This design comes from an exercise in tuning for small area, a short achievable clock period and few clock cycles on the open sky130 flow, not from production work. RTL that was checked went through simulation tests only; none was proved equivalent to the original. The series may have gaps, and a smaller design here may also do less where the tests do not look. The RTL of runs 3 and 4 was laid out without a check of its function.

$ cat run.sh
#!/bin/bash
# synth_recipe.tcl (not shown) runs the flow's synth.tcl, then flattens the netlist and writes it again
# the make line also repeats each setting of config.mk as NAME=value (left out here)
make -C /OpenROAD-flow-scripts/flow DESIGN_CONFIG=/design/flow/config.mk WORK_HOME=/design/flow/orfs CLKGATE_MAP_FILE= SYNTH_SCRIPT=/design/flow/synth_recipe.tcl finish
$ cat config.mk
export PLATFORM = sky130hd
export DESIGN_NAME = Match_Ctrl
export DESIGN_NICKNAME = Match_Ctrl
export VERILOG_FILES = /design/flow/design.v
export SDC_FILE = /design/flow/constraint.sdc
export NUM_CORES = 4
export LEC_CHECK = 0
export CAP_MARGIN = 20
export CORE_MARGIN = 2
export CORE_UTILIZATION = 40
export SLEW_MARGIN = 20
$ cat constraint.sdc
create_clock -name core_clock -period 6.6 [get_ports {clk}]
set_input_delay 1.3200 -clock core_clock [delete_from_list [all_inputs] [get_ports {clk}]]
set_output_delay 1.3200 -clock core_clock [all_outputs]
set_load 0.01 [all_outputs]
$ cat design.v
`timescale 1ns / 1ps
module HDC(
    input clk,
    input [127:0] vectorA, vectorB,
    output [7:0] distance
    );
reg [127:0] vector;
always @(posedge clk)
	vector <= vectorA ^ vectorB;
HWC u_hwc(
    .clk(clk),
    .vector(vector),
    .weight(distance)
    );
endmodule
module HWC(
    input clk,
    input [127:0] vector,
    output reg [7:0] weight
    );
reg [6:0] W1, W2;
always @(posedge clk) begin
        W1     <= vector[000]
                + vector[001]
                + vector[002]
                + vector[003]
                + vector[004]
                + vector[005]
                + vector[006]
                + vector[007]
                + vector[008]
                + vector[009]
                + vector[010]
                + vector[011]
                + vector[012]
                + vector[013]
                + vector[014]
                + vector[015]
                + vector[016]
                + vector[017]
                + vector[018]
                + vector[019]
                + vector[020]
                + vector[021]
                + vector[022]
                + vector[023]
                + vector[024]
                + vector[025]
                + vector[026]
                + vector[027]
                + vector[028]
                + vector[029]
                + vector[030]
                + vector[031]
                + vector[032]
                + vector[033]
                + vector[034]
                + vector[035]
                + vector[036]
                + vector[037]
                + vector[038]
                + vector[039]
                + vector[040]
                + vector[041]
                + vector[042]
                + vector[043]
                + vector[044]
                + vector[045]
                + vector[046]
                + vector[047]
                + vector[048]
                + vector[049]
                + vector[050]
                + vector[051]
                + vector[052]
                + vector[053]
                + vector[054]
                + vector[055]
                + vector[056]
                + vector[057]
                + vector[058]
                + vector[059]
                + vector[060]
                + vector[061]
                + vector[062]
                + vector[063];
end
always @(posedge clk) begin
       W2      <= vector[064]
                + vector[065]
                + vector[066]
                + vector[067]
                + vector[068]
                + vector[069]
                + vector[070]
                + vector[071]
                + vector[072]
                + vector[073]
                + vector[074]
                + vector[075]
                + vector[076]
                + vector[077]
                + vector[078]
                + vector[079]
                + vector[080]
                + vector[081]
                + vector[082]
                + vector[083]
                + vector[084]
                + vector[085]
                + vector[086]
                + vector[087]
                + vector[088]
                + vector[089]
                + vector[090]
                + vector[091]
                + vector[092]
                + vector[093]
                + vector[094]
                + vector[095]
                + vector[096]
                + vector[097]
                + vector[098]
                + vector[099]
                + vector[100]
                + vector[101]
                + vector[102]
                + vector[103]
                + vector[104]
                + vector[105]
                + vector[106]
                + vector[107]
                + vector[108]
                + vector[109]
                + vector[110]
                + vector[111]
                + vector[112]
                + vector[113]
                + vector[114]
                + vector[115]
                + vector[116]
                + vector[117]
                + vector[118]
                + vector[119]
                + vector[120]
                + vector[121]
                + vector[122]
                + vector[123]
                + vector[124]
                + vector[125]
                + vector[126]
                + vector[127];
end
always @(posedge clk)
    weight <= W1 + W2;
endmodule
`timescale 1ns / 1ps
module match_core(
    input clk,en,clear,
    input [147:0]coor_des_Main, coor_des_Slave,
    output [9:0]index_Slave,
    output [19:0]coor_Slave,
    output reg [7:0] min_hd,
    output done
    );
wire [127:0] des_Main, des_Slave;
wire [7:0] hd_MS;  
assign des_Main = coor_des_Main[127:0];
assign des_Slave = coor_des_Slave[127:0];
HDC u_HDC(
    .clk(clk),
    .vectorA(des_Main),
    .vectorB(des_Slave),
    .distance(hd_MS)
    );
localparam HDC_latency = 3;
reg [HDC_latency:0] _delay;
integer i;
always @(posedge clk) begin
    for(i=0; i<HDC_latency; i=i+1)
        _delay[i+1] <= _delay[i];
    _delay[0] <= en;
end
wire HDC_valid; 
assign HDC_valid = _delay[HDC_latency-1];
reg  [19:0]__delay[HDC_latency-1:0];
always @(posedge clk) begin
    for(i=0; i<HDC_latency-1; i=i+1)
        __delay[i+1] <= __delay[i];
    __delay[0] <= coor_des_Slave[147:128];
end
wire [19:0]coor_Slave_temp; 
assign coor_Slave_temp = __delay[HDC_latency-1];
wire hd_update;
assign hd_update = HDC_valid? min_hd > hd_MS : 0;
reg [19:0] coor_;
always @(posedge clk) begin
    coor_ <= hd_update ? coor_Slave_temp : coor_;
    if(clear)
        coor_ <= 20'bx;
end
always @(posedge clk) begin
    min_hd <= hd_update ? hd_MS : min_hd;
    if(clear)
        min_hd <= 8'hFF;
end
reg [9:0] index_cnt;
always @(posedge clk) begin
    if(HDC_valid)
        index_cnt <= index_cnt + 1;
    if(clear)
        index_cnt <= 0;
end
reg [9:0] index_;
always @(posedge clk) begin
    if(hd_update)
        index_ <= index_cnt;
end
assign index_Slave = index_;
assign coor_Slave = coor_;
assign done = ~_delay[HDC_latency-1] & _delay[HDC_latency];
endmodule
`timescale 1ns / 1ps
module Match_Ctrl #(
    parameter Match_Threshold = 10,
    parameter PSR = 5  
)
(
    input clk,
    input rst,
    input start,
    output [59:0] dout,
    output dout_valid,
    output match_done,
    input wire [9:0] DesNum_RP,
    input wire [9:0] DesNum_RR,
    input wire [9:0] DesNum_RL,
    output  [9:0] R_R_addr,
    input [147:0] R_R_data,
    output  [9:0] R_P_addr,
    input [147:0] R_P_data,
    output [9:0] R_L_addr,
    input [147:0] R_L_data
    );
localparam  IDEL          = 4'd0, 
            LOAD_RR       = 4'd1,
            LOAD_RR_2     = 4'd2,
            LOAD_RR_3     = 4'd3,
            LOAD_RR_4     = 4'd4,
            MC_WORKING    = 4'd5,
            TRANSFER      = 4'd6,
            TRANSFER_2    = 4'd7,
            TRANSFER_3    = 4'd8,
            TRANSFER_4    = 4'd9,
            DONE          = 4'd10,
            CLEAR         = 4'b1111,
            UNK           = 4'bXXXX;
reg [147:0] coor_des_Main_1,coor_des_Main_2,coor_des_Main_3,coor_des_Main_4;
wire [147:0] coor_des_Slave,coor_des_Slave_LR;
assign coor_des_Slave = R_P_data;
assign coor_des_Slave_LR = R_R_data;
wire [9:0] index_Slave_1,index_Slave_2,index_Slave_3,index_Slave_4;
wire [19:0] coor_Slave_1,coor_Slave_2,coor_Slave_3,coor_Slave_4;
wire [7:0] minHD_Slave_1,minHD_Slave_2,minHD_Slave_3,minHD_Slave_4;
wire [9:0] index_Slave_1_LR,index_Slave_2_LR,index_Slave_3_LR,index_Slave_4_LR;
wire [19:0] coor_Slave_1_LR,coor_Slave_2_LR,coor_Slave_3_LR,coor_Slave_4_LR;
wire [7:0] minHD_Slave_1_LR,minHD_Slave_2_LR,minHD_Slave_3_LR,minHD_Slave_4_LR;
reg [3:0] state;
reg [9:0] RL_addr, RR_addr, RP_addr;
wire [59:0] txFifo_dout;
reg [59:0] txFifo_din;
reg txFifo_wr_en;
wire txFifo_rd_en,txFifo_empty;
wire match_core_done, match_core_done_LR;
reg Slave_valid, Slave_valid_RR;
reg mc_clr; 
reg [10:0] cnt;
reg [4:1] core_enable;
reg [1:0] match_core_done_both;
wire zero;
assign zero = (DesNum_RL==0) || (DesNum_RR==0) || (DesNum_RP==0); 
always @(posedge clk) begin
    if(rst) begin
        state <= IDEL;
        RL_addr <= 0;
        RR_addr <= 0;
        RP_addr <= 0;
        mc_clr <= 1;
        match_core_done_both <= 0;
        Slave_valid <= 0;
        Slave_valid_RR <= 0;
        core_enable <= 0;
    end
    else begin
        case(state) 
            IDEL: begin
                state <= IDEL;
                RL_addr <= 0;
                RR_addr <= 0;
                RP_addr <= 0;
                mc_clr <= 1;
                match_core_done_both <= 0;
                Slave_valid <= 0;
                Slave_valid_RR <= 0;
                core_enable <= 0;
                if(start == 1)
                    state <= zero? DONE : CLEAR;
            end
            LOAD_RR: begin
                coor_des_Main_1 <= R_L_data;
                RL_addr <= RL_addr + 1;
                core_enable <= 4'b1111;
                state <= LOAD_RR_2;
                if(RL_addr==DesNum_RL) begin
                    core_enable <= 4'b0001;
                    state <= MC_WORKING;
                end
            end
            LOAD_RR_2: begin
                coor_des_Main_2 <= R_L_data;
                RL_addr <= RL_addr + 1;
                core_enable <= 4'b1111;
                state <= LOAD_RR_3;
                if(RL_addr==DesNum_RL) begin
                    core_enable <= 4'b0011;
                    state <= MC_WORKING;
                end
            end
            LOAD_RR_3: begin
                coor_des_Main_3 <= R_L_data;
                RL_addr <= RL_addr + 1;
                core_enable <= 4'b1111;
                state <= LOAD_RR_4;
                if(RL_addr==DesNum_RL) begin
                    core_enable <= 4'b0111;
                    state <= MC_WORKING;
                end
            end
            LOAD_RR_4: begin
                coor_des_Main_4 <= R_L_data;
                state <= MC_WORKING;
                core_enable <= 4'b1111;
                if(RL_addr==DesNum_RL) begin
                    core_enable <= 4'b1111;
                end
            end
            MC_WORKING: begin
                mc_clr <= 0;
                Slave_valid <= 1;
                Slave_valid_RR <= 1;
                RR_addr <= RR_addr + 1;
                RP_addr <= RP_addr + 1;
                if(RP_addr >= DesNum_RP) begin  
                    RP_addr <= RP_addr;  
                    Slave_valid <= 0;
                    if(match_core_done) begin  
                        match_core_done_both[0] <= 1'b1;
                    end
                end
                if(RR_addr >= DesNum_RR) begin  
                    RR_addr <= RR_addr;
                    Slave_valid_RR <= 0;
                    if(match_core_done_LR) begin
                        match_core_done_both[1] <= 1'b1;
                    end
                end
                if(match_core_done_both == 2'b11)
                    state <= TRANSFER;
            end
            TRANSFER: begin  
                state <= TRANSFER_2;
            end
            TRANSFER_2: begin  
                state <= TRANSFER_3;
            end
            TRANSFER_3: begin  
                state <= TRANSFER_4;
            end
            TRANSFER_4: begin  
                state <= CLEAR; 
                if(core_enable != 4'b1111)
                    state <= DONE;
            end
            CLEAR: begin
                RR_addr <= 0;
                RP_addr <= 0;
                mc_clr <= 1;
                match_core_done_both <= 0;
                cnt <= 0;
                core_enable <= 0;
                RL_addr <= RL_addr + 1; 
                core_enable <= 4'b1111;
                state <= LOAD_RR; 
                if(RL_addr==DesNum_RL) begin
                    core_enable <= 4'b0000;
                    state <= DONE;
                end
            end
            DONE: begin
                state <= IDEL;
            end
            default: state <= UNK;
        endcase
     end
end
function [9:0] col_distance; 
    input [9:0] col_A, col_B;
    col_distance = col_A>col_B ? col_A-col_B : col_B-col_A;
endfunction
always @* begin
    txFifo_din = coor_Slave_1;
    txFifo_wr_en = 0;
case(state)
    TRANSFER: begin  
        txFifo_din = {coor_Slave_1_LR,coor_Slave_1,coor_des_Main_1[147:128]};
        if(minHD_Slave_1 < Match_Threshold && core_enable[1] && col_distance(coor_Slave_1_LR[9:0],coor_des_Main_1[137:128])<PSR)
            txFifo_wr_en = 1;
    end
    TRANSFER_2: begin  
        txFifo_din =  {coor_Slave_2_LR,coor_Slave_2,coor_des_Main_2[147:128]};
        if(minHD_Slave_2 < Match_Threshold && core_enable[2] && col_distance(coor_Slave_2_LR[9:0],coor_des_Main_2[137:128])<PSR)
            txFifo_wr_en = 1;
    end
    TRANSFER_3: begin  
        txFifo_din =  {coor_Slave_3_LR,coor_Slave_3,coor_des_Main_3[147:128]};
        if(minHD_Slave_3 < Match_Threshold && core_enable[3] && col_distance(coor_Slave_3_LR[9:0],coor_des_Main_3[137:128])<PSR)
            txFifo_wr_en = 1;
    end
    TRANSFER_4: begin  
        txFifo_din =  {coor_Slave_4_LR,coor_Slave_4,coor_des_Main_4[147:128]};
        if(minHD_Slave_4 < Match_Threshold && core_enable[4] && col_distance(coor_Slave_4_LR[9:0],coor_des_Main_4[137:128])<PSR)
            txFifo_wr_en = 1;
    end
endcase
end
match_core u_core_1(
    .clk(clk),
    .en(Slave_valid),
    .clear(mc_clr),
    .coor_des_Main(coor_des_Main_1),
    .coor_des_Slave(coor_des_Slave),
    .index_Slave(index_Slave_1),
    .coor_Slave(coor_Slave_1),
    .min_hd(minHD_Slave_1),
    .done(match_core_done)  
    );
match_core u_core_2(
    .clk(clk),
    .en(Slave_valid),
    .clear(mc_clr),
    .coor_des_Main(coor_des_Main_2),
    .coor_des_Slave(coor_des_Slave),
    .index_Slave(index_Slave_2),
    .min_hd(minHD_Slave_2),
    .coor_Slave(coor_Slave_2)
    );
match_core u_core_3(
    .clk(clk),
    .en(Slave_valid),
    .clear(mc_clr),
    .coor_des_Main(coor_des_Main_3),
    .coor_des_Slave(coor_des_Slave),
    .index_Slave(index_Slave_3),
    .min_hd(minHD_Slave_3),
    .coor_Slave(coor_Slave_3)
    );
match_core u_core_4(
    .clk(clk),
    .en(Slave_valid),
    .clear(mc_clr),
    .coor_des_Main(coor_des_Main_4),
    .coor_des_Slave(coor_des_Slave),
    .index_Slave(index_Slave_4),
    .min_hd(minHD_Slave_4),
    .coor_Slave(coor_Slave_4)
    );
match_core u_core_1_LR(
    .clk(clk),
    .en(Slave_valid_RR),
    .clear(mc_clr),
    .coor_des_Main(coor_des_Main_1),
    .coor_des_Slave(coor_des_Slave_LR),
    .index_Slave(index_Slave_1_LR),
    .coor_Slave(coor_Slave_1_LR),
    .min_hd(minHD_Slave_1_LR),
    .done(match_core_done_LR)
    );
match_core u_core_2_LR(
    .clk(clk),
    .en(Slave_valid_RR),
    .clear(mc_clr),
    .coor_des_Main(coor_des_Main_2),
    .coor_des_Slave(coor_des_Slave_LR),
    .index_Slave(index_Slave_2_LR),
    .min_hd(minHD_Slave_2_LR),
    .coor_Slave(coor_Slave_2_LR)
    );
match_core u_core_3_LR(
    .clk(clk),
    .en(Slave_valid_RR),
    .clear(mc_clr),
    .coor_des_Main(coor_des_Main_3),
    .coor_des_Slave(coor_des_Slave_LR),
    .index_Slave(index_Slave_3_LR),
    .min_hd(minHD_Slave_3_LR),
    .coor_Slave(coor_Slave_3_LR)
    );
match_core u_core_4_LR(
    .clk(clk),
    .en(Slave_valid_RR),
    .clear(mc_clr),
    .coor_des_Main(coor_des_Main_4),
    .coor_des_Slave(coor_des_Slave_LR),
    .index_Slave(index_Slave_4_LR),
    .min_hd(minHD_Slave_4_LR),
    .coor_Slave(coor_Slave_4_LR)
    );
assign R_L_addr = RL_addr;
assign R_R_addr = RR_addr;
assign R_P_addr = RP_addr;
assign dout = txFifo_din;
assign dout_valid = txFifo_wr_en;
assign match_done = state == DONE;
endmodule
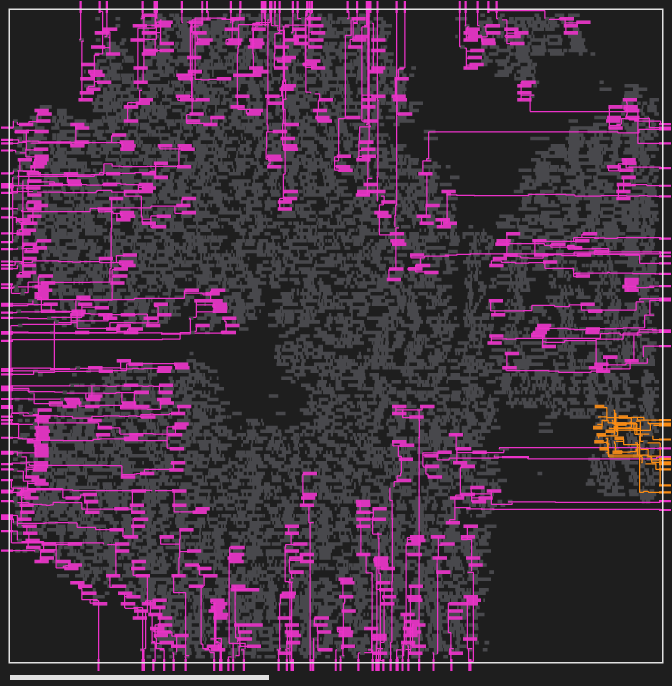
Run 1: wires at chosen ports, followed through buffers
Bar = 200 um.
orange -> `R_R_addr`  # bits 10, direction output, edge right, end cells 10, buffers 10, wire 721 um
magenta -> `R_L_data`  # bits 148, direction input, edge 52 left, 38 top, 36 bottom, 22 right, end cells 592, buffers 148, wire 15700 um
Port Buffers: 568
Ports: 569

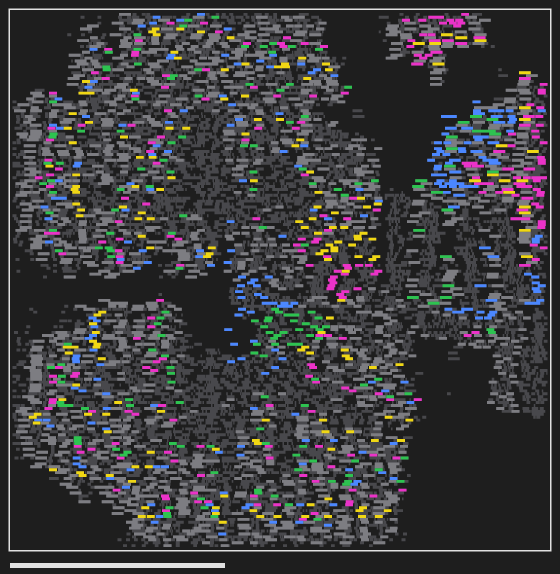
Run 1: hierarchy map of the flops
Bar = 200 um.
green -> `u_core_4_LR`  # placed flops 180, where all over the die
blue -> `u_core_3_LR`  # placed flops 238, where all over the die
yellow -> `u_core_3`  # placed flops 178, where all over the die
magenta -> `u_core_4`  # placed flops 240, where all over the die
not colored = 1351

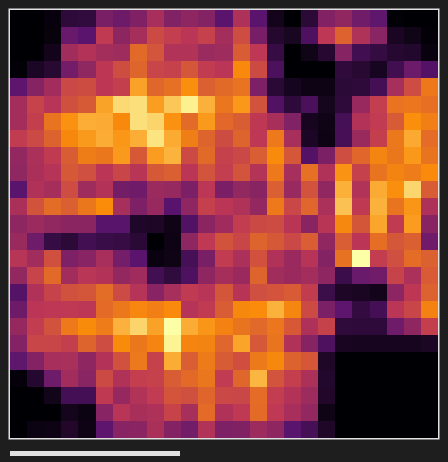
Run 1: routed metal per tile
Bar = 200 um. 25 x 25 tiles, from black (low) to pale yellow (high), scaled to the fullest tile. Values are wire area over tile area, all layers added.
fullest tile = 0.38
emptiest ninth of the die = bottom right
nearly empty tiles = 9.0%
tiles over half the peak = 44%
mean over tiles = 0.17

==> flow_metrics.py, run 1 <==
metrics = {
    "outcome": {
        "status": "timing/DRC/antenna clean",
    },
    "global_route": {
        "antenna_found_initial": 59,
        "top_usage_layer": "met2",
        "grt_start_max_net_pins": 85,
        "track_usage_pct": 20.66,
    },
    "detailed_routing": {
        "first_pass_iters": 5,
        "met3_length_mm": 16.45,
        "drt_iter0_markers": 3421,
        "wirelength_met1_mm": 118.7,
        "vias": 55056,
        "vias_per_cell": 4.564,
        "ant_nets": 0,
        "highest_layer": "met5",
        "post_drt_wl_per_cell_um": 21.64,
        "drc_errors": 0,
    },
    "timing": {
        "relSlewSlack_pct": 33.15,
        "rsz0062_at_grt": "yes",
        "finalSetupTns_ns": 0,
        "fin_skew_ns": 0.09304,
        "fin_crit_ns": 6.500,
        "max_freq_mhz": 153.9,
        "setup_ws_ns": 0.1001,
        "finalCritPeriodShare_pct": 98.48,
        "hold-worst-slack_ns": 0.2828,
    },
    "worst_setup_path": {
        "cp_cell_sequence": "inv_1 > fa_1 > fa_1 > fa_2 > fa_1 > fa_2 > fa_2 > fa_1 > fa_1 > fa_1 > inv_1 > ha_2 > fa_2 > a21oi_1 > nor2_1 > nor2_2 > nor2b_1 > o21ai_1 > nand2b_1",
        "crit_start": "u_core_1.u_HDC.vector[2]",
        "crit_path_max_fanout": 2,
        "r2r_setup_slack_ns": 0.10,
        "crit_slowest_cell": "fa_2",
        "start_kind": "flop",
        "r2r_cells": 19,
        "max_stage_delay_ns": 0.65,
        "cpMostUsedCell": "fa_1",
        "cp.required_ns": 7.32,
        "worstSetupPathType": "reg2reg",
        "r2r-start": "u_core_1.u_HDC.vector[2]",
    },
    "placed_design": {
        "place_area_mm2": 0.1096,
        "place_ws_ns": -0.0003197,
        "dpl.hpwl_mm": 204.1,
    },
    "floorplanning": {
        "initial_core_util_pct": 40.16,
        "rows": 183,
        "die_w_um": 503.2,
        "die_y_um": 503.2,
    },
    "clocking": {
        "clkSinkCount": 2187,
        "cts_resized": 1,
        "cts_buffers": 228,
        "cts_tree": "built",
        "clk_latency_ns": 0.88,
        "ctsHoldBuffers": 0,
        "root_buffer": "clkbuf_16",
        "postCtsSetupBuffers": 0,
        "cts_buffer_depth": 3,
    },
    "logic_synthesis": {
        "ys_ff_latch": 2187,
        "yosysUniqueCellTypes": 81,
        "synth_warnings": 5,
        "muxShareOfSynthArea_pct": 0.6415,
        "synth_common_cells": "inv_1 (1797), dfxtp_1 (1435), xor2_1 (1084)",
        "synthSimpleGateAreaFrac_pct": 2.397,
        "yosysSeqAreaShare_pct": 51.48,
        "synth-compound-area-share_pct": 4.435,
        "synth_edf_count": 752,
        "yosysMostFrequentCell": "inv_1",
        "synth.area.top_cells": "dfxtp_1 (29%), edfxtp_1 (23%), fa_1 (18%)",
        "synthFlopType": "dfxtp_1",
        "syn_avg_cell_area_um2": 12.83,
        "synth_top_family_by_area": "adder cells",
        "synth_xor_area_share_pct": 10.30,
        "yosys.area.top_type": "dfxtp_1",
        "postSynthCellCount": 7771,
        "synth_top_area_share_pct": 28.82,
    },
    "min_path": {
        "hold_end": "u_core_3_LR.__delay[1][4]",
    },
    "layout": {
        "area_growth_pct": 18.20,
        "fin_util_pct": 47.46,
        "nets": 10346,
        "fillers": 22216,
        "fin_cells": 12063,
    },
}
Testbench counts for the RTL of run 1, summed over its fixed seeds: cycles 154,402.
-- run 1: worst max-delay path: cells and delay by family (launching register included) --
family | cells | cell delay (ns)
adder cells (fa/ha/maj) | 11 | 5.36
AND/OR/NAND/NOR | 4 | 0.33
buffers and inverters | 2 | 0.09
AO/OA/AOI/OAI | 2 | 0.25
flip-flops | 1 | 0.30
-- run 1: layout by cell type (no fill, tap or decap), drive strengths merged, types with 13 or more instances in the layout --
| master | instances |
|---|---|
| nor3 | 13 |
| nand4 | 32 |
| mux2i | 56 |
| xnor2 | 88 |
| a22o | 41 |
| buf | 26 |
| a22oi | 41 |
| o21bai | 44 |
| xor2 | 1084 |
| clkbuf | 334 |
| inv | 1806 |
| nor2b | 42 |
| nand3 | 36 |
| nand2b | 43 |
| o211ai | 20 |
| fa | 880 |
| clkinv | 66 |
| o21ai | 85 |
| dfxtp | 1435 |
| clkdlybuf4s50 | 568 |
| a21oi | 179 |
| bufinv | 18 |
| a221o | 41 |
| nand2 | 109 |
| nor2 | 118 |
| ha | 475 |
| nor4 | 15 |
| a31oi | 31 |
| or2 | 16 |
| a21o | 79 |
| edfxtp | 752 |
| diode | 14 |
-- run 1: logic make-up after synthesis --
kind of cell             after synthesis
flip-flops                          2187
AND/OR/NAND/NOR                      467
XOR/XNOR                            1172
multiplexers                          62
buffers and inverters               1878
AO/OA/AOI/OAI                        649
adder cells (fa/ha/maj)             1356
-- run 1: area by class of cell --
type | count | area (um^2) | area share (%)
Antenna cell | 14 | 35.03 | 0.02974
Clock buffer | 334 | 6798 | 5.770
Clock inverter | 101 | 1272 | 1.080
Inverter | 1797 | 6746 | 5.727
Multi-Input combinational cell | 3706 | 41490 | 35.22
Sequential cell | 2187 | 51310 | 43.55
Tap cell | 3330 | 4167 | 3.537
Timing Repair Buffer | 594 | 5993 | 5.087
-- run 1: how the worst max path moves through the flow --
stage | to | cells past startpoint
final | u_core_1.u_HDC.u_hwc.W1[6] | 19
after global routing | u_core_1.u_HDC.u_hwc.W1[6] | 19
after CTS | u_core_1.u_HDC.u_hwc.W1[6] | 19
after detailed placement | u_core_3.u_HDC.u_hwc.W1[6] | 19
after global placement | u_core_3.u_HDC.u_hwc.W1[6] | 19
after floorplan | coor_des_Main_1[0] | 3
## Run 2: files that changed since run 1, shown whole
==> design.v <==
module hd_s1(input [127:0] a, input [127:0] b, output [39:0] y);
  wire [127:0] x = a ^ b;
  wire s1 = x[0] ^ x[1] ^ x[2];
  wire c2 = (x[0] & x[1]) | (x[0] & x[2]) | (x[1] & x[2]);
  wire s3 = x[3] ^ x[4] ^ x[5];
  wire c4 = (x[3] & x[4]) | (x[3] & x[5]) | (x[4] & x[5]);
  wire s5 = x[6] ^ x[7] ^ x[8];
  wire c6 = (x[6] & x[7]) | (x[6] & x[8]) | (x[7] & x[8]);
  wire s7 = x[9] ^ x[10] ^ x[11];
  wire c8 = (x[9] & x[10]) | (x[9] & x[11]) | (x[10] & x[11]);
  wire s9 = x[12] ^ x[13] ^ x[14];
  wire c10 = (x[12] & x[13]) | (x[12] & x[14]) | (x[13] & x[14]);
  wire s11 = x[15] ^ x[16] ^ x[17];
  wire c12 = (x[15] & x[16]) | (x[15] & x[17]) | (x[16] & x[17]);
  wire s13 = x[18] ^ x[19] ^ x[20];
  wire c14 = (x[18] & x[19]) | (x[18] & x[20]) | (x[19] & x[20]);
  wire s15 = x[21] ^ x[22] ^ x[23];
  wire c16 = (x[21] & x[22]) | (x[21] & x[23]) | (x[22] & x[23]);
  wire s17 = x[24] ^ x[25] ^ x[26];
  wire c18 = (x[24] & x[25]) | (x[24] & x[26]) | (x[25] & x[26]);
  wire s19 = x[27] ^ x[28] ^ x[29];
  wire c20 = (x[27] & x[28]) | (x[27] & x[29]) | (x[28] & x[29]);
  wire s21 = x[30] ^ x[31] ^ x[32];
  wire c22 = (x[30] & x[31]) | (x[30] & x[32]) | (x[31] & x[32]);
  wire s23 = x[33] ^ x[34] ^ x[35];
  wire c24 = (x[33] & x[34]) | (x[33] & x[35]) | (x[34] & x[35]);
  wire s25 = x[36] ^ x[37] ^ x[38];
  wire c26 = (x[36] & x[37]) | (x[36] & x[38]) | (x[37] & x[38]);
  wire s27 = x[39] ^ x[40] ^ x[41];
  wire c28 = (x[39] & x[40]) | (x[39] & x[41]) | (x[40] & x[41]);
  wire s29 = x[42] ^ x[43] ^ x[44];
  wire c30 = (x[42] & x[43]) | (x[42] & x[44]) | (x[43] & x[44]);
  wire s31 = x[45] ^ x[46] ^ x[47];
  wire c32 = (x[45] & x[46]) | (x[45] & x[47]) | (x[46] & x[47]);
  wire s33 = x[48] ^ x[49] ^ x[50];
  wire c34 = (x[48] & x[49]) | (x[48] & x[50]) | (x[49] & x[50]);
  wire s35 = x[51] ^ x[52] ^ x[53];
  wire c36 = (x[51] & x[52]) | (x[51] & x[53]) | (x[52] & x[53]);
  wire s37 = x[54] ^ x[55] ^ x[56];
  wire c38 = (x[54] & x[55]) | (x[54] & x[56]) | (x[55] & x[56]);
  wire s39 = x[57] ^ x[58] ^ x[59];
  wire c40 = (x[57] & x[58]) | (x[57] & x[59]) | (x[58] & x[59]);
  wire s41 = x[60] ^ x[61] ^ x[62];
  wire c42 = (x[60] & x[61]) | (x[60] & x[62]) | (x[61] & x[62]);
  wire s43 = x[63] ^ x[64] ^ x[65];
  wire c44 = (x[63] & x[64]) | (x[63] & x[65]) | (x[64] & x[65]);
  wire s45 = x[66] ^ x[67] ^ x[68];
  wire c46 = (x[66] & x[67]) | (x[66] & x[68]) | (x[67] & x[68]);
  wire s47 = x[69] ^ x[70] ^ x[71];
  wire c48 = (x[69] & x[70]) | (x[69] & x[71]) | (x[70] & x[71]);
  wire s49 = x[72] ^ x[73] ^ x[74];
  wire c50 = (x[72] & x[73]) | (x[72] & x[74]) | (x[73] & x[74]);
  wire s51 = x[75] ^ x[76] ^ x[77];
  wire c52 = (x[75] & x[76]) | (x[75] & x[77]) | (x[76] & x[77]);
  wire s53 = x[78] ^ x[79] ^ x[80];
  wire c54 = (x[78] & x[79]) | (x[78] & x[80]) | (x[79] & x[80]);
  wire s55 = x[81] ^ x[82] ^ x[83];
  wire c56 = (x[81] & x[82]) | (x[81] & x[83]) | (x[82] & x[83]);
  wire s57 = x[84] ^ x[85] ^ x[86];
  wire c58 = (x[84] & x[85]) | (x[84] & x[86]) | (x[85] & x[86]);
  wire s59 = x[87] ^ x[88] ^ x[89];
  wire c60 = (x[87] & x[88]) | (x[87] & x[89]) | (x[88] & x[89]);
  wire s61 = x[90] ^ x[91] ^ x[92];
  wire c62 = (x[90] & x[91]) | (x[90] & x[92]) | (x[91] & x[92]);
  wire s63 = x[93] ^ x[94] ^ x[95];
  wire c64 = (x[93] & x[94]) | (x[93] & x[95]) | (x[94] & x[95]);
  wire s65 = x[96] ^ x[97] ^ x[98];
  wire c66 = (x[96] & x[97]) | (x[96] & x[98]) | (x[97] & x[98]);
  wire s67 = x[99] ^ x[100] ^ x[101];
  wire c68 = (x[99] & x[100]) | (x[99] & x[101]) | (x[100] & x[101]);
  wire s69 = x[102] ^ x[103] ^ x[104];
  wire c70 = (x[102] & x[103]) | (x[102] & x[104]) | (x[103] & x[104]);
  wire s71 = x[105] ^ x[106] ^ x[107];
  wire c72 = (x[105] & x[106]) | (x[105] & x[107]) | (x[106] & x[107]);
  wire s73 = x[108] ^ x[109] ^ x[110];
  wire c74 = (x[108] & x[109]) | (x[108] & x[110]) | (x[109] & x[110]);
  wire s75 = x[111] ^ x[112] ^ x[113];
  wire c76 = (x[111] & x[112]) | (x[111] & x[113]) | (x[112] & x[113]);
  wire s77 = x[114] ^ x[115] ^ x[116];
  wire c78 = (x[114] & x[115]) | (x[114] & x[116]) | (x[115] & x[116]);
  wire s79 = x[117] ^ x[118] ^ x[119];
  wire c80 = (x[117] & x[118]) | (x[117] & x[119]) | (x[118] & x[119]);
  wire s81 = x[120] ^ x[121] ^ x[122];
  wire c82 = (x[120] & x[121]) | (x[120] & x[122]) | (x[121] & x[122]);
  wire s83 = x[123] ^ x[124] ^ x[125];
  wire c84 = (x[123] & x[124]) | (x[123] & x[125]) | (x[124] & x[125]);
  wire s85 = s1 ^ s3 ^ s5;
  wire c86 = (s1 & s3) | (s1 & s5) | (s3 & s5);
  wire s87 = s7 ^ s9 ^ s11;
  wire c88 = (s7 & s9) | (s7 & s11) | (s9 & s11);
  wire s89 = s13 ^ s15 ^ s17;
  wire c90 = (s13 & s15) | (s13 & s17) | (s15 & s17);
  wire s91 = s19 ^ s21 ^ s23;
  wire c92 = (s19 & s21) | (s19 & s23) | (s21 & s23);
  wire s93 = s25 ^ s27 ^ s29;
  wire c94 = (s25 & s27) | (s25 & s29) | (s27 & s29);
  wire s95 = s31 ^ s33 ^ s35;
  wire c96 = (s31 & s33) | (s31 & s35) | (s33 & s35);
  wire s97 = s37 ^ s39 ^ s41;
  wire c98 = (s37 & s39) | (s37 & s41) | (s39 & s41);
  wire s99 = s43 ^ s45 ^ s47;
  wire c100 = (s43 & s45) | (s43 & s47) | (s45 & s47);
  wire s101 = s49 ^ s51 ^ s53;
  wire c102 = (s49 & s51) | (s49 & s53) | (s51 & s53);
  wire s103 = s55 ^ s57 ^ s59;
  wire c104 = (s55 & s57) | (s55 & s59) | (s57 & s59);
  wire s105 = s61 ^ s63 ^ s65;
  wire c106 = (s61 & s63) | (s61 & s65) | (s63 & s65);
  wire s107 = s67 ^ s69 ^ s71;
  wire c108 = (s67 & s69) | (s67 & s71) | (s69 & s71);
  wire s109 = s73 ^ s75 ^ s77;
  wire c110 = (s73 & s75) | (s73 & s77) | (s75 & s77);
  wire s111 = s79 ^ s81 ^ s83;
  wire c112 = (s79 & s81) | (s79 & s83) | (s81 & s83);
  wire s113 = c2 ^ c4 ^ c6;
  wire c114 = (c2 & c4) | (c2 & c6) | (c4 & c6);
  wire s115 = c8 ^ c10 ^ c12;
  wire c116 = (c8 & c10) | (c8 & c12) | (c10 & c12);
  wire s117 = c14 ^ c16 ^ c18;
  wire c118 = (c14 & c16) | (c14 & c18) | (c16 & c18);
  wire s119 = c20 ^ c22 ^ c24;
  wire c120 = (c20 & c22) | (c20 & c24) | (c22 & c24);
  wire s121 = c26 ^ c28 ^ c30;
  wire c122 = (c26 & c28) | (c26 & c30) | (c28 & c30);
  wire s123 = c32 ^ c34 ^ c36;
  wire c124 = (c32 & c34) | (c32 & c36) | (c34 & c36);
  wire s125 = c38 ^ c40 ^ c42;
  wire c126 = (c38 & c40) | (c38 & c42) | (c40 & c42);
  wire s127 = c44 ^ c46 ^ c48;
  wire c128 = (c44 & c46) | (c44 & c48) | (c46 & c48);
  wire s129 = c50 ^ c52 ^ c54;
  wire c130 = (c50 & c52) | (c50 & c54) | (c52 & c54);
  wire s131 = c56 ^ c58 ^ c60;
  wire c132 = (c56 & c58) | (c56 & c60) | (c58 & c60);
  wire s133 = c62 ^ c64 ^ c66;
  wire c134 = (c62 & c64) | (c62 & c66) | (c64 & c66);
  wire s135 = c68 ^ c70 ^ c72;
  wire c136 = (c68 & c70) | (c68 & c72) | (c70 & c72);
  wire s137 = c74 ^ c76 ^ c78;
  wire c138 = (c74 & c76) | (c74 & c78) | (c76 & c78);
  wire s139 = c80 ^ c82 ^ c84;
  wire c140 = (c80 & c82) | (c80 & c84) | (c82 & c84);
  wire s141 = s85 ^ s87 ^ s89;
  wire c142 = (s85 & s87) | (s85 & s89) | (s87 & s89);
  wire s143 = s91 ^ s93 ^ s95;
  wire c144 = (s91 & s93) | (s91 & s95) | (s93 & s95);
  wire s145 = s97 ^ s99 ^ s101;
  wire c146 = (s97 & s99) | (s97 & s101) | (s99 & s101);
  wire s147 = s103 ^ s105 ^ s107;
  wire c148 = (s103 & s105) | (s103 & s107) | (s105 & s107);
  wire s149 = s109 ^ s111 ^ x[126];
  wire c150 = (s109 & s111) | (s109 & x[126]) | (s111 & x[126]);
  wire s151 = c86 ^ c88 ^ c90;
  wire c152 = (c86 & c88) | (c86 & c90) | (c88 & c90);
  wire s153 = c92 ^ c94 ^ c96;
  wire c154 = (c92 & c94) | (c92 & c96) | (c94 & c96);
  wire s155 = c98 ^ c100 ^ c102;
  wire c156 = (c98 & c100) | (c98 & c102) | (c100 & c102);
  wire s157 = c104 ^ c106 ^ c108;
  wire c158 = (c104 & c106) | (c104 & c108) | (c106 & c108);
  wire s159 = c110 ^ c112 ^ s113;
  wire c160 = (c110 & c112) | (c110 & s113) | (c112 & s113);
  wire s161 = s115 ^ s117 ^ s119;
  wire c162 = (s115 & s117) | (s115 & s119) | (s117 & s119);
  wire s163 = s121 ^ s123 ^ s125;
  wire c164 = (s121 & s123) | (s121 & s125) | (s123 & s125);
  wire s165 = s127 ^ s129 ^ s131;
  wire c166 = (s127 & s129) | (s127 & s131) | (s129 & s131);
  wire s167 = s133 ^ s135 ^ s137;
  wire c168 = (s133 & s135) | (s133 & s137) | (s135 & s137);
  wire s169 = c114 ^ c116 ^ c118;
  wire c170 = (c114 & c116) | (c114 & c118) | (c116 & c118);
  wire s171 = c120 ^ c122 ^ c124;
  wire c172 = (c120 & c122) | (c120 & c124) | (c122 & c124);
  wire s173 = c126 ^ c128 ^ c130;
  wire c174 = (c126 & c128) | (c126 & c130) | (c128 & c130);
  wire s175 = c132 ^ c134 ^ c136;
  wire c176 = (c132 & c134) | (c132 & c136) | (c134 & c136);
  assign y = {c176, c174, c172, c170, c140, c138, s175, s173, s171, s169, c168, c166, c164, c162, c160, c158, c156, c154, c152, s139, s167, s165, s163, s161, s159, s157, s155, s153, s151, c150, c148, c146, c144, c142, x[127], s149, s147, s145, s143, s141};
endmodule
module hd_s2(input [39:0] y, output [7:0] d);
  wire s1 = y[0] ^ y[1] ^ y[2];
  wire c2 = (y[0] & y[1]) | (y[0] & y[2]) | (y[1] & y[2]);
  wire s3 = y[3] ^ y[4] ^ y[5];
  wire c4 = (y[3] & y[4]) | (y[3] & y[5]) | (y[4] & y[5]);
  wire s5 = y[6] ^ y[7] ^ y[8];
  wire c6 = (y[6] & y[7]) | (y[6] & y[8]) | (y[7] & y[8]);
  wire s7 = y[9] ^ y[10] ^ y[11];
  wire c8 = (y[9] & y[10]) | (y[9] & y[11]) | (y[10] & y[11]);
  wire s9 = y[12] ^ y[13] ^ y[14];
  wire c10 = (y[12] & y[13]) | (y[12] & y[14]) | (y[13] & y[14]);
  wire s11 = y[15] ^ y[16] ^ y[17];
  wire c12 = (y[15] & y[16]) | (y[15] & y[17]) | (y[16] & y[17]);
  wire s13 = y[18] ^ y[19] ^ y[20];
  wire c14 = (y[18] & y[19]) | (y[18] & y[20]) | (y[19] & y[20]);
  wire s15 = y[21] ^ y[22] ^ y[23];
  wire c16 = (y[21] & y[22]) | (y[21] & y[23]) | (y[22] & y[23]);
  wire s17 = y[24] ^ y[25] ^ y[26];
  wire c18 = (y[24] & y[25]) | (y[24] & y[26]) | (y[25] & y[26]);
  wire s19 = y[27] ^ y[28] ^ y[29];
  wire c20 = (y[27] & y[28]) | (y[27] & y[29]) | (y[28] & y[29]);
  wire s21 = y[30] ^ y[31] ^ y[32];
  wire c22 = (y[30] & y[31]) | (y[30] & y[32]) | (y[31] & y[32]);
  wire s23 = y[33] ^ y[34] ^ y[35];
  wire c24 = (y[33] & y[34]) | (y[33] & y[35]) | (y[34] & y[35]);
  wire s25 = y[36] ^ y[37] ^ y[38];
  wire c26 = (y[36] & y[37]) | (y[36] & y[38]) | (y[37] & y[38]);
  wire s27 = c2 ^ c4 ^ s5;
  wire c28 = (c2 & c4) | (c2 & s5) | (c4 & s5);
  wire s29 = s7 ^ s9 ^ s11;
  wire c30 = (s7 & s9) | (s7 & s11) | (s9 & s11);
  wire s31 = c6 ^ c8 ^ c10;
  wire c32 = (c6 & c8) | (c6 & c10) | (c8 & c10);
  wire s33 = c12 ^ c14 ^ s15;
  wire c34 = (c12 & c14) | (c12 & s15) | (c14 & s15);
  wire s35 = s17 ^ s19 ^ s21;
  wire c36 = (s17 & s19) | (s17 & s21) | (s19 & s21);
  wire s37 = c16 ^ c18 ^ c20;
  wire c38 = (c16 & c18) | (c16 & c20) | (c18 & c20);
  wire s39 = c22 ^ c24 ^ s25;
  wire c40 = (c22 & c24) | (c22 & s25) | (c24 & s25);
  wire s41 = s27 ^ s29 ^ s13;
  wire c42 = (s27 & s29) | (s27 & s13) | (s29 & s13);
  wire s43 = c28 ^ c30 ^ s31;
  wire c44 = (c28 & c30) | (c28 & s31) | (c30 & s31);
  wire s45 = s33 ^ s35 ^ s23;
  wire c46 = (s33 & s35) | (s33 & s23) | (s35 & s23);
  wire s47 = c32 ^ c34 ^ c36;
  wire c48 = (c32 & c34) | (c32 & c36) | (c34 & c36);
  wire s49 = s37 ^ s39 ^ y[39];
  wire c50 = (s37 & s39) | (s37 & y[39]) | (s39 & y[39]);
  wire s51 = c38 ^ c40 ^ c26;
  wire c52 = (c38 & c40) | (c38 & c26) | (c40 & c26);
  wire s53 = c42 ^ s43 ^ s45;
  wire c54 = (c42 & s43) | (c42 & s45) | (s43 & s45);
  wire s55 = c44 ^ c46 ^ s47;
  wire c56 = (c44 & c46) | (c44 & s47) | (c46 & s47);
  wire s57 = c48 ^ c50 ^ s51;
  wire c58 = (c48 & c50) | (c48 & s51) | (c50 & s51);
  wire s59 = c54 ^ s55 ^ s49;
  wire c60 = (c54 & s55) | (c54 & s49) | (s55 & s49);
  wire s61 = c60 ^ c56 ^ s57;
  wire c62 = (c60 & c56) | (c60 & s57) | (c56 & s57);
  wire s63 = c62 ^ c58 ^ c52;
  wire c64 = (c62 & c58) | (c62 & c52) | (c58 & c52);
  wire [6:0] ra = {c64, s63, s61, s59, s53, s41, s1};
  wire [6:0] rb = {1'b0, 1'b0, 1'b0, 1'b0, 1'b0, 1'b0, s3};
  assign d = ra + rb;
endmodule
module hd_pipe(input clk, input [127:0] a, input [127:0] b, output [7:0] d);
  wire [39:0] y;
  reg [39:0] y_r;
  hd_s1 u_s1(.a(a), .b(b), .y(y));
  always @(posedge clk) y_r <= y;
  hd_s2 u_s2(.y(y_r), .d(d));
endmodule
`timescale 1ns / 1ps
module tracker(
    input clk, rst,
    input v, vP, vR, last,
    input [3:0] hdP,
    input ltP,
    input [7:0] hdR,
    input rok,
    output reg fin,
    output hit,
    output reg [9:0] bestP,
    output reg [9:0] bestR
    );
reg fresh;
reg [9:0] jt;
reg [3:0] minP;
reg [7:0] minR;
reg rokR;
wire first = fresh;
wire [9:0] jc = first ? 10'd0 : jt;
wire [3:0] baseP = first ? 4'hF : minP;
wire updP = v && vP && ltP && (hdP < baseP);
wire updR = v && vR && (first || (hdR < minR));
always @(posedge clk) begin
    if (v)
        jt <= jc + 10'd1;
    if (updP) begin
        minP <= hdP;
        bestP <= jc;
    end else if (v && first)
        minP <= 4'hF;
    if (updR) begin
        minR <= hdR;
        bestR <= jc;
        rokR <= rok;
    end
    if (rst) begin
        fresh <= 1'b1;
        fin <= 1'b0;
    end else begin
        if (v)
            fresh <= last;
        fin <= v && last;
    end
end
assign hit = (minP != 4'hF) && rokR;
endmodule
`timescale 1ns / 1ps
module Match_Ctrl #(
    parameter Match_Threshold = 10,
    parameter PSR = 5  
)
(
    input clk,
    input rst,
    input start,
    output [59:0] dout,
    output dout_valid,
    output match_done,
    input wire [9:0] DesNum_RP,
    input wire [9:0] DesNum_RR,
    input wire [9:0] DesNum_RL,
    output  [9:0] R_R_addr,
    input [147:0] R_R_data,
    output  [9:0] R_P_addr,
    input [147:0] R_P_data,
    output [9:0] R_L_addr,
    input [147:0] R_L_data
    );
localparam IDLE = 2'd0, RUN = 2'd1, DRAIN = 2'd2;
reg [1:0] state;
reg [9:0] a, aprev, j;
wire       fin, hit;
wire [9:0] bestP, bestR;
wire       rr_now = fin & hit;      
wire zero = (DesNum_RL == 10'd0) || (DesNum_RP == 10'd0) || (DesNum_RR == 10'd0);
wire [10:0] j1 = {1'b0, j} + 11'd1;
wire lastj = (j >= 10'd4) && (j1 >= {1'b0, DesNum_RP}) && (j1 >= {1'b0, DesNum_RR});
wire [9:0] a1 = a + 10'd1;
wire lastL = (a1 == DesNum_RL);
wire go    = (state == IDLE) && start && !zero;
wire issue = go || ((state == RUN) && !rr_now);
reg f1v, f1p, f1r, f1l;
reg f2v, f2p, f2r, f2l;
reg f3v, f3p, f3r, f3l;
reg rr_d1, done_r;
always @(posedge clk) begin
    f1p <= (j < DesNum_RP);
    f1r <= (j < DesNum_RR);
    f1l <= lastj;
    f2p <= f1p; f2r <= f1r; f2l <= f1l;
    f3p <= f2p; f3r <= f2r; f3l <= f2l;
    if (rst) begin
        state <= IDLE;
        a <= 0;
        j <= 0;
        f1v <= 0; f2v <= 0; f3v <= 0;
        rr_d1 <= 0;
        done_r <= 0;
    end else begin
        f1v <= issue;
        f2v <= f1v;
        f3v <= f2v;
        rr_d1 <= rr_now;
        done_r <= ((state == IDLE) && start && zero) || ((state == DRAIN) && fin);
        case (state)
            IDLE: begin
                a <= 0;
                j <= 0;
                if (go) begin
                    j <= 1;
                    state <= RUN;
                end
            end
            RUN: begin
                if (!rr_now) begin
                    if (lastj) begin
                        j <= 0;
                        a <= a1;
                        aprev <= a;
                        if (lastL)
                            state <= DRAIN;
                    end else
                        j <= j1[9:0];
                end
            end
            default: begin  
                if (fin)
                    state <= IDLE;
            end
        endcase
    end
end
wire [127:0] dL = R_L_data[127:0];
wire [9:0] rowL = R_L_data[137:128];
wire [9:0] rowR = R_R_data[137:128];
wire [10:0] rdiff = {1'b0, rowR} - {1'b0, rowL} + 11'd4;    
wire rowok = (rdiff <= 11'd8);
reg rok2;
always @(posedge clk)
    rok2 <= rowok;
wire [7:0] dP, dR;
hd_pipe u_hdP(.clk(clk), .a(dL), .b(R_P_data[127:0]), .d(dP));
hd_pipe u_hdR(.clk(clk), .a(dL), .b(R_R_data[127:0]), .d(dR));
reg [7:0] hdR;
reg [3:0] hdP;
reg ltP, rok3;
always @(posedge clk) begin
    hdR <= dR;
    hdP <= dP[3:0];
    ltP <= (dP < Match_Threshold);
    rok3 <= rok2;
end
tracker u_trk(
    .clk(clk), .rst(rst),
    .v(f3v), .vP(f3p), .vR(f3r), .last(f3l),
    .hdP(hdP), .ltP(ltP), .hdR(hdR), .rok(rok3),
    .fin(fin), .hit(hit), .bestP(bestP), .bestR(bestR)
);
assign R_L_addr = rr_now ? aprev : a;
assign R_P_addr = rr_now ? bestP : j;
assign R_R_addr = rr_now ? bestR : j;
assign dout = {R_R_data[147:128], R_P_data[147:128], R_L_data[147:128]};
assign dout_valid = rr_d1;
assign match_done = done_r;
endmodule
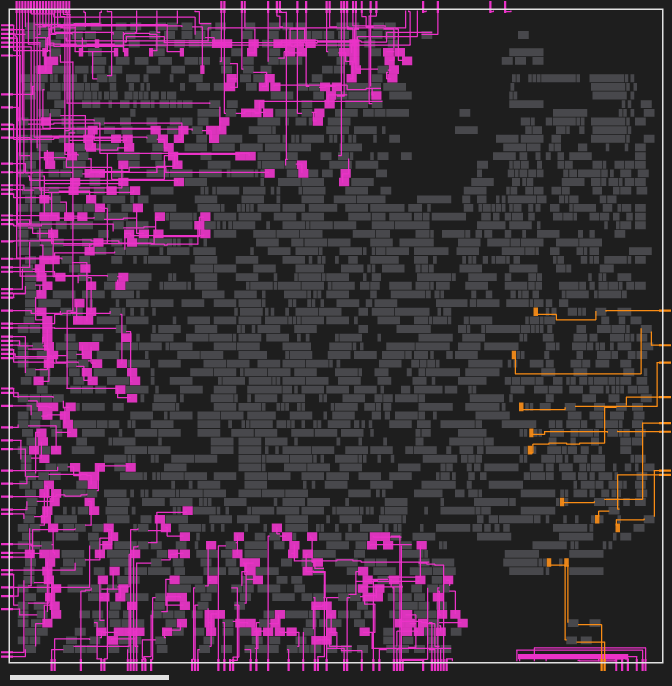
Run 2: wires at chosen ports, followed through buffers
Bar = 50 um.
magenta -> `R_L_data`  # bits 148, direction input, edge 57 left, 49 bottom, 42 top, end cells 266, buffers 148, wire 6410 um
orange -> `R_R_addr`  # bits 10, direction output, edge 8 right, 2 bottom, end cells 10, buffers 10, wire 445 um

==> flow_metrics.py, run 2 <==
metrics = {
    "worst_setup_path": {
        "crit_path_max_fanout": 3,
        "cp_cell_sequence": "inv_1 > fa_1 > inv_1 > fa_1 > fa_1 > fa_1 > inv_1 > fa_1 > fa_1 > inv_1 > fa_1 > nand4b_1 > xnor2_1",
        "max_stage_delay_ns": 0.55,
        "critPathArrivalTime_ns": 4.52,
        "cp-end-kind": "flop",
        "cpMostUsedCell": "fa_1",
        "worstSetupPathType": "reg2reg",
        "crit_slowest_cell": "fa_1",
        "cp.required_ns": 6.95,
        "start_kind": "flop",
        "r2r_setup_slack_ns": 2.43,
    },
    "clocking": {
        "clk_pin_slew_ns": 0.07,
        "cts_tree": "built",
        "cts_buffers": 17,
        "root_buffer": "clkbuf_16",
        "cts-htree-levels": 4,
        "postCtsSetupBuffers": 0,
        "ctsHoldBuffers": 0,
        "cts_buffer_depth": 2,
        "clkSinkCount": 186,
        "clk_latency_ns": 0.44,
        "cts_resized": 0,
    },
    "logic_synthesis": {
        "syn_avg_cell_area_um2": 10.69,
        "synth.area.top_cells": "fa_1 (30%), dfxtp_1 (16%), xnor2_1 (12%)",
        "postSynthCellCount": 1512,
        "synthesis.area_mm2": 0.01617,
        "ys_ff_latch": 186,
        "yosysSeqAreaShare_pct": 26.31,
        "yosys.area.top_type": "fa_1",
        "synthFlopType": "dfxtp_1",
        "synth_top_area_share_pct": 29.84,
        "synth_common_cells": "inv_1 (267), fa_1 (241), xnor2_1 (230)",
        "synth_warnings": 3,
        "synth_edf_count": 53,
        "yosysUniqueCellTypes": 56,
        "yosysMostFrequentCell": "inv_1",
        "async_flop_share_pct": 0,
    },
    "outcome": {
        "status": "timing/DRC/antenna clean",
    },
    "layout": {
        "nets": 2738,
        "fin_util_pct": 54.84,
        "layout_common_cells": "clkdlybuf4s50_1 (488), inv_1 (267), fa_1 (241), xnor2_1 (230), dfxtp_1 (133)",
        "mostFrequentLayoutCell": "clkdlybuf4s50_1",
        "drive_gt1_share_pct": 2.045,
        "area_growth_pct": 35.07,
        "largestRegisters": "u_hdP.y_r x40, u_hdR.y_r x40",
    },
    "timing": {
        "setup_violations": 0,
        "fin_skew_ns": 0.01438,
        "relSlewSlack_pct": 30.06,
        "rsz0062_at_grt": "no",
        "worst_pin_slew_ns": 1.046,
        "finalCritPeriodShare_pct": 63.19,
        "slew_viol_final": 0,
        "hold-worst-slack_ns": 0.3287,
        "fin_crit_ns": 4.171,
        "hold_violations": 0,
        "max_freq_mhz": 239.8,
        "finalSetupTns_ns": 0,
    },
    "floorplanning": {
        "die_area_mm2": 0.04205,
        "initial_core_util_pct": 40.60,
        "die_y_um": 205.1,
        "rows": 73,
        "core_area_mm2": 0.03982,
        "io_pins": 569,
        "die_w_um": 205.1,
    },
    "global_route": {
        "grt_start_max_net_pins": 36,
        "grt_pass1_vias": 12787,
        "antenna_found_initial": 7,
        "gr-total-overflow": 0,
        "grt_pass1_wl_mm": 69.92,
        "track_usage_pct": 22.33,
    },
    "detailed_routing": {
        "ant_nets": 0,
        "drt_wl_total_mm": 46.45,
        "first_pass_iters": 4,
        "vias": 11493,
        "drc_errors": 0,
        "post_drt_wl_per_cell_um": 18.65,
        "vias_per_cell": 4.616,
        "drt_iter0_markers": 473,
    },
    "flow_run": {
        "maxCapViolCount": 0,
    },
    "placed_design": {
        "io_buffers": 488,
        "gp_congestion": 0.8880,
        "dpl.hpwl_mm": 42.06,
    },
    "min_path": {
        "hold_path_class": "reg2reg",
    },
}
Testbench counts for the RTL of run 2, summed over its fixed seeds: cycles 533,308.
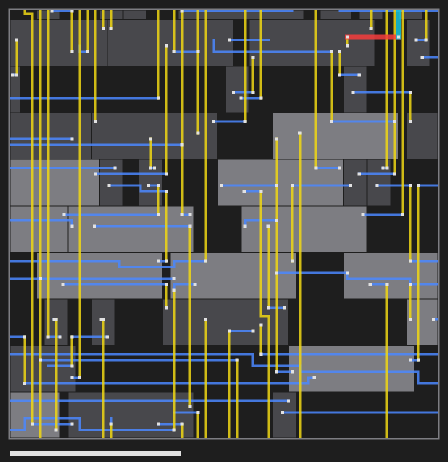
Run 2: layout detail
Bar = 10 um. Window x 90 to 115, y 49 to 74 um. Cells in gray, sequential cells in the stronger gray; small squares are vias.
yellow -> met2
red -> met3
cyan -> met4
blue -> met1
netlist names of flops here include = `u_hdP.y_r` (5), `u_hdR.y_r` (4)
sequential cells in the window = 9
most frequent = inv_1 (10), dfxtp_1 (9), fa_1 (7)
cells with their middle in the window = 27

[run 2: critical path, delay by kind of cell, from the launching register on]
family / cells / cell delay, ns
adders and majority gates: 7 / 3.23
DFF: 1 / 0.34
buffers and inverters: 4 / 0.26
and+or+nand+nor: 1 / 0.14
xor gates and xnor gates: 1 / 0.13
[run 2: cells by family after synthesis]
family,after synthesis,synth area share [%]
XOR/XNOR,300,16.25
buffers and inverters,347,9.479
multiplexers,2,0.1238
flip-flops,186,26.31
AO/OA/AOI/OAI,110,4.550
AND/OR/NAND/NOR,249,7.491
adder cells (fa/ha/maj),318,35.80
[run 2: cell type report]
class / instances / area [um^2]
timing repair buffer: 492 / 4915
fill: 3594 / 17980
clock inverter: 13 / 155.1
inverter: 267 / 1002
tap: 525 / 656.9
multi-input combinational: 979 / 10400
antenna: 9 / 22.52
clock buffer: 19 / 432.9
sequential: 186 / 4254
[run 2: metrics by stage]
step	cell area, um^2	worst slack [ns]	cells
finish	21840	2.429	2490
global route	21830	2.281	2488
CTS	21810	2.416	2481
detailed placement	21220	2.356	2449
global placement	21220	2.410	2449
floorplan	16170	2.555	1512
[run 2: worst paths after layout]
check / start / end / depth (start not counted)
max reg2reg: u_hdR.y_r[22] / hdR[6] / 13
max: u_hdR.y_r[22] / hdR[6] / 13
min: f1r / f2r / 0
min reg2reg: f1r / f2r / 0
[run 2: per-layer routing]
metal / wire length, um / global-route usage (%) / up-vias / part of all wire (%)
met5: 33 / 0.5952 / - / 0.071
met4: 1121 / 7.246 / 2 / 2.4
met3: 2715 / 4.184 / 62 / 5.8
met2: 24540 / 40.49 / 396 / 53
met1: 18040 / 26.50 / 5511 / 39
li1: - / - / 5522 / -
==> run 3: a larger rewrite; changed files in full <==
==> design.v <==
module fa3(input a, input b, input c, output s, output co);
  assign s = a ^ b ^ c;
  assign co = (a & b) | (a & c) | (b & c);
endmodule
module hd_s1(input [127:0] a, input [127:0] b, output [39:0] y);
  wire [127:0] x = a ^ b;
  wire s1, c2;
  fa3 u_s1(.a(x[0]), .b(x[1]), .c(x[2]), .s(s1), .co(c2));
  wire s3, c4;
  fa3 u_s3(.a(x[3]), .b(x[4]), .c(x[5]), .s(s3), .co(c4));
  wire s5, c6;
  fa3 u_s5(.a(x[6]), .b(x[7]), .c(x[8]), .s(s5), .co(c6));
  wire s7, c8;
  fa3 u_s7(.a(x[9]), .b(x[10]), .c(x[11]), .s(s7), .co(c8));
  wire s9, c10;
  fa3 u_s9(.a(x[12]), .b(x[13]), .c(x[14]), .s(s9), .co(c10));
  wire s11, c12;
  fa3 u_s11(.a(x[15]), .b(x[16]), .c(x[17]), .s(s11), .co(c12));
  wire s13, c14;
  fa3 u_s13(.a(x[18]), .b(x[19]), .c(x[20]), .s(s13), .co(c14));
  wire s15, c16;
  fa3 u_s15(.a(x[21]), .b(x[22]), .c(x[23]), .s(s15), .co(c16));
  wire s17, c18;
  fa3 u_s17(.a(x[24]), .b(x[25]), .c(x[26]), .s(s17), .co(c18));
  wire s19, c20;
  fa3 u_s19(.a(x[27]), .b(x[28]), .c(x[29]), .s(s19), .co(c20));
  wire s21, c22;
  fa3 u_s21(.a(x[30]), .b(x[31]), .c(x[32]), .s(s21), .co(c22));
  wire s23, c24;
  fa3 u_s23(.a(x[33]), .b(x[34]), .c(x[35]), .s(s23), .co(c24));
  wire s25, c26;
  fa3 u_s25(.a(x[36]), .b(x[37]), .c(x[38]), .s(s25), .co(c26));
  wire s27, c28;
  fa3 u_s27(.a(x[39]), .b(x[40]), .c(x[41]), .s(s27), .co(c28));
  wire s29, c30;
  fa3 u_s29(.a(x[42]), .b(x[43]), .c(x[44]), .s(s29), .co(c30));
  wire s31, c32;
  fa3 u_s31(.a(x[45]), .b(x[46]), .c(x[47]), .s(s31), .co(c32));
  wire s33, c34;
  fa3 u_s33(.a(x[48]), .b(x[49]), .c(x[50]), .s(s33), .co(c34));
  wire s35, c36;
  fa3 u_s35(.a(x[51]), .b(x[52]), .c(x[53]), .s(s35), .co(c36));
  wire s37, c38;
  fa3 u_s37(.a(x[54]), .b(x[55]), .c(x[56]), .s(s37), .co(c38));
  wire s39, c40;
  fa3 u_s39(.a(x[57]), .b(x[58]), .c(x[59]), .s(s39), .co(c40));
  wire s41, c42;
  fa3 u_s41(.a(x[60]), .b(x[61]), .c(x[62]), .s(s41), .co(c42));
  wire s43, c44;
  fa3 u_s43(.a(x[63]), .b(x[64]), .c(x[65]), .s(s43), .co(c44));
  wire s45, c46;
  fa3 u_s45(.a(x[66]), .b(x[67]), .c(x[68]), .s(s45), .co(c46));
  wire s47, c48;
  fa3 u_s47(.a(x[69]), .b(x[70]), .c(x[71]), .s(s47), .co(c48));
  wire s49, c50;
  fa3 u_s49(.a(x[72]), .b(x[73]), .c(x[74]), .s(s49), .co(c50));
  wire s51, c52;
  fa3 u_s51(.a(x[75]), .b(x[76]), .c(x[77]), .s(s51), .co(c52));
  wire s53, c54;
  fa3 u_s53(.a(x[78]), .b(x[79]), .c(x[80]), .s(s53), .co(c54));
  wire s55, c56;
  fa3 u_s55(.a(x[81]), .b(x[82]), .c(x[83]), .s(s55), .co(c56));
  wire s57, c58;
  fa3 u_s57(.a(x[84]), .b(x[85]), .c(x[86]), .s(s57), .co(c58));
  wire s59, c60;
  fa3 u_s59(.a(x[87]), .b(x[88]), .c(x[89]), .s(s59), .co(c60));
  wire s61, c62;
  fa3 u_s61(.a(x[90]), .b(x[91]), .c(x[92]), .s(s61), .co(c62));
  wire s63, c64;
  fa3 u_s63(.a(x[93]), .b(x[94]), .c(x[95]), .s(s63), .co(c64));
  wire s65, c66;
  fa3 u_s65(.a(x[96]), .b(x[97]), .c(x[98]), .s(s65), .co(c66));
  wire s67, c68;
  fa3 u_s67(.a(x[99]), .b(x[100]), .c(x[101]), .s(s67), .co(c68));
  wire s69, c70;
  fa3 u_s69(.a(x[102]), .b(x[103]), .c(x[104]), .s(s69), .co(c70));
  wire s71, c72;
  fa3 u_s71(.a(x[105]), .b(x[106]), .c(x[107]), .s(s71), .co(c72));
  wire s73, c74;
  fa3 u_s73(.a(x[108]), .b(x[109]), .c(x[110]), .s(s73), .co(c74));
  wire s75, c76;
  fa3 u_s75(.a(x[111]), .b(x[112]), .c(x[113]), .s(s75), .co(c76));
  wire s77, c78;
  fa3 u_s77(.a(x[114]), .b(x[115]), .c(x[116]), .s(s77), .co(c78));
  wire s79, c80;
  fa3 u_s79(.a(x[117]), .b(x[118]), .c(x[119]), .s(s79), .co(c80));
  wire s81, c82;
  fa3 u_s81(.a(x[120]), .b(x[121]), .c(x[122]), .s(s81), .co(c82));
  wire s83, c84;
  fa3 u_s83(.a(x[123]), .b(x[124]), .c(x[125]), .s(s83), .co(c84));
  wire s85, c86;
  fa3 u_s85(.a(s1), .b(s3), .c(s5), .s(s85), .co(c86));
  wire s87, c88;
  fa3 u_s87(.a(s7), .b(s9), .c(s11), .s(s87), .co(c88));
  wire s89, c90;
  fa3 u_s89(.a(s13), .b(s15), .c(s17), .s(s89), .co(c90));
  wire s91, c92;
  fa3 u_s91(.a(s19), .b(s21), .c(s23), .s(s91), .co(c92));
  wire s93, c94;
  fa3 u_s93(.a(s25), .b(s27), .c(s29), .s(s93), .co(c94));
  wire s95, c96;
  fa3 u_s95(.a(s31), .b(s33), .c(s35), .s(s95), .co(c96));
  wire s97, c98;
  fa3 u_s97(.a(s37), .b(s39), .c(s41), .s(s97), .co(c98));
  wire s99, c100;
  fa3 u_s99(.a(s43), .b(s45), .c(s47), .s(s99), .co(c100));
  wire s101, c102;
  fa3 u_s101(.a(s49), .b(s51), .c(s53), .s(s101), .co(c102));
  wire s103, c104;
  fa3 u_s103(.a(s55), .b(s57), .c(s59), .s(s103), .co(c104));
  wire s105, c106;
  fa3 u_s105(.a(s61), .b(s63), .c(s65), .s(s105), .co(c106));
  wire s107, c108;
  fa3 u_s107(.a(s67), .b(s69), .c(s71), .s(s107), .co(c108));
  wire s109, c110;
  fa3 u_s109(.a(s73), .b(s75), .c(s77), .s(s109), .co(c110));
  wire s111, c112;
  fa3 u_s111(.a(s79), .b(s81), .c(s83), .s(s111), .co(c112));
  wire s113, c114;
  fa3 u_s113(.a(c2), .b(c4), .c(c6), .s(s113), .co(c114));
  wire s115, c116;
  fa3 u_s115(.a(c8), .b(c10), .c(c12), .s(s115), .co(c116));
  wire s117, c118;
  fa3 u_s117(.a(c14), .b(c16), .c(c18), .s(s117), .co(c118));
  wire s119, c120;
  fa3 u_s119(.a(c20), .b(c22), .c(c24), .s(s119), .co(c120));
  wire s121, c122;
  fa3 u_s121(.a(c26), .b(c28), .c(c30), .s(s121), .co(c122));
  wire s123, c124;
  fa3 u_s123(.a(c32), .b(c34), .c(c36), .s(s123), .co(c124));
  wire s125, c126;
  fa3 u_s125(.a(c38), .b(c40), .c(c42), .s(s125), .co(c126));
  wire s127, c128;
  fa3 u_s127(.a(c44), .b(c46), .c(c48), .s(s127), .co(c128));
  wire s129, c130;
  fa3 u_s129(.a(c50), .b(c52), .c(c54), .s(s129), .co(c130));
  wire s131, c132;
  fa3 u_s131(.a(c56), .b(c58), .c(c60), .s(s131), .co(c132));
  wire s133, c134;
  fa3 u_s133(.a(c62), .b(c64), .c(c66), .s(s133), .co(c134));
  wire s135, c136;
  fa3 u_s135(.a(c68), .b(c70), .c(c72), .s(s135), .co(c136));
  wire s137, c138;
  fa3 u_s137(.a(c74), .b(c76), .c(c78), .s(s137), .co(c138));
  wire s139, c140;
  fa3 u_s139(.a(c80), .b(c82), .c(c84), .s(s139), .co(c140));
  wire s141, c142;
  fa3 u_s141(.a(s85), .b(s87), .c(s89), .s(s141), .co(c142));
  wire s143, c144;
  fa3 u_s143(.a(s91), .b(s93), .c(s95), .s(s143), .co(c144));
  wire s145, c146;
  fa3 u_s145(.a(s97), .b(s99), .c(s101), .s(s145), .co(c146));
  wire s147, c148;
  fa3 u_s147(.a(s103), .b(s105), .c(s107), .s(s147), .co(c148));
  wire s149, c150;
  fa3 u_s149(.a(s109), .b(s111), .c(x[126]), .s(s149), .co(c150));
  wire s151, c152;
  fa3 u_s151(.a(c86), .b(c88), .c(c90), .s(s151), .co(c152));
  wire s153, c154;
  fa3 u_s153(.a(c92), .b(c94), .c(c96), .s(s153), .co(c154));
  wire s155, c156;
  fa3 u_s155(.a(c98), .b(c100), .c(c102), .s(s155), .co(c156));
  wire s157, c158;
  fa3 u_s157(.a(c104), .b(c106), .c(c108), .s(s157), .co(c158));
  wire s159, c160;
  fa3 u_s159(.a(c110), .b(c112), .c(s113), .s(s159), .co(c160));
  wire s161, c162;
  fa3 u_s161(.a(s115), .b(s117), .c(s119), .s(s161), .co(c162));
  wire s163, c164;
  fa3 u_s163(.a(s121), .b(s123), .c(s125), .s(s163), .co(c164));
  wire s165, c166;
  fa3 u_s165(.a(s127), .b(s129), .c(s131), .s(s165), .co(c166));
  wire s167, c168;
  fa3 u_s167(.a(s133), .b(s135), .c(s137), .s(s167), .co(c168));
  wire s169, c170;
  fa3 u_s169(.a(c114), .b(c116), .c(c118), .s(s169), .co(c170));
  wire s171, c172;
  fa3 u_s171(.a(c120), .b(c122), .c(c124), .s(s171), .co(c172));
  wire s173, c174;
  fa3 u_s173(.a(c126), .b(c128), .c(c130), .s(s173), .co(c174));
  wire s175, c176;
  fa3 u_s175(.a(c132), .b(c134), .c(c136), .s(s175), .co(c176));
  assign y = {c176, c174, c172, c170, c140, c138, s175, s173, s171, s169, c168, c166, c164, c162, c160, c158, c156, c154, c152, s139, s167, s165, s163, s161, s159, s157, s155, s153, s151, c150, c148, c146, c144, c142, x[127], s149, s147, s145, s143, s141};
endmodule
module hd_s2(input [39:0] y, output [10:0] z);
  wire s1, c2;
  fa3 u_s1(.a(y[0]), .b(y[1]), .c(y[2]), .s(s1), .co(c2));
  wire s3, c4;
  fa3 u_s3(.a(y[3]), .b(y[4]), .c(y[5]), .s(s3), .co(c4));
  wire s5, c6;
  fa3 u_s5(.a(y[6]), .b(y[7]), .c(y[8]), .s(s5), .co(c6));
  wire s7, c8;
  fa3 u_s7(.a(y[9]), .b(y[10]), .c(y[11]), .s(s7), .co(c8));
  wire s9, c10;
  fa3 u_s9(.a(y[12]), .b(y[13]), .c(y[14]), .s(s9), .co(c10));
  wire s11, c12;
  fa3 u_s11(.a(y[15]), .b(y[16]), .c(y[17]), .s(s11), .co(c12));
  wire s13, c14;
  fa3 u_s13(.a(y[18]), .b(y[19]), .c(y[20]), .s(s13), .co(c14));
  wire s15, c16;
  fa3 u_s15(.a(y[21]), .b(y[22]), .c(y[23]), .s(s15), .co(c16));
  wire s17, c18;
  fa3 u_s17(.a(y[24]), .b(y[25]), .c(y[26]), .s(s17), .co(c18));
  wire s19, c20;
  fa3 u_s19(.a(y[27]), .b(y[28]), .c(y[29]), .s(s19), .co(c20));
  wire s21, c22;
  fa3 u_s21(.a(y[30]), .b(y[31]), .c(y[32]), .s(s21), .co(c22));
  wire s23, c24;
  fa3 u_s23(.a(y[33]), .b(y[34]), .c(y[35]), .s(s23), .co(c24));
  wire s25, c26;
  fa3 u_s25(.a(y[36]), .b(y[37]), .c(y[38]), .s(s25), .co(c26));
  wire s27, c28;
  fa3 u_s27(.a(c2), .b(c4), .c(s5), .s(s27), .co(c28));
  wire s29, c30;
  fa3 u_s29(.a(s7), .b(s9), .c(s11), .s(s29), .co(c30));
  wire s31, c32;
  fa3 u_s31(.a(c6), .b(c8), .c(c10), .s(s31), .co(c32));
  wire s33, c34;
  fa3 u_s33(.a(c12), .b(c14), .c(s15), .s(s33), .co(c34));
  wire s35, c36;
  fa3 u_s35(.a(s17), .b(s19), .c(s21), .s(s35), .co(c36));
  wire s37, c38;
  fa3 u_s37(.a(c16), .b(c18), .c(c20), .s(s37), .co(c38));
  wire s39, c40;
  fa3 u_s39(.a(c22), .b(c24), .c(s25), .s(s39), .co(c40));
  wire s41, c42;
  fa3 u_s41(.a(s27), .b(s29), .c(s13), .s(s41), .co(c42));
  wire s43, c44;
  fa3 u_s43(.a(c28), .b(c30), .c(s31), .s(s43), .co(c44));
  wire s45, c46;
  fa3 u_s45(.a(s33), .b(s35), .c(s23), .s(s45), .co(c46));
  wire s47, c48;
  fa3 u_s47(.a(c32), .b(c34), .c(c36), .s(s47), .co(c48));
  wire s49, c50;
  fa3 u_s49(.a(s37), .b(s39), .c(y[39]), .s(s49), .co(c50));
  wire s51, c52;
  fa3 u_s51(.a(c38), .b(c40), .c(c26), .s(s51), .co(c52));
  wire s53, c54;
  fa3 u_s53(.a(c42), .b(s43), .c(s45), .s(s53), .co(c54));
  wire s55, c56;
  fa3 u_s55(.a(c44), .b(c46), .c(s47), .s(s55), .co(c56));
  wire s57, c58;
  fa3 u_s57(.a(c48), .b(c50), .c(s51), .s(s57), .co(c58));
  assign z = {c52, c58, s57, c56, s49, s55, c54, s53, s41, s3, s1};
endmodule
module hd_s3(input [10:0] z, output [7:0] d);
  wire s1, c2;
  fa3 u_s1(.a(z[4]), .b(z[5]), .c(z[6]), .s(s1), .co(c2));
  wire s3 = z[7] ^ z[8];
  wire c4 = z[7] & z[8];
  wire s5 = z[9] ^ z[10];
  wire c6 = z[9] & z[10];
  wire [7:0] ra = {1'b0, c6, c4, c2, s1, z[3], z[2], z[0]};
  wire [7:0] rb = {1'b0, 1'b0, s5, s3, 1'b0, 1'b0, 1'b0, z[1]};
  cpa8 u_add(.a(ra), .b(rb), .s(d));
endmodule
module cpa8(input [7:0] a, input [7:0] b, output [7:0] s);
  wire [7:0] p = a ^ b;
  wire [7:0] g = a & b;
  wire G1_1 = g[1] | (p[1] & g[0]);
  wire P1_1 = p[1] & p[0];
  wire G1_3 = g[3] | (p[3] & g[2]);
  wire P1_3 = p[3] & p[2];
  wire G1_5 = g[5] | (p[5] & g[4]);
  wire P1_5 = p[5] & p[4];
  wire G1_7 = g[7] | (p[7] & g[6]);
  wire P1_7 = p[7] & p[6];
  wire G2_2 = g[2] | (p[2] & G1_1);
  wire P2_2 = p[2] & P1_1;
  wire G2_3 = G1_3 | (P1_3 & G1_1);
  wire P2_3 = P1_3 & P1_1;
  wire G2_6 = g[6] | (p[6] & G1_5);
  wire P2_6 = p[6] & P1_5;
  wire G2_7 = G1_7 | (P1_7 & G1_5);
  wire P2_7 = P1_7 & P1_5;
  wire G3_4 = g[4] | (p[4] & G2_3);
  wire P3_4 = p[4] & P2_3;
  wire G3_5 = G1_5 | (P1_5 & G2_3);
  wire P3_5 = P1_5 & P2_3;
  wire G3_6 = G2_6 | (P2_6 & G2_3);
  wire P3_6 = P2_6 & P2_3;
  wire G3_7 = G2_7 | (P2_7 & G2_3);
  wire P3_7 = P2_7 & P2_3;
  assign s = {p[7] ^ G3_6, p[6] ^ G3_5, p[5] ^ G3_4, p[4] ^ G2_3, p[3] ^ G2_2, p[2] ^ G1_1, p[1] ^ g[0], p[0]};
endmodule
`timescale 1ns / 1ps
module row_window(
    input [9:0] rowA,
    input [9:0] rowB,
    output ok
    );
wire [10:0] d = {1'b0, rowA} - {1'b0, rowB};
wire hi0 = (d[10:3] == 8'h00);
wire hi1 = (d[10:3] == 8'hFF);
assign ok = (hi0 && (d[2:0] <= 3'd4)) || (hi1 && d[2]);
endmodule
`timescale 1ns / 1ps
module Match_Ctrl #(
    parameter Match_Threshold = 10,
    parameter PSR = 5  
)
(
    input clk,
    input rst,
    input start,
    output [59:0] dout,
    output dout_valid,
    output match_done,
    input wire [9:0] DesNum_RP,
    input wire [9:0] DesNum_RR,
    input wire [9:0] DesNum_RL,
    output  [9:0] R_R_addr,
    input [147:0] R_R_data,
    output  [9:0] R_P_addr,
    input [147:0] R_P_data,
    output [9:0] R_L_addr,
    input [147:0] R_L_data
    );
localparam IDLE = 2'd0, RUN = 2'd1, DRAIN = 2'd2;
reg [1:0] state;
reg [9:0] a, aprev, j;
reg rr_q;                        
reg fin;                         
reg [9:0] bestP, bestR;
wire zero = (DesNum_RL == 10'd0) || (DesNum_RP == 10'd0) || (DesNum_RR == 10'd0);
wire [9:0] j1 = j + 10'd1;
wire lastj = (j >= 10'd4) && (j >= DesNum_RP - 10'd1) && (j >= DesNum_RR - 10'd1);
wire [9:0] a1 = a + 10'd1;
wire lastL = (a1 == DesNum_RL);
wire go    = (state == IDLE) && start && !zero;
wire issue = go || ((state == RUN) && !rr_q);
reg v1, p1, r1, l1;
reg v2, p2, r2, l2;
reg v3, p3, r3, l3;
reg v4, p4, r4, l4;
reg dv1, dv2, done1, done2;
always @(posedge clk) begin
    p1 <= (j < DesNum_RP);
    r1 <= (j < DesNum_RR);
    l1 <= lastj;
    p2 <= p1; r2 <= r1; l2 <= l1;
    p3 <= p2; r3 <= r2; l3 <= l2;
    p4 <= p3; r4 <= r3; l4 <= l3;
    if (rst) begin
        state <= IDLE;
        a <= 0;
        j <= 0;
        v1 <= 0; v2 <= 0; v3 <= 0; v4 <= 0;
        dv1 <= 0; dv2 <= 0;
        done1 <= 0; done2 <= 0;
    end else begin
        v1 <= issue;
        v2 <= v1;
        v3 <= v2;
        v4 <= v3;
        dv1 <= rr_q;
        dv2 <= dv1;
        done1 <= ((state == IDLE) && start && zero) || ((state == DRAIN) && fin);
        done2 <= done1;
        case (state)
            IDLE: begin
                a <= 0;
                j <= 0;
                if (go) begin
                    j <= 1;
                    state <= RUN;
                end
            end
            RUN: begin
                if (!rr_q) begin
                    if (lastj) begin
                        j <= 0;
                        a <= a1;
                        aprev <= a;
                        if (lastL)
                            state <= DRAIN;
                    end else
                        j <= j1;
                end
            end
            default: begin  
                if (fin)
                    state <= IDLE;
            end
        endcase
    end
end
wire [127:0] dL = R_L_data[127:0];
wire rowok;
row_window u_row(.rowA(R_R_data[137:128]), .rowB(R_L_data[137:128]), .ok(rowok));
wire [39:0] yP, yR;
reg  [39:0] yP1, yR1;
wire [10:0] zP, zR;
reg  [10:0] zP2, zR2;
wire [7:0] dP, dR;
reg rk2, rk3, rk4;
hd_s1 u_s1P(.a(dL), .b(R_P_data[127:0]), .y(yP));
hd_s1 u_s1R(.a(dL), .b(R_R_data[127:0]), .y(yR));
hd_s2 u_s2P(.y(yP1), .z(zP));
hd_s2 u_s2R(.y(yR1), .z(zR));
hd_s3 u_s3P(.z(zP2), .d(dP));
hd_s3 u_s3R(.z(zR2), .d(dR));
reg [7:0] hdR;
reg [3:0] hdP;
reg ltP;
always @(posedge clk) begin
    yP1 <= yP;
    yR1 <= yR;
    zP2 <= zP;
    zR2 <= zR;
    hdR <= dR;
    hdP <= dP[3:0];
    ltP <= (dP < Match_Threshold);
    rk2 <= rowok;
    rk3 <= rk2;
    rk4 <= rk3;
end
reg fresh;
reg [9:0] jt;
reg [3:0] minP;
reg [7:0] minR;
reg rokR;
wire first = fresh;
wire [9:0] jc = first ? 10'd0 : jt;
wire [3:0] baseP = first ? 4'hF : minP;
wire updP = v4 && p4 && ltP && (hdP < baseP);
wire updR = v4 && r4 && (first || (hdR < minR));
wire [3:0] minP_n = updP ? hdP : ((v4 && first) ? 4'hF : minP);
wire rokR_n = updR ? rk4 : rokR;
wire fin_n = v4 && l4;
always @(posedge clk) begin
    if (v4)
        jt <= jc + 10'd1;
    minP <= minP_n;
    if (updP)
        bestP <= jc;
    if (updR) begin
        minR <= hdR;
        bestR <= jc;
    end
    rokR <= rokR_n;
    if (rst) begin
        fresh <= 1'b1;
        fin <= 1'b0;
        rr_q <= 1'b0;
    end else begin
        if (v4)
            fresh <= l4;
        fin <= fin_n;
        rr_q <= fin_n && (minP_n != 4'hF) && rokR_n;
    end
end
reg [59:0] dout_r;
always @(posedge clk)
    dout_r <= {R_R_data[147:128], R_P_data[147:128], R_L_data[147:128]};
assign R_L_addr = rr_q ? aprev : a;
assign R_P_addr = rr_q ? bestP : j;
assign R_R_addr = rr_q ? bestR : j;
assign dout = dout_r;
assign dout_valid = dv2;
assign match_done = done2;
endmodule
==> config.mk <==
export PLATFORM = sky130hd
export DESIGN_NAME = Match_Ctrl
export DESIGN_NICKNAME = Match_Ctrl
export VERILOG_FILES = /design/flow/design.v
export SDC_FILE = /design/flow/constraint.sdc
export NUM_CORES = 4
export LEC_CHECK = 0
export CAP_MARGIN = 20
export CORE_MARGIN = 2
export CORE_UTILIZATION = 40
export SLEW_MARGIN = 20
export SYNTH_HIERARCHICAL = 1
export SYNTH_MINIMUM_KEEP_SIZE = 0
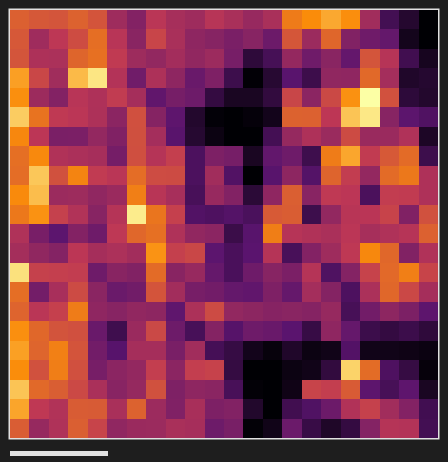
Run 3: routed metal per tile
Bar = 50 um. 22 x 22 tiles, from black (low) to pale yellow (high), scaled to the fullest tile. Values are wire area over tile area, all layers added.
mean over tiles = 0.17
nearly empty tiles = 3.5%
tiles over half the peak = 30%
fullest tile = 0.42

==> flow_metrics.py, run 3 <==
metrics = {
    "global_route": {
        "grt_start_max_net_pins": 36,
        "antenna_found_initial": 9,
        "track_usage_pct": 21.37,
        "grt_pass1_wl_mm": 76.01,
        "grt_pass1_vias": 13733,
        "gr-total-overflow": 0,
    },
    "floorplanning": {
        "core_area_mm2": 0.04519,
        "initial_core_util_pct": 40.30,
        "die_y_um": 217.4,
        "io_pins": 569,
        "die_w_um": 217.4,
        "rows": 78,
        "die_area_mm2": 0.04725,
    },
    "worst_setup_path": {
        "cp-end-kind": "flop",
        "crit_start": "DesNum_RP[3]",
        "start_kind": "input pin",
        "crit_path_max_fanout": 14,
        "cpMostUsedCell": "nand2_1",
        "max_stage_delay_ns": 0.59,
        "worstSetupPathType": "in2reg",
        "cp_cell_sequence": "clkdlybuf4s50_1 > or4_1 > nor3_1 > nand2_1 > xnor2_1 > ha_1 > a21oi_1 > nand2_1 > a221o_1 > a2bb2oi_2 > nor2_2 > nand2_1 > inv_1 > a31oi_1 > a31oi_1",
        "r2r-start": "j[0]",
        "cp.required_ns": 7.03,
        "critPathArrivalTime_ns": 5.13,
        "crit_slowest_cell": "or4_1",
    },
    "logic_synthesis": {
        "synth_warnings": 7,
        "async_flop_share_pct": 0,
        "yosys.area.top_type": "fa_1",
        "postSynthCellCount": 1533,
        "synth_top_area_share_pct": 26.72,
        "synthFlopType": "dfxtp_1",
        "synth_edf_count": 48,
        "synthesis.area_mm2": 0.01821,
        "synth_common_cells": "xor2_1 (270), fa_1 (243), dfxtp_1 (228)",
        "syn_avg_cell_area_um2": 11.88,
        "yosysMostFrequentCell": "xor2_1",
        "yosysUniqueCellTypes": 69,
        "yosysSeqAreaShare_pct": 32.98,
        "synth.area.top_cells": "fa_1 (27%), dfxtp_1 (25%), xor2_1 (13%)",
        "ys_ff_latch": 276,
    },
    "layout": {
        "fillers": 3904,
        "largestRegisters": "dout_r x60, yP1 x40, yR1 x40",
        "regMostFlops": "dout_r",
        "area_growth_pct": 36.54,
        "largest_reg_flops": 60,
        "drive_gt1_share_pct": 4.004,
        "seq_area_mm2": 0.006006,
        "design_area_mm2": 0.02486,
        "mostFrequentLayoutCell": "clkdlybuf4s50_1",
        "layout_common_cells": "clkdlybuf4s50_1 (568), xor2_1 (270), fa_1 (243), dfxtp_1 (228), nand2_1 (95)",
        "fin_cells": 2654,
        "nets": 2830,
        "multiInputGateArea_mm2": 0.01113,
    },
    "clocking": {
        "root_buffer": "clkbuf_16",
        "clkSinkCount": 276,
        "ctsHoldBuffers": 0,
        "cts_buffer_depth": 3,
        "clk_pin_slew_ns": 0.06,
        "cts-htree-levels": 1,
        "cts_buffers": 28,
        "cts_resized": 0,
        "clk_latency_ns": 0.55,
        "postCtsSetupBuffers": 0,
        "cts_tree": "built",
    },
    "timing": {
        "relSlewSlack_pct": 48.38,
        "hold_violations": 0,
        "setup_ws_ns": 1.894,
        "finalSetupTns_ns": 0,
        "rsz0062_at_grt": "no",
        "fin_crit_ns": 4.706,
        "max_freq_mhz": 212.5,
        "setup_violations": 0,
        "worst_pin_slew_ns": 0.7733,
        "fin_skew_ns": 0.008962,
        "slew_viol_final": 0,
        "finalCritPeriodShare_pct": 71.30,
        "hold-worst-slack_ns": 0.3260,
    },
    "detailed_routing": {
        "vias_per_cell": 4.636,
        "ant_nets": 0,
        "drt_wl_total_mm": 51.19,
        "post_drt_wl_per_cell_um": 19.29,
        "drc_errors": 0,
        "vias": 12304,
        "drt_iter0_markers": 454,
        "first_pass_iters": 5,
    },
    "placed_design": {
        "io_buffers": 568,
        "dpl.hpwl_mm": 45.28,
        "place_ws_ns": 1.407,
        "place_area_mm2": 0.02388,
        "placedCellCount": 2596,
        "gp_congestion": 0.9090,
    },
    "outcome": {
        "status": "timing/DRC/antenna clean",
    },
    "min_path": {
        "min_from": "l3",
        "hold_path_class": "reg2reg",
    },
    "flow_run": {
        "maxCapViolCount": 0,
    },
}
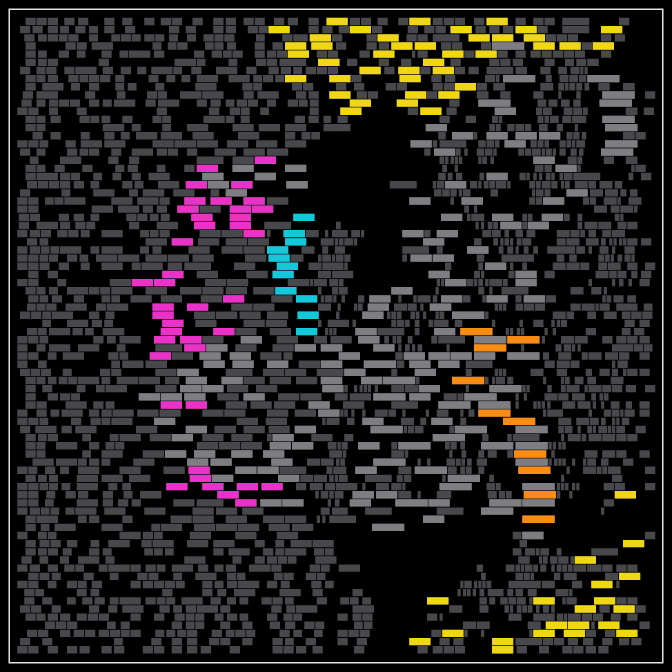
Run 3: sequential cells grouped by signal name
orange -> `bestR`  # placed flops 10
yellow -> `dout_r`  # placed flops 60
cyan -> `zP2`  # placed flops 11, where middle
magenta -> `yP1`  # placed flops 40
not colored = 155

==> run 3: worst max-delay path: cells and delay by family <==
family | cells | cell delay (ns)
simple gates | 6 | 1.44
compound gates | 5 | 1.19
xor+xnor | 1 | 0.15
fa+ha+maj | 1 | 0.30
buf+inv | 2 | 0.73
==> run 3: cell families after synthesis <==
logic type	after synthesis	share of synthesized area, %
buffers and inverters	196	6.143
flip-flops	276	32.98
AND/OR/NAND/NOR	271	7.400
other	2	0.04124
AO/OA/AOI/OAI	141	5.422
adder cells (fa/ha/maj)	326	32.42
XOR/XNOR	309	14.86
multiplexers	12	0.7284
==> run 3: layout make-up <==
cell class | count | area share (%)
diodes | 6 | 0.06039
clock buffers | 44 | 3.518
clock inverters | 7 | 0.3523
inverters | 76 | 1.147
multi-input cells | 1073 | 44.77
flip-flops and latches | 276 | 24.16
well taps | 600 | 3.020
repair buffers | 572 | 22.98
==> run 3: layer usage <==
layer / part of all wire, % / GRT usage (%) / vias to the layer above
li1: - / - / 5903
met1: 37 / 23.74 / 5953
met2: 55 / 40.36 / 370
met3: 5.0 / 3.690 / 76
met4: 2.9 / 8.242 / 2
met5: 0.021 / 0 / -
==> run 3: worst paths after layout <==
kind | end | slack (ns) | cells after the start
setup / recovery | a[4] | 1.89 | 15
hold / removal | l4 | 0.33 | 0
setup reg to reg | a[4] | 3.63 | 11
hold reg to reg | l4 | 0.33 | 0
==> run 3: Yosys stat by module (local to each module, per instance) <==
module      area (um^2)  cells  times used  flip-flops and latches
Match_Ctrl         9253    779           1                     276
cpa8              304.0     36           2                       0
hd_s1              1421    168           2                       0
hd_s2             82.58     11           2                       0
row_window        558.0     82           1                       0
hd_s3             28.78      3           2                       0
fa3               20.02      1         236                       0
==> run 3: stage by stage <==
step | util (%)
2_1_floorplan | -
3_3_place_gp | 52.85
3_5_place_dp | 52.85
4_1_cts | 54.98
5_1_grt | 55.02
6_report | 55.02
==> inputs of run 4 (changes only) <==
--- a/config.mk
+++ b/config.mk
@@ -8,6 +8,7 @@
 export CAP_MARGIN = 20
 export CORE_MARGIN = 2
 export CORE_UTILIZATION = 40
+export SETUP_SLACK_MARGIN = 3.8
 export SLEW_MARGIN = 20
 export SYNTH_HIERARCHICAL = 1
 export SYNTH_MINIMUM_KEEP_SIZE = 0
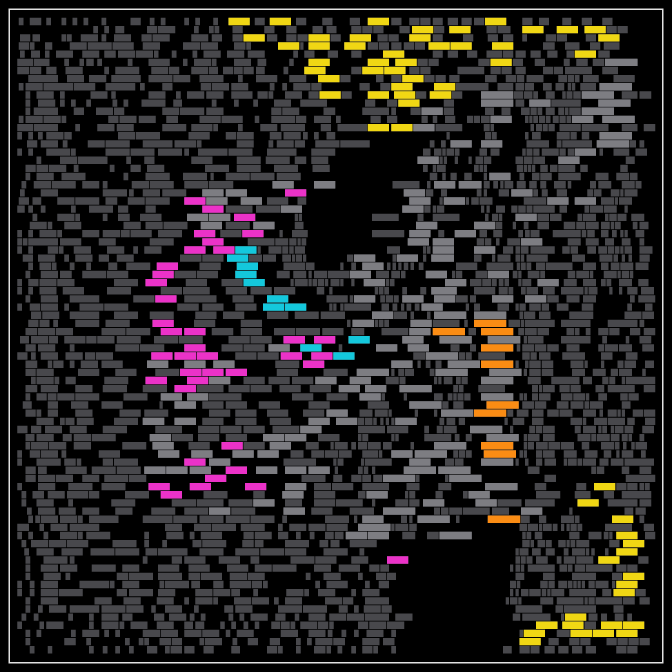
Run 4: sequential cells grouped by signal name
yellow -> `dout_r`  # placed flops 60
cyan -> `zP2`  # placed flops 11, where middle
orange -> `bestR`  # placed flops 10, where right middle
magenta -> `yP1`  # placed flops 40

==> flow_metrics.py, run 4 <==
metrics = {
    "layout": {
        "regMostFlops": "dout_r",
        "fillers": 3702,
        "layout_common_cells": "dfxtp_1 (225), xor2_2 (206), buf_2 (163), clkdlybuf4s50_1 (135), fa_2 (131)",
        "largest_reg_flops": 60,
        "mostFrequentLayoutCell": "dfxtp_1",
        "area_growth_pct": 49.78,
        "largestRegisters": "dout_r x60, yP1 x40, yR1 x40",
        "drive_gt1_share_pct": 43.36,
        "nets": 2875,
    },
    "worst_setup_path": {
        "cp-end-kind": "flop",
        "cp.required_ns": 7.01,
        "critPathArrivalTime_ns": 4.14,
        "start_kind": "input pin",
        "worstSetupPathType": "in2reg",
        "crit_path_max_fanout": 4,
    },
    "clocking": {
        "cts_resized": 1483,
        "clk_latency_ns": 0.54,
        "postCtsSetupBuffers": 27,
        "ctsHoldBuffers": 0,
        "clk_pin_slew_ns": 0.06,
        "root_buffer": "clkbuf_16",
        "clkSinkCount": 276,
        "cts_tree": "built",
        "cts_buffers": 28,
        "cts_buffer_depth": 3,
        "cts-htree-levels": 1,
    },
    "timing": {
        "hold_violations": 0,
        "setup_ws_ns": 2.868,
        "fin_skew_ns": 0.008990,
        "relSlewSlack_pct": 48.03,
        "hold-worst-slack_ns": 0.3275,
        "worst_pin_slew_ns": 0.7787,
        "finalCritPeriodShare_pct": 56.55,
        "max_freq_mhz": 267.9,
        "slew_viol_final": 0,
        "fin_crit_ns": 3.732,
        "finalSetupTns_ns": 0,
        "rsz0062_at_grt": "yes",
        "setup_violations": 0,
    },
    "floorplanning": {
        "io_pins": 569,
        "die_y_um": 217.4,
        "initial_core_util_pct": 40.30,
        "die_area_mm2": 0.04725,
        "core_area_mm2": 0.04519,
        "die_w_um": 217.4,
        "rows": 78,
    },
    "logic_synthesis": {
        "synthFlopType": "dfxtp_1",
        "yosysMostFrequentCell": "xor2_1",
        "async_flop_share_pct": 0,
        "yosysUniqueCellTypes": 69,
        "synth_edf_count": 48,
        "yosys.area.top_type": "fa_1",
        "ys_ff_latch": 276,
        "synth.area.top_cells": "fa_1 (27%), dfxtp_1 (25%), xor2_1 (13%)",
        "synth_warnings": 7,
        "yosysSeqAreaShare_pct": 32.98,
        "synthesis.area_mm2": 0.01821,
        "syn_avg_cell_area_um2": 11.88,
        "synth_common_cells": "xor2_1 (270), fa_1 (243), dfxtp_1 (228)",
        "synth_top_area_share_pct": 26.72,
        "postSynthCellCount": 1533,
    },
    "global_route": {
        "track_usage_pct": 22.37,
        "grt_start_max_net_pins": 28,
        "grt_pass1_wl_mm": 80.00,
        "gr-total-overflow": 0,
        "antenna_found_initial": 7,
        "grt_pass1_vias": 14220,
    },
    "placed_design": {
        "dpl.hpwl_mm": 44.89,
        "place_ws_ns": 1.756,
        "io_buffers": 568,
        "gp_congestion": 0.8825,
    },
    "min_path": {
        "hold_path_class": "reg2reg",
    },
    "detailed_routing": {
        "first_pass_iters": 5,
        "post_drt_wl_per_cell_um": 19.52,
        "drt_wl_total_mm": 52.66,
        "drt_iter0_markers": 449,
        "vias": 12373,
        "vias_per_cell": 4.586,
        "drc_errors": 0,
        "ant_nets": 0,
    },
    "outcome": {
        "status": "timing/DRC/antenna clean",
    },
    "flow_run": {
        "maxCapViolCount": 0,
    },
}
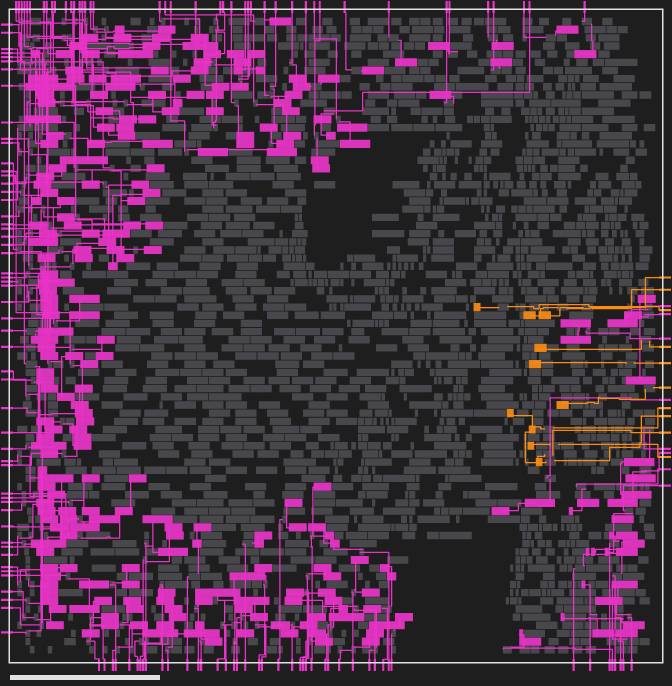
Run 4: wires at chosen ports, followed through buffers
Bar = 50 um.

==> run 4: area by class of cell <==
type | count | area (um^2) | share of cell area [%]
Multi-Input combinational cell | 1073 | 14070 | 51.61
Antenna cell | 4 | 10.01 | 0.03670
Inverter | 76 | 304.0 | 1.115
Clock buffer | 34 | 797.0 | 2.922
Tap cell | 600 | 750.7 | 2.753
Timing Repair inverter | 1 | 11.26 | 0.04129
Sequential cell | 276 | 6012 | 22.04
Clock inverter | 18 | 241.5 | 0.8854
Timing Repair Buffer | 616 | 5072 | 18.60
==> run 4: cells by family after synthesis <==
logic type	count (synthesis)	share of synthesized area, %
fa+ha+maj	326	32.42
compound gates	141	5.422
buf+inv	196	6.143
other cells	2	0.04124
simple gates	271	7.400
mux	12	0.7284
xor+xnor	309	14.86
flops	276	32.98
==> run 4: worst paths after layout <==
path	start	endpoint	slack, ns	depth (start not counted)
min	r3	r4	0.33	0
max	DesNum_RP[4]	a[3]	2.87	14
max reg2reg	j[0]	a[3]	3.85	11
min reg2reg	r3	r4	0.33	0
==> run 4: critical path, stage by stage <==
cell and delay, ns:
buf_6 0.09, or4_4 0.55, nor3_4 0.16, nand4_1 0.14
xnor2_1 0.15, ha_1 0.30, and4_4 0.21, a221o_1 0.19
a2bb2oi_4 0.10, buf_4 0.15, buf_6 0.12, or4_4 0.51
nand3_2 0.09, o31ai_1 0.06
==> run 4: per-stage QoR <==
stage	cells	util (%)	instance area (um^2)
floorplan	1545	-	19400
CTS	2677	59.74	27000
global route	2698	60.36	27270
detailed placement	2595	55.35	25010
finish	2698	60.36	27270
global placement	2595	55.35	25010
==> run 4: routing by layer <==
layer  track usage [%]  vias up  wire length (um)
li1                  -     5767                 -
met1             26.61     6183             20340
met2             42.62      358             28990
met3             3.075       63              2406
met4             4.909        2               919
met5                 0        -                13
==> run 4: Yosys stat by module (local to each module, per instance) <==
module | cell area, um^2 | flip-flops and latches | cells | times used
fa3 | 20.02 | 0 | 1 | 236
cpa8 | 304.0 | 0 | 36 | 2
hd_s2 | 82.58 | 0 | 11 | 2
hd_s3 | 28.78 | 0 | 3 | 2
Match_Ctrl | 9253 | 276 | 779 | 1
hd_s1 | 1421 | 0 | 168 | 2
row_window | 558.0 | 0 | 82 | 1
==> inputs of run 5 (changes only) <==
--- a/design.v
+++ b/design.v
@@ -324,7 +324,10 @@
 reg [9:0] bestP, bestR;
 wire zero = (DesNum_RL == 10'd0) || (DesNum_RP == 10'd0) || (DesNum_RR == 10'd0);
 wire [9:0] j1 = j + 10'd1;
-wire lastj = (j >= 10'd4) && (j >= DesNum_RP - 10'd1) && (j >= DesNum_RR - 10'd1);
+reg [9:0] mx;
+always @(posedge clk)
+    mx <= (DesNum_RP > DesNum_RR) ? DesNum_RP : DesNum_RR;
+wire lastj = (j >= 10'd4) && (j1 >= mx);
 wire [9:0] a1 = a + 10'd1;
 wire lastL = (a1 == DesNum_RL);
 wire go    = (state == IDLE) && start && !zero;
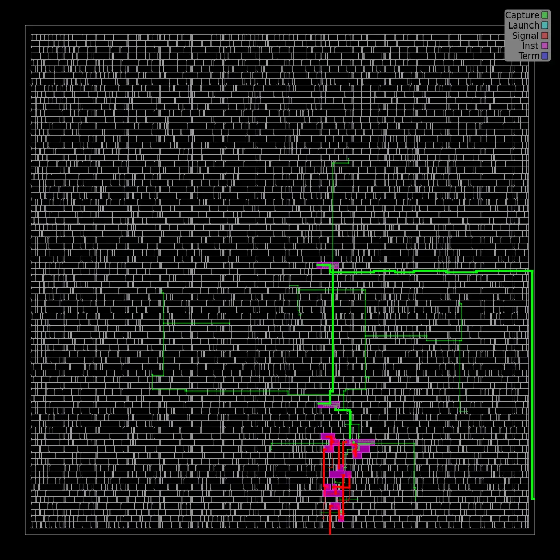
Run 5: worst path highlighted
Final Util: 61.21%
final setup TNS: 0 ns

==> flow_metrics.py, run 5 <==
metrics = {
    "detailed_routing": {
        "vias_per_cell": 4.644,
        "ant_nets": 0,
        "first_pass_iters": 5,
        "drc_errors": 0,
        "post_drt_wl_per_cell_um": 20.26,
        "drt_iter0_markers": 447,
        "drt_wl_total_mm": 55.15,
        "vias": 12641,
    },
    "clocking": {
        "postCtsSetupBuffers": 39,
        "cts_buffer_depth": 3,
        "clk_pin_slew_ns": 0.06,
        "cts_tree": "built",
        "cts_buffers": 30,
        "cts_resized": 1232,
        "clk_latency_ns": 0.57,
        "cts-htree-levels": 1,
        "root_buffer": "clkbuf_16",
        "ctsHoldBuffers": 0,
        "clkSinkCount": 286,
    },
    "layout": {
        "mostFrequentLayoutCell": "dfxtp_1",
        "nets": 2890,
        "fin_cells": 2722,
        "drive_gt1_share_pct": 42.39,
        "design_area_mm2": 0.02778,
        "largest_reg_flops": 60,
        "regMostFlops": "dout_r",
        "area_growth_pct": 50.80,
        "layout_common_cells": "dfxtp_1 (225), xor2_2 (192), clkdlybuf4s50_1 (136), fa_2 (129), buf_2 (127)",
        "largestRegisters": "dout_r x60, yP1 x40, yR1 x40",
    },
    "min_path": {
        "hold_path_class": "reg2reg",
    },
    "logic_synthesis": {
        "async_flop_share_pct": 0,
        "synth_edf_count": 48,
        "yosysMostFrequentCell": "xor2_1",
        "synthesis.area_mm2": 0.01842,
        "synth_warnings": 7,
        "synth_common_cells": "xor2_1 (274), fa_1 (243), dfxtp_1 (238)",
        "yosysUniqueCellTypes": 67,
        "synth.area.top_cells": "fa_1 (26%), dfxtp_1 (26%), xor2_1 (13%)",
        "postSynthCellCount": 1528,
        "ys_ff_latch": 286,
        "syn_avg_cell_area_um2": 12.06,
        "synth_top_area_share_pct": 26.41,
        "yosysSeqAreaShare_pct": 33.69,
        "synthFlopType": "dfxtp_1",
        "yosys.area.top_type": "fa_1",
    },
    "global_route": {
        "gr-total-overflow": 0,
        "grt_start_max_net_pins": 35,
        "track_usage_pct": 22.81,
        "grt_pass1_vias": 14284,
        "antenna_found_initial": 9,
        "grt_pass1_wl_mm": 81.43,
    },
    "worst_setup_path": {
        "cp.required_ns": 7.09,
        "worstSetupPathType": "in2reg",
        "crit_buf_inv": 5,
        "cp-end-kind": "flop",
        "cp_cell_sequence": "buf_6 > inv_4 > ha_4 > inv_2 > fa_2 > buf_4 > buf_6 > xnor2_2 > or3_4 > or4_1 > or4_1 > mux2i_1",
        "crit_path_max_fanout": 2,
        "start_kind": "input pin",
        "max_stage_delay_ns": 0.46,
        "crit_slowest_cell": "or4_1",
        "critPathArrivalTime_ns": 3.75,
        "path_delay_family": "simple AND/OR/NAND/NOR gates",
    },
    "floorplanning": {
        "die_area_mm2": 0.04779,
        "die_y_um": 218.6,
        "core_area_mm2": 0.04538,
        "initial_core_util_pct": 40.59,
        "rows": 78,
        "io_pins": 569,
        "die_w_um": 218.6,
    },
    "placed_design": {
        "place_ws_ns": 2.306,
        "gp_congestion": 0.8943,
        "io_buffers": 568,
        "placedCellCount": 2588,
        "place_area_mm2": 0.02526,
        "dpl.hpwl_mm": 46.18,
    },
    "timing": {
        "hold_violations": 0,
        "fin_crit_ns": 3.256,
        "setup_ws_ns": 3.344,
        "rsz0062_at_grt": "yes",
        "fin_skew_ns": 0.01117,
        "finalCritPeriodShare_pct": 49.34,
        "setup_violations": 0,
        "slew_viol_final": 0,
        "hold-worst-slack_ns": 0.3280,
        "max_freq_mhz": 307.1,
        "worst_pin_slew_ns": 0.6693,
        "relSlewSlack_pct": 54.97,
    },
    "outcome": {
        "status": "timing/DRC/antenna clean",
    },
    "flow_run": {
        "maxCapViolCount": 0,
    },
}
Testbench counts for the RTL of run 5, summed over its fixed seeds: cycles 533,436.
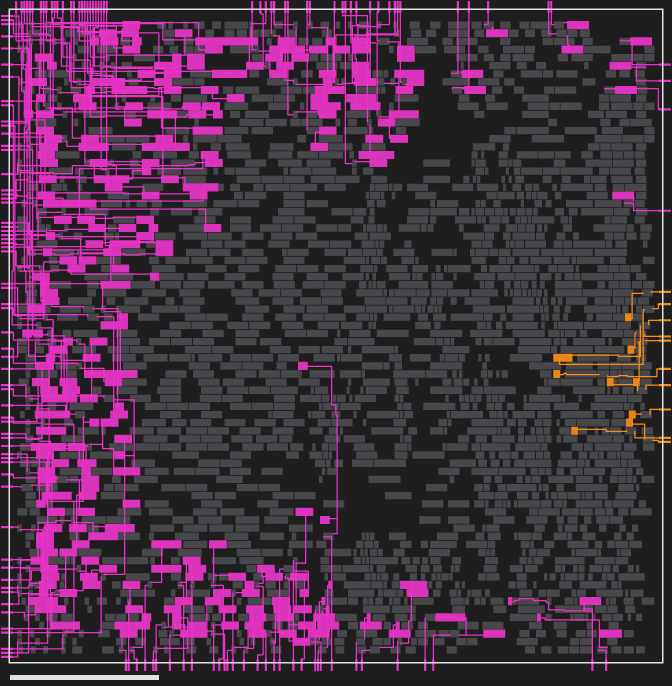
Run 5: wires at chosen ports, followed through buffers
Bar = 50 um.

run 5: cell count changes after synthesis, moves of 6 or more:
cell | before | now
a21oi_1 | 40 | 33
dfxtp_1 | 228 | 238
inv_1 | 76 | 82
mux2i_1 | 2 | 10
nand2_1 | 95 | 69
nand2b_1 | 14 | 26
nand3_1 | 26 | 20
nand4_1 | 5 | 12
xnor2_1 | 39 | 23
run 5: worst paths after layout:
kind	to	startpoint	cells after the start	slack, ns
worst max-delay path	rk2	R_R_data[128]	12	3.34
worst min-delay path	l4	l3	0	0.33
worst max register to register	a[8]	j[6]	13	3.80
worst min register to register	l4	l3	0	0.33
run 5: area by class of cell:
cell class              instances  area, um^2
diodes                          6       15.01
repair buffers                644        5459
multi-input cells            1048       13970
clock buffers                  46       947.2
fillers                      3716       17600
clock inverters                10       78.83
inverters                      82       319.1
well taps                     600       750.7
flip-flops and latches        286        6242
run 5: layer usage:
layer	routed length (um)	part of all wire [%]	vias up	global-route usage [%]
met1	20410	37	6297	26.46
li1	-	-	5875	-
met2	30700	56	399	43.28
met5	0	0	-	0
met3	2740	5.0	70	3.354
met4	1294	2.3	0	6.417
run 5: logic make-up (layout without fill, tap and decap cells):
kind of cell	count (synthesis)	in the layout	share of synthesized area, %
buf+inv	206	782	6.351
simple gates	250	250	6.948
fa+ha+maj	321	321	31.71
flops	286	286	33.69
xor+xnor	297	297	14.12
compound gates	141	141	5.685
other cells	2	20	0.04077
mux	25	25	1.460
run 5: worst reg2reg max path: stages, from the launching register on:
cell and delay (ns):
dfxtp_4 0.39, nand2_2 0.08, nor3_2 0.23, and3_4 0.24, xor2_4 0.18, ha_4 0.23, a41o_1 0.24, a21oi_2 0.12
a21oi_2 0.06, a21oi_2 0.14, buf_6 0.15, clkinvlp_4 0.16, a31o_2 0.23, a311oi_1 0.25
run 5: Yosys stat by module (local to each module, per instance):
module,copies in the design,cell area [um^2]
hd_s1,2,1421
row_window,1,558.0
cpa8,2,304.0
Match_Ctrl,1,9465
hd_s2,2,82.58
fa3,236,20.02
hd_s3,2,28.78
==> inputs of run 6 (changes only) <==
--- a/config.mk
+++ b/config.mk
@@ -8,7 +8,7 @@
 export CAP_MARGIN = 20
 export CORE_MARGIN = 2
 export CORE_UTILIZATION = 40
-export SETUP_SLACK_MARGIN = 3.8
+export SETUP_SLACK_MARGIN = 3.3
 export SLEW_MARGIN = 20
 export SYNTH_HIERARCHICAL = 1
 export SYNTH_MINIMUM_KEEP_SIZE = 0
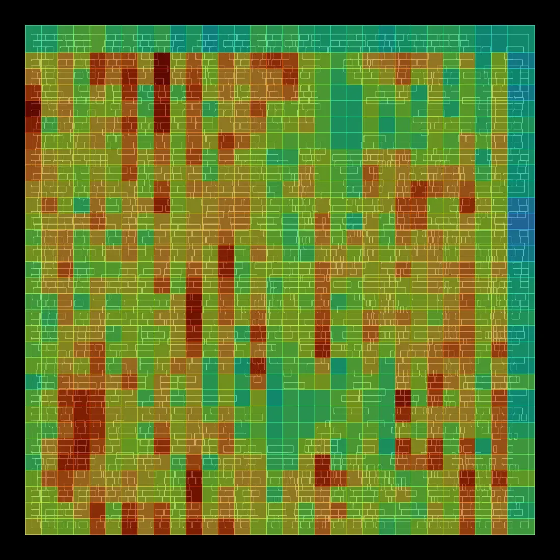
Run 6: track usage over the die
met2 usage: 39.60%
GRT busiest layer: met2
drt wl/cell: 19.41 um
Final Util: 56.40%

==> flow_metrics.py, run 6 <==
metrics = {
    "timing": {
        "relSlewSlack_pct": 50.34,
        "fin_crit_ns": 3.328,
        "setup_violations": 0,
        "max_freq_mhz": 300.5,
        "fin_skew_ns": 0.01421,
        "hold-worst-slack_ns": 0.3262,
        "finalSetupTns_ns": 0,
        "finalCritPeriodShare_pct": 50.43,
        "rsz0062_at_grt": "yes",
        "hold_violations": 0,
        "worst_pin_slew_ns": 0.7440,
        "slew_viol_final": 0,
    },
    "layout": {
        "regMostFlops": "dout_r",
        "mostFrequentLayoutCell": "clkdlybuf4s50_1",
        "largestRegisters": "dout_r x60, yP1 x40, yR1 x40",
        "nets": 2844,
        "fin_cells": 2676,
        "largest_reg_flops": 60,
        "drive_gt1_share_pct": 7.243,
        "layout_common_cells": "clkdlybuf4s50_1 (547), xor2_1 (273), fa_1 (242), dfxtp_1 (229), inv_1 (77)",
        "area_growth_pct": 38.94,
    },
    "logic_synthesis": {
        "synthSimpleGateAreaFrac_pct": 6.948,
        "synth_top_area_share_pct": 26.41,
        "ys_ff_latch": 286,
        "synth-adder-area-share_pct": 31.71,
        "muxShareOfSynthArea_pct": 1.460,
        "synth-compound-area-share_pct": 5.685,
        "async_flop_share_pct": 0,
        "yosysSeqAreaShare_pct": 33.69,
        "syn_avg_cell_area_um2": 12.06,
        "synth.area.top_cells": "fa_1 (26%), dfxtp_1 (26%), xor2_1 (13%)",
        "synth_xor_area_share_pct": 14.12,
        "synth_warnings": 7,
        "synth_edf_count": 48,
        "postSynthCellCount": 1528,
        "synthesis.area_mm2": 0.01842,
        "synth_top_family_by_area": "adder cells",
        "synth_common_cells": "xor2_1 (274), fa_1 (243), dfxtp_1 (238)",
        "yosysUniqueCellTypes": 67,
        "yosysMostFrequentCell": "xor2_1",
        "yosys.area.top_type": "fa_1",
        "synthFlopType": "dfxtp_1",
    },
    "worst_setup_path": {
        "crit_path_max_fanout": 3,
        "r2r-start": "j[0]",
        "start_kind": "input pin",
        "cp.required_ns": 7.09,
        "critPathArrivalTime_ns": 3.82,
        "r2r_setup_slack_ns": 3.48,
        "worstReg2RegEnd": "a[8]",
        "worstSetupPathType": "in2reg",
        "cp-end-kind": "flop",
        "r2r_cells": 14,
    },
    "global_route": {
        "grt_pass1_wl_mm": 76.73,
        "gr-total-overflow": 0,
        "grt_start_max_net_pins": 35,
        "grt_pass1_vias": 13762,
        "antenna_found_initial": 7,
        "track_usage_pct": 21.35,
    },
    "placed_design": {
        "dpl.hpwl_mm": 45.14,
        "gp_congestion": 0.8711,
        "io_buffers": 568,
        "placedCellCount": 2589,
    },
    "clocking": {
        "clkSinkCount": 286,
        "cts-htree-levels": 1,
        "clk_pin_slew_ns": 0.06,
        "cts_tree": "built",
        "cts_buffer_depth": 3,
        "ctsHoldBuffers": 0,
        "root_buffer": "clkbuf_16",
        "cts_buffers": 31,
        "clk_latency_ns": 0.56,
    },
    "detailed_routing": {
        "first_pass_iters": 5,
        "drc_errors": 0,
        "vias": 12471,
        "ant_nets": 0,
        "drt_iter0_markers": 427,
        "drt_wl_total_mm": 51.95,
        "vias_per_cell": 4.660,
    },
    "floorplanning": {
        "rows": 78,
        "core_area_mm2": 0.04538,
        "initial_core_util_pct": 40.59,
        "die_area_mm2": 0.04779,
        "die_y_um": 218.6,
        "io_pins": 569,
        "die_w_um": 218.6,
    },
    "min_path": {
        "hold_end": "p2",
        "hold_path_class": "reg2reg",
        "min_from": "p1",
        "holdPathStages": 0,
    },
    "flow_run": {
        "maxCapViolCount": 0,
    },
    "outcome": {
        "status": "timing/DRC/antenna clean",
    },
}
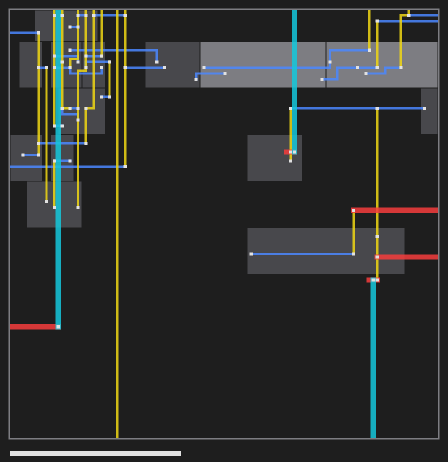
Run 6: layout detail
Bar = 10 um. Window x 97 to 122, y 53 to 78 um. Cells in gray, sequential cells in the stronger gray; small squares are vias.

[run 6: cell count changes in the layout (fill, tap and decap cells not counted), sizes merged, moves of 47 or more]
| cell | change |
|---|---|
| clkdlybuf4s50 | +411 |
| dlygate4sd2 | -47 |
| buf | -207 |
| clkbuf | -96 |
| clkdlybuf4s15 | -109 |
[run 6: per-layer routing]
metal	GRT usage [%]	vias to the layer above	wire [um]
met2	39.60	404	27820
met3	3.633	91	2795
li1	-	5981	-
met5	0	-	12
met4	8.413	2	1877
met1	24.22	5993	19440
[run 6: worst max-delay path by stage]
stage,start,endpoint,slack (ns),cells past startpoint
6_report,R_R_data[128],rk2,3.27,12
5_1_grt,R_R_data[128],rk2,3.17,12
4_1_cts,R_R_data[128],rk2,3.30,12
3_5_place_dp,R_L_data[128],rk2,2.35,10
3_3_place_gp,R_R_data[128],rk2,2.43,11
2_1_floorplan,R_R_data[128],rk2,2.98,10
[run 6: layout make-up]
| type | instances | area, um^2 |
|---|---|---|
| fillers | 3900 | 19790 |
| multi-input cells | 1048 | 11230 |
| flip-flops and latches | 286 | 6227 |
| repair buffers | 597 | 5968 |
| clock buffers | 41 | 874.6 |
| well taps | 600 | 750.7 |
| inverters | 82 | 314.1 |
| clock inverters | 17 | 216.5 |
| diodes | 5 | 12.51 |
[run 6: worst max-delay path: stages]
cell	delay, ns
buf_6	0.10
inv_4	0.04
ha_4	0.13
inv_2	0.05
fa_2	0.39
buf_6	0.13
a21o_1	0.21
a221oi_4	0.37
o21ai_2	0.11
or4_1	0.45
or4_1	0.40
mux2i_1	0.13
[run 6: through the flow]
stage / cell area, um^2 / worst slack, ns
floorplan: 18470 / 2.983
global placement: 24090 / 2.429
detailed placement: 24090 / 2.351
CTS: 25460 / 3.296
global route: 25590 / 3.167
finish: 25590 / 3.272
[run 6: what timing repair did]
action | CTS | global route
pin swaps | 14 | 7
setup endpoints to repair | 58 | 30
buffers inserted | 16 | 6
gates resized for setup | 58 | 17
cloned | 1 | 1
hold endpoints to repair | 0 | 0
[run 6: modules after synthesis, one instance, submodules excluded, excerpt]
module      flip-flops and latches  times used  cells
cpa8                             0           2     36
hd_s3                            0           2      3
hd_s1                            0           2    168
fa3                              0         236      1
row_window                       0           1     82
hd_s2                            0           2     11
==> inputs of run 7 (changes only) <==
--- a/config.mk
+++ b/config.mk
@@ -5,10 +5,11 @@
 export SDC_FILE = /design/flow/constraint.sdc
 export NUM_CORES = 4
 export LEC_CHECK = 0
+export ABC_CLOCK_PERIOD_IN_PS = 2800
 export CAP_MARGIN = 20
 export CORE_MARGIN = 2
 export CORE_UTILIZATION = 40
-export SETUP_SLACK_MARGIN = 3.3
+export SETUP_SLACK_MARGIN = 3.5
 export SLEW_MARGIN = 20
 export SYNTH_HIERARCHICAL = 1
 export SYNTH_MINIMUM_KEEP_SIZE = 0
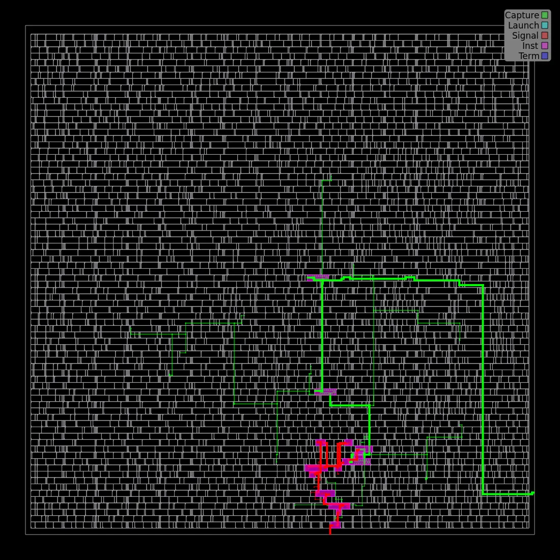
Run 7: worst path highlighted
fin cells: 2679
post-layout minimum cycle time: 3.285 ns
setup ws final: 3.315 ns

==> flow_metrics.py, run 7 <==
metrics = {
    "layout": {
        "mostFrequentLayoutCell": "clkdlybuf4s50_1",
        "fillers": 3728,
        "nets": 2847,
        "drive_gt1_share_pct": 19.20,
        "regMostFlops": "dout_r",
        "largest_reg_flops": 60,
    },
    "timing": {
        "finalSetupTns_ns": 0,
        "fin_skew_ns": 0.01293,
        "worst_pin_slew_ns": 0.8053,
        "finalCritPeriodShare_pct": 49.78,
        "max_freq_mhz": 304.4,
        "setup_violations": 0,
        "relSlewSlack_pct": 46.26,
        "rsz0062_at_grt": "yes",
    },
    "detailed_routing": {
        "ant_nets": 0,
        "first_pass_iters": 5,
        "met3_length_mm": 2.730,
        "drc_errors": 0,
        "drt_wl_total_mm": 53.22,
        "vias": 12427,
        "wl_met2_mm": 29.02,
        "highest_layer": "met4",
        "wirelength_met1_mm": 20.06,
    },
    "logic_synthesis": {
        "async_flop_share_pct": 0,
        "yosys.area.top_type": "fa_1",
        "postSynthCellCount": 1528,
        "synth-compound-area-share_pct": 5.685,
        "synthSimpleGateAreaFrac_pct": 6.948,
        "muxShareOfSynthArea_pct": 1.460,
        "synthesis.area_mm2": 0.01842,
        "synth_xor_area_share_pct": 14.12,
        "synth_warnings": 7,
        "synth-adder-area-share_pct": 31.71,
        "synth_common_cells": "xor2_1 (274), fa_1 (243), dfxtp_1 (238)",
        "yosysMostFrequentCell": "xor2_1",
        "synthFlopType": "dfxtp_1",
        "yosysSeqAreaShare_pct": 33.69,
        "yosysUniqueCellTypes": 67,
    },
    "clocking": {
        "cts_tree": "built",
        "clkSinkCount": 286,
        "cts-htree-levels": 1,
        "clk_pin_slew_ns": 0.06,
        "cts_buffer_depth": 3,
        "cts_buffers": 31,
        "root_buffer": "clkbuf_16",
    },
    "floorplanning": {
        "die_y_um": 218.6,
        "rows": 78,
        "die_w_um": 218.6,
        "io_pins": 569,
        "initial_core_util_pct": 40.59,
    },
    "worst_setup_path": {
        "cp.required_ns": 7.08,
        "critPathArrivalTime_ns": 3.77,
        "worstSetupPathType": "in2reg",
        "start_kind": "input pin",
    },
    "outcome": {
        "status": "timing/DRC/antenna clean",
    },
    "global_route": {
        "gr-total-overflow": 0,
        "antenna_found_initial": 6,
    },
    "placed_design": {
        "gp_congestion": 0.8655,
        "dpl.hpwl_mm": 45.39,
        "placedCellCount": 2589,
    },
    "flow_run": {
        "maxCapViolCount": 0,
    },
}
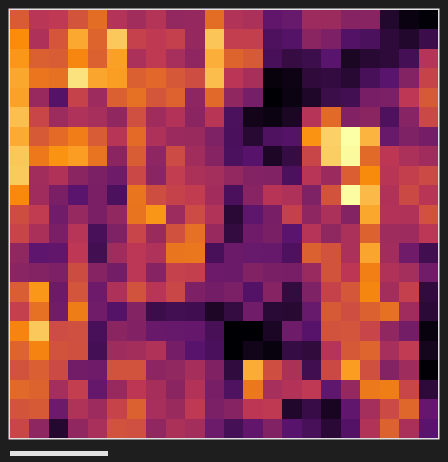
Run 7: routed metal per tile
Bar = 50 um. 22 x 22 tiles, from black (low) to pale yellow (high), scaled to the fullest tile. Values are wire area over tile area, all layers added.
fullest tile = 0.41
nearly empty tiles = 1.4%
tiles over half the peak = 36%
mean over tiles = 0.18
densest ninth of the die = top left
GR Util All Layers: 21.81%
drt wl/cell: 19.86 um

## run 7: cell counts after synthesis
No cell type changed its count.
## run 7: cells by family after synthesis
kind of cell | after synthesis
compound gates | 141
xor+xnor | 297
fa+ha+maj | 321
buf+inv | 206
flops | 286
mux | 25
other cells | 2
simple gates | 250
## run 7: layout make-up
cell class                      instances  area share (%)
Tap cell                              600           2.757
Sequential cell                       286           22.91
Timing Repair Buffer                  600           22.66
Antenna cell                            6         0.05514
Clock buffer                           36           3.069
Clock inverter                         21          0.9649
Multi-Input combinational cell       1048           46.42
Inverter                               82           1.153
## run 7: layer usage
layer | global-route usage (%) | up-vias
li1 | - | 5809
met1 | 25.64 | 6126
met2 | 40.90 | 409
met3 | 3.229 | 83
met4 | 6.190 | 0
met5 | 0 | -
## run 7: final timing paths
kind / start / end / slack, ns / cells after the start
min reg2reg: l3 / l4 / 0.33 / 0
min: l3 / l4 / 0.33 / 0
max: R_R_data[128] / rk2 / 3.31 / 12
max reg2reg: j[2] / a[8] / 3.64 / 13
## run 7: stage by stage
step / setup WS, ns / area (um^2) / hold WS [ns]
floorplan: 2.983 / 18810 / 0.3096
global placement: 2.433 / 24420 / 0.3115
detailed placement: 2.364 / 24420 / 0.3132
CTS: 3.312 / 26260 / 0.3282
global route: 3.274 / 27230 / 0.3346
finish: 3.315 / 27230 / 0.3255
## run 7: what timing repair did
item	in CTS	in global routing
gates resized for setup	250	217
cloned	1	2
setup buffers	17	7
setup endpoints to repair	93	66
pin swaps	95	168
hold endpoints to repair	0	0
## run 7: worst max-delay path, cell delays in order
cell      delay, ns
buf_6          0.10
inv_4          0.04
ha_4           0.12
inv_2          0.03
fa_2           0.36
a21o_1         0.22
buf_6          0.13
a221oi_4       0.35
o21ai_2        0.11
or4_1          0.45
or4_1          0.41
mux2i_1        0.13

==> notes/layouts.md <==
Pictures saved along the way, in no particular order.

Worst path highlighted.
panel A
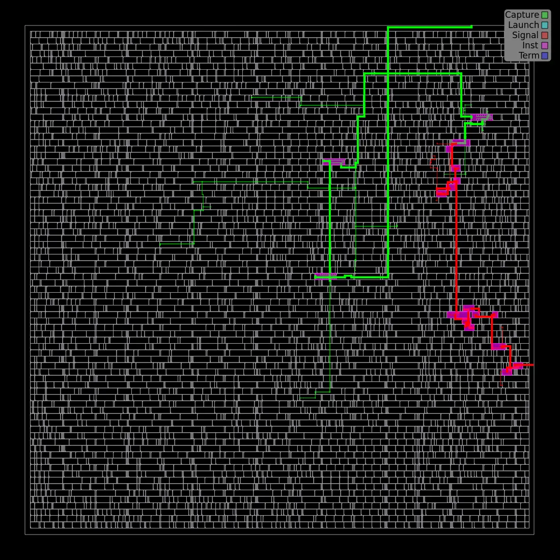
panel B
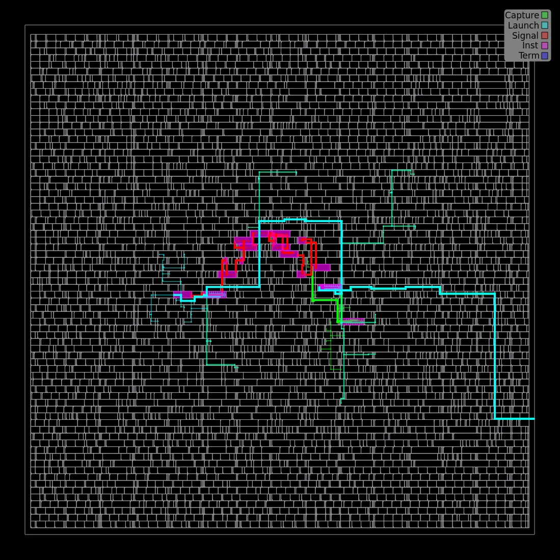
| picture | from |
|---|---|
| panel B | run 2 |
| panel A | run 4 |

static timing again, ports no longer ideal:
In the flow no input, the clock included, has a driving cell. The finished layouts below were timed again as built, in two steps. Step 1 assumes that a clkbuf_16 drives the clock port and a buf_2 every other input. Step 2 adds t to the input delays and takes it off the output delays; t is the mean of the earliest and latest rising clock arrival at the registers after step 1. Input paths then give back, and output paths get back, about the clock's delay inside the block. Three values: ideal, step 1, step 2; two values: the first two.
run | t, ns | setup slack, ns | hold slack, ns | worst setup path at the end | cell pins on the clock port's net
run 1 | 0.928 | 0.100 / 0.100 / 0.100 | 0.283 / 0.283 / 0.283 | register to register | 1
run 2 | 0.475 | 2.429 / 2.429 / 2.298 | 0.329 / 0.329 / 0.329 | input to register | 1
run 3 | 0.599 | 1.894 / 1.923 / 1.324 | 0.326 / 0.326 / 0.326 | input to register | 1
run 4 | 0.592 | 2.868 / 2.888 / 2.296 | 0.327 / 0.327 / 0.327 | input to register | 1
run 5 | 0.612 | 3.344 / 3.362 / 2.750 | 0.328 / 0.328 / 0.328 | input to register | 1
run 6 | 0.609 | 3.272 / 3.292 / 2.683 | 0.326 / 0.326 / 0.326 | input to register | 1
run 7 | 0.605 | 3.315 / 3.340 / 2.735 | 0.326 / 0.326 / 0.326 | input to register | 1
After both steps setup and hold are still met in every run listed. The setup slack of run 5, which loses most, moves by +0.018 ns with the drivers and by -0.594 ns with both steps.
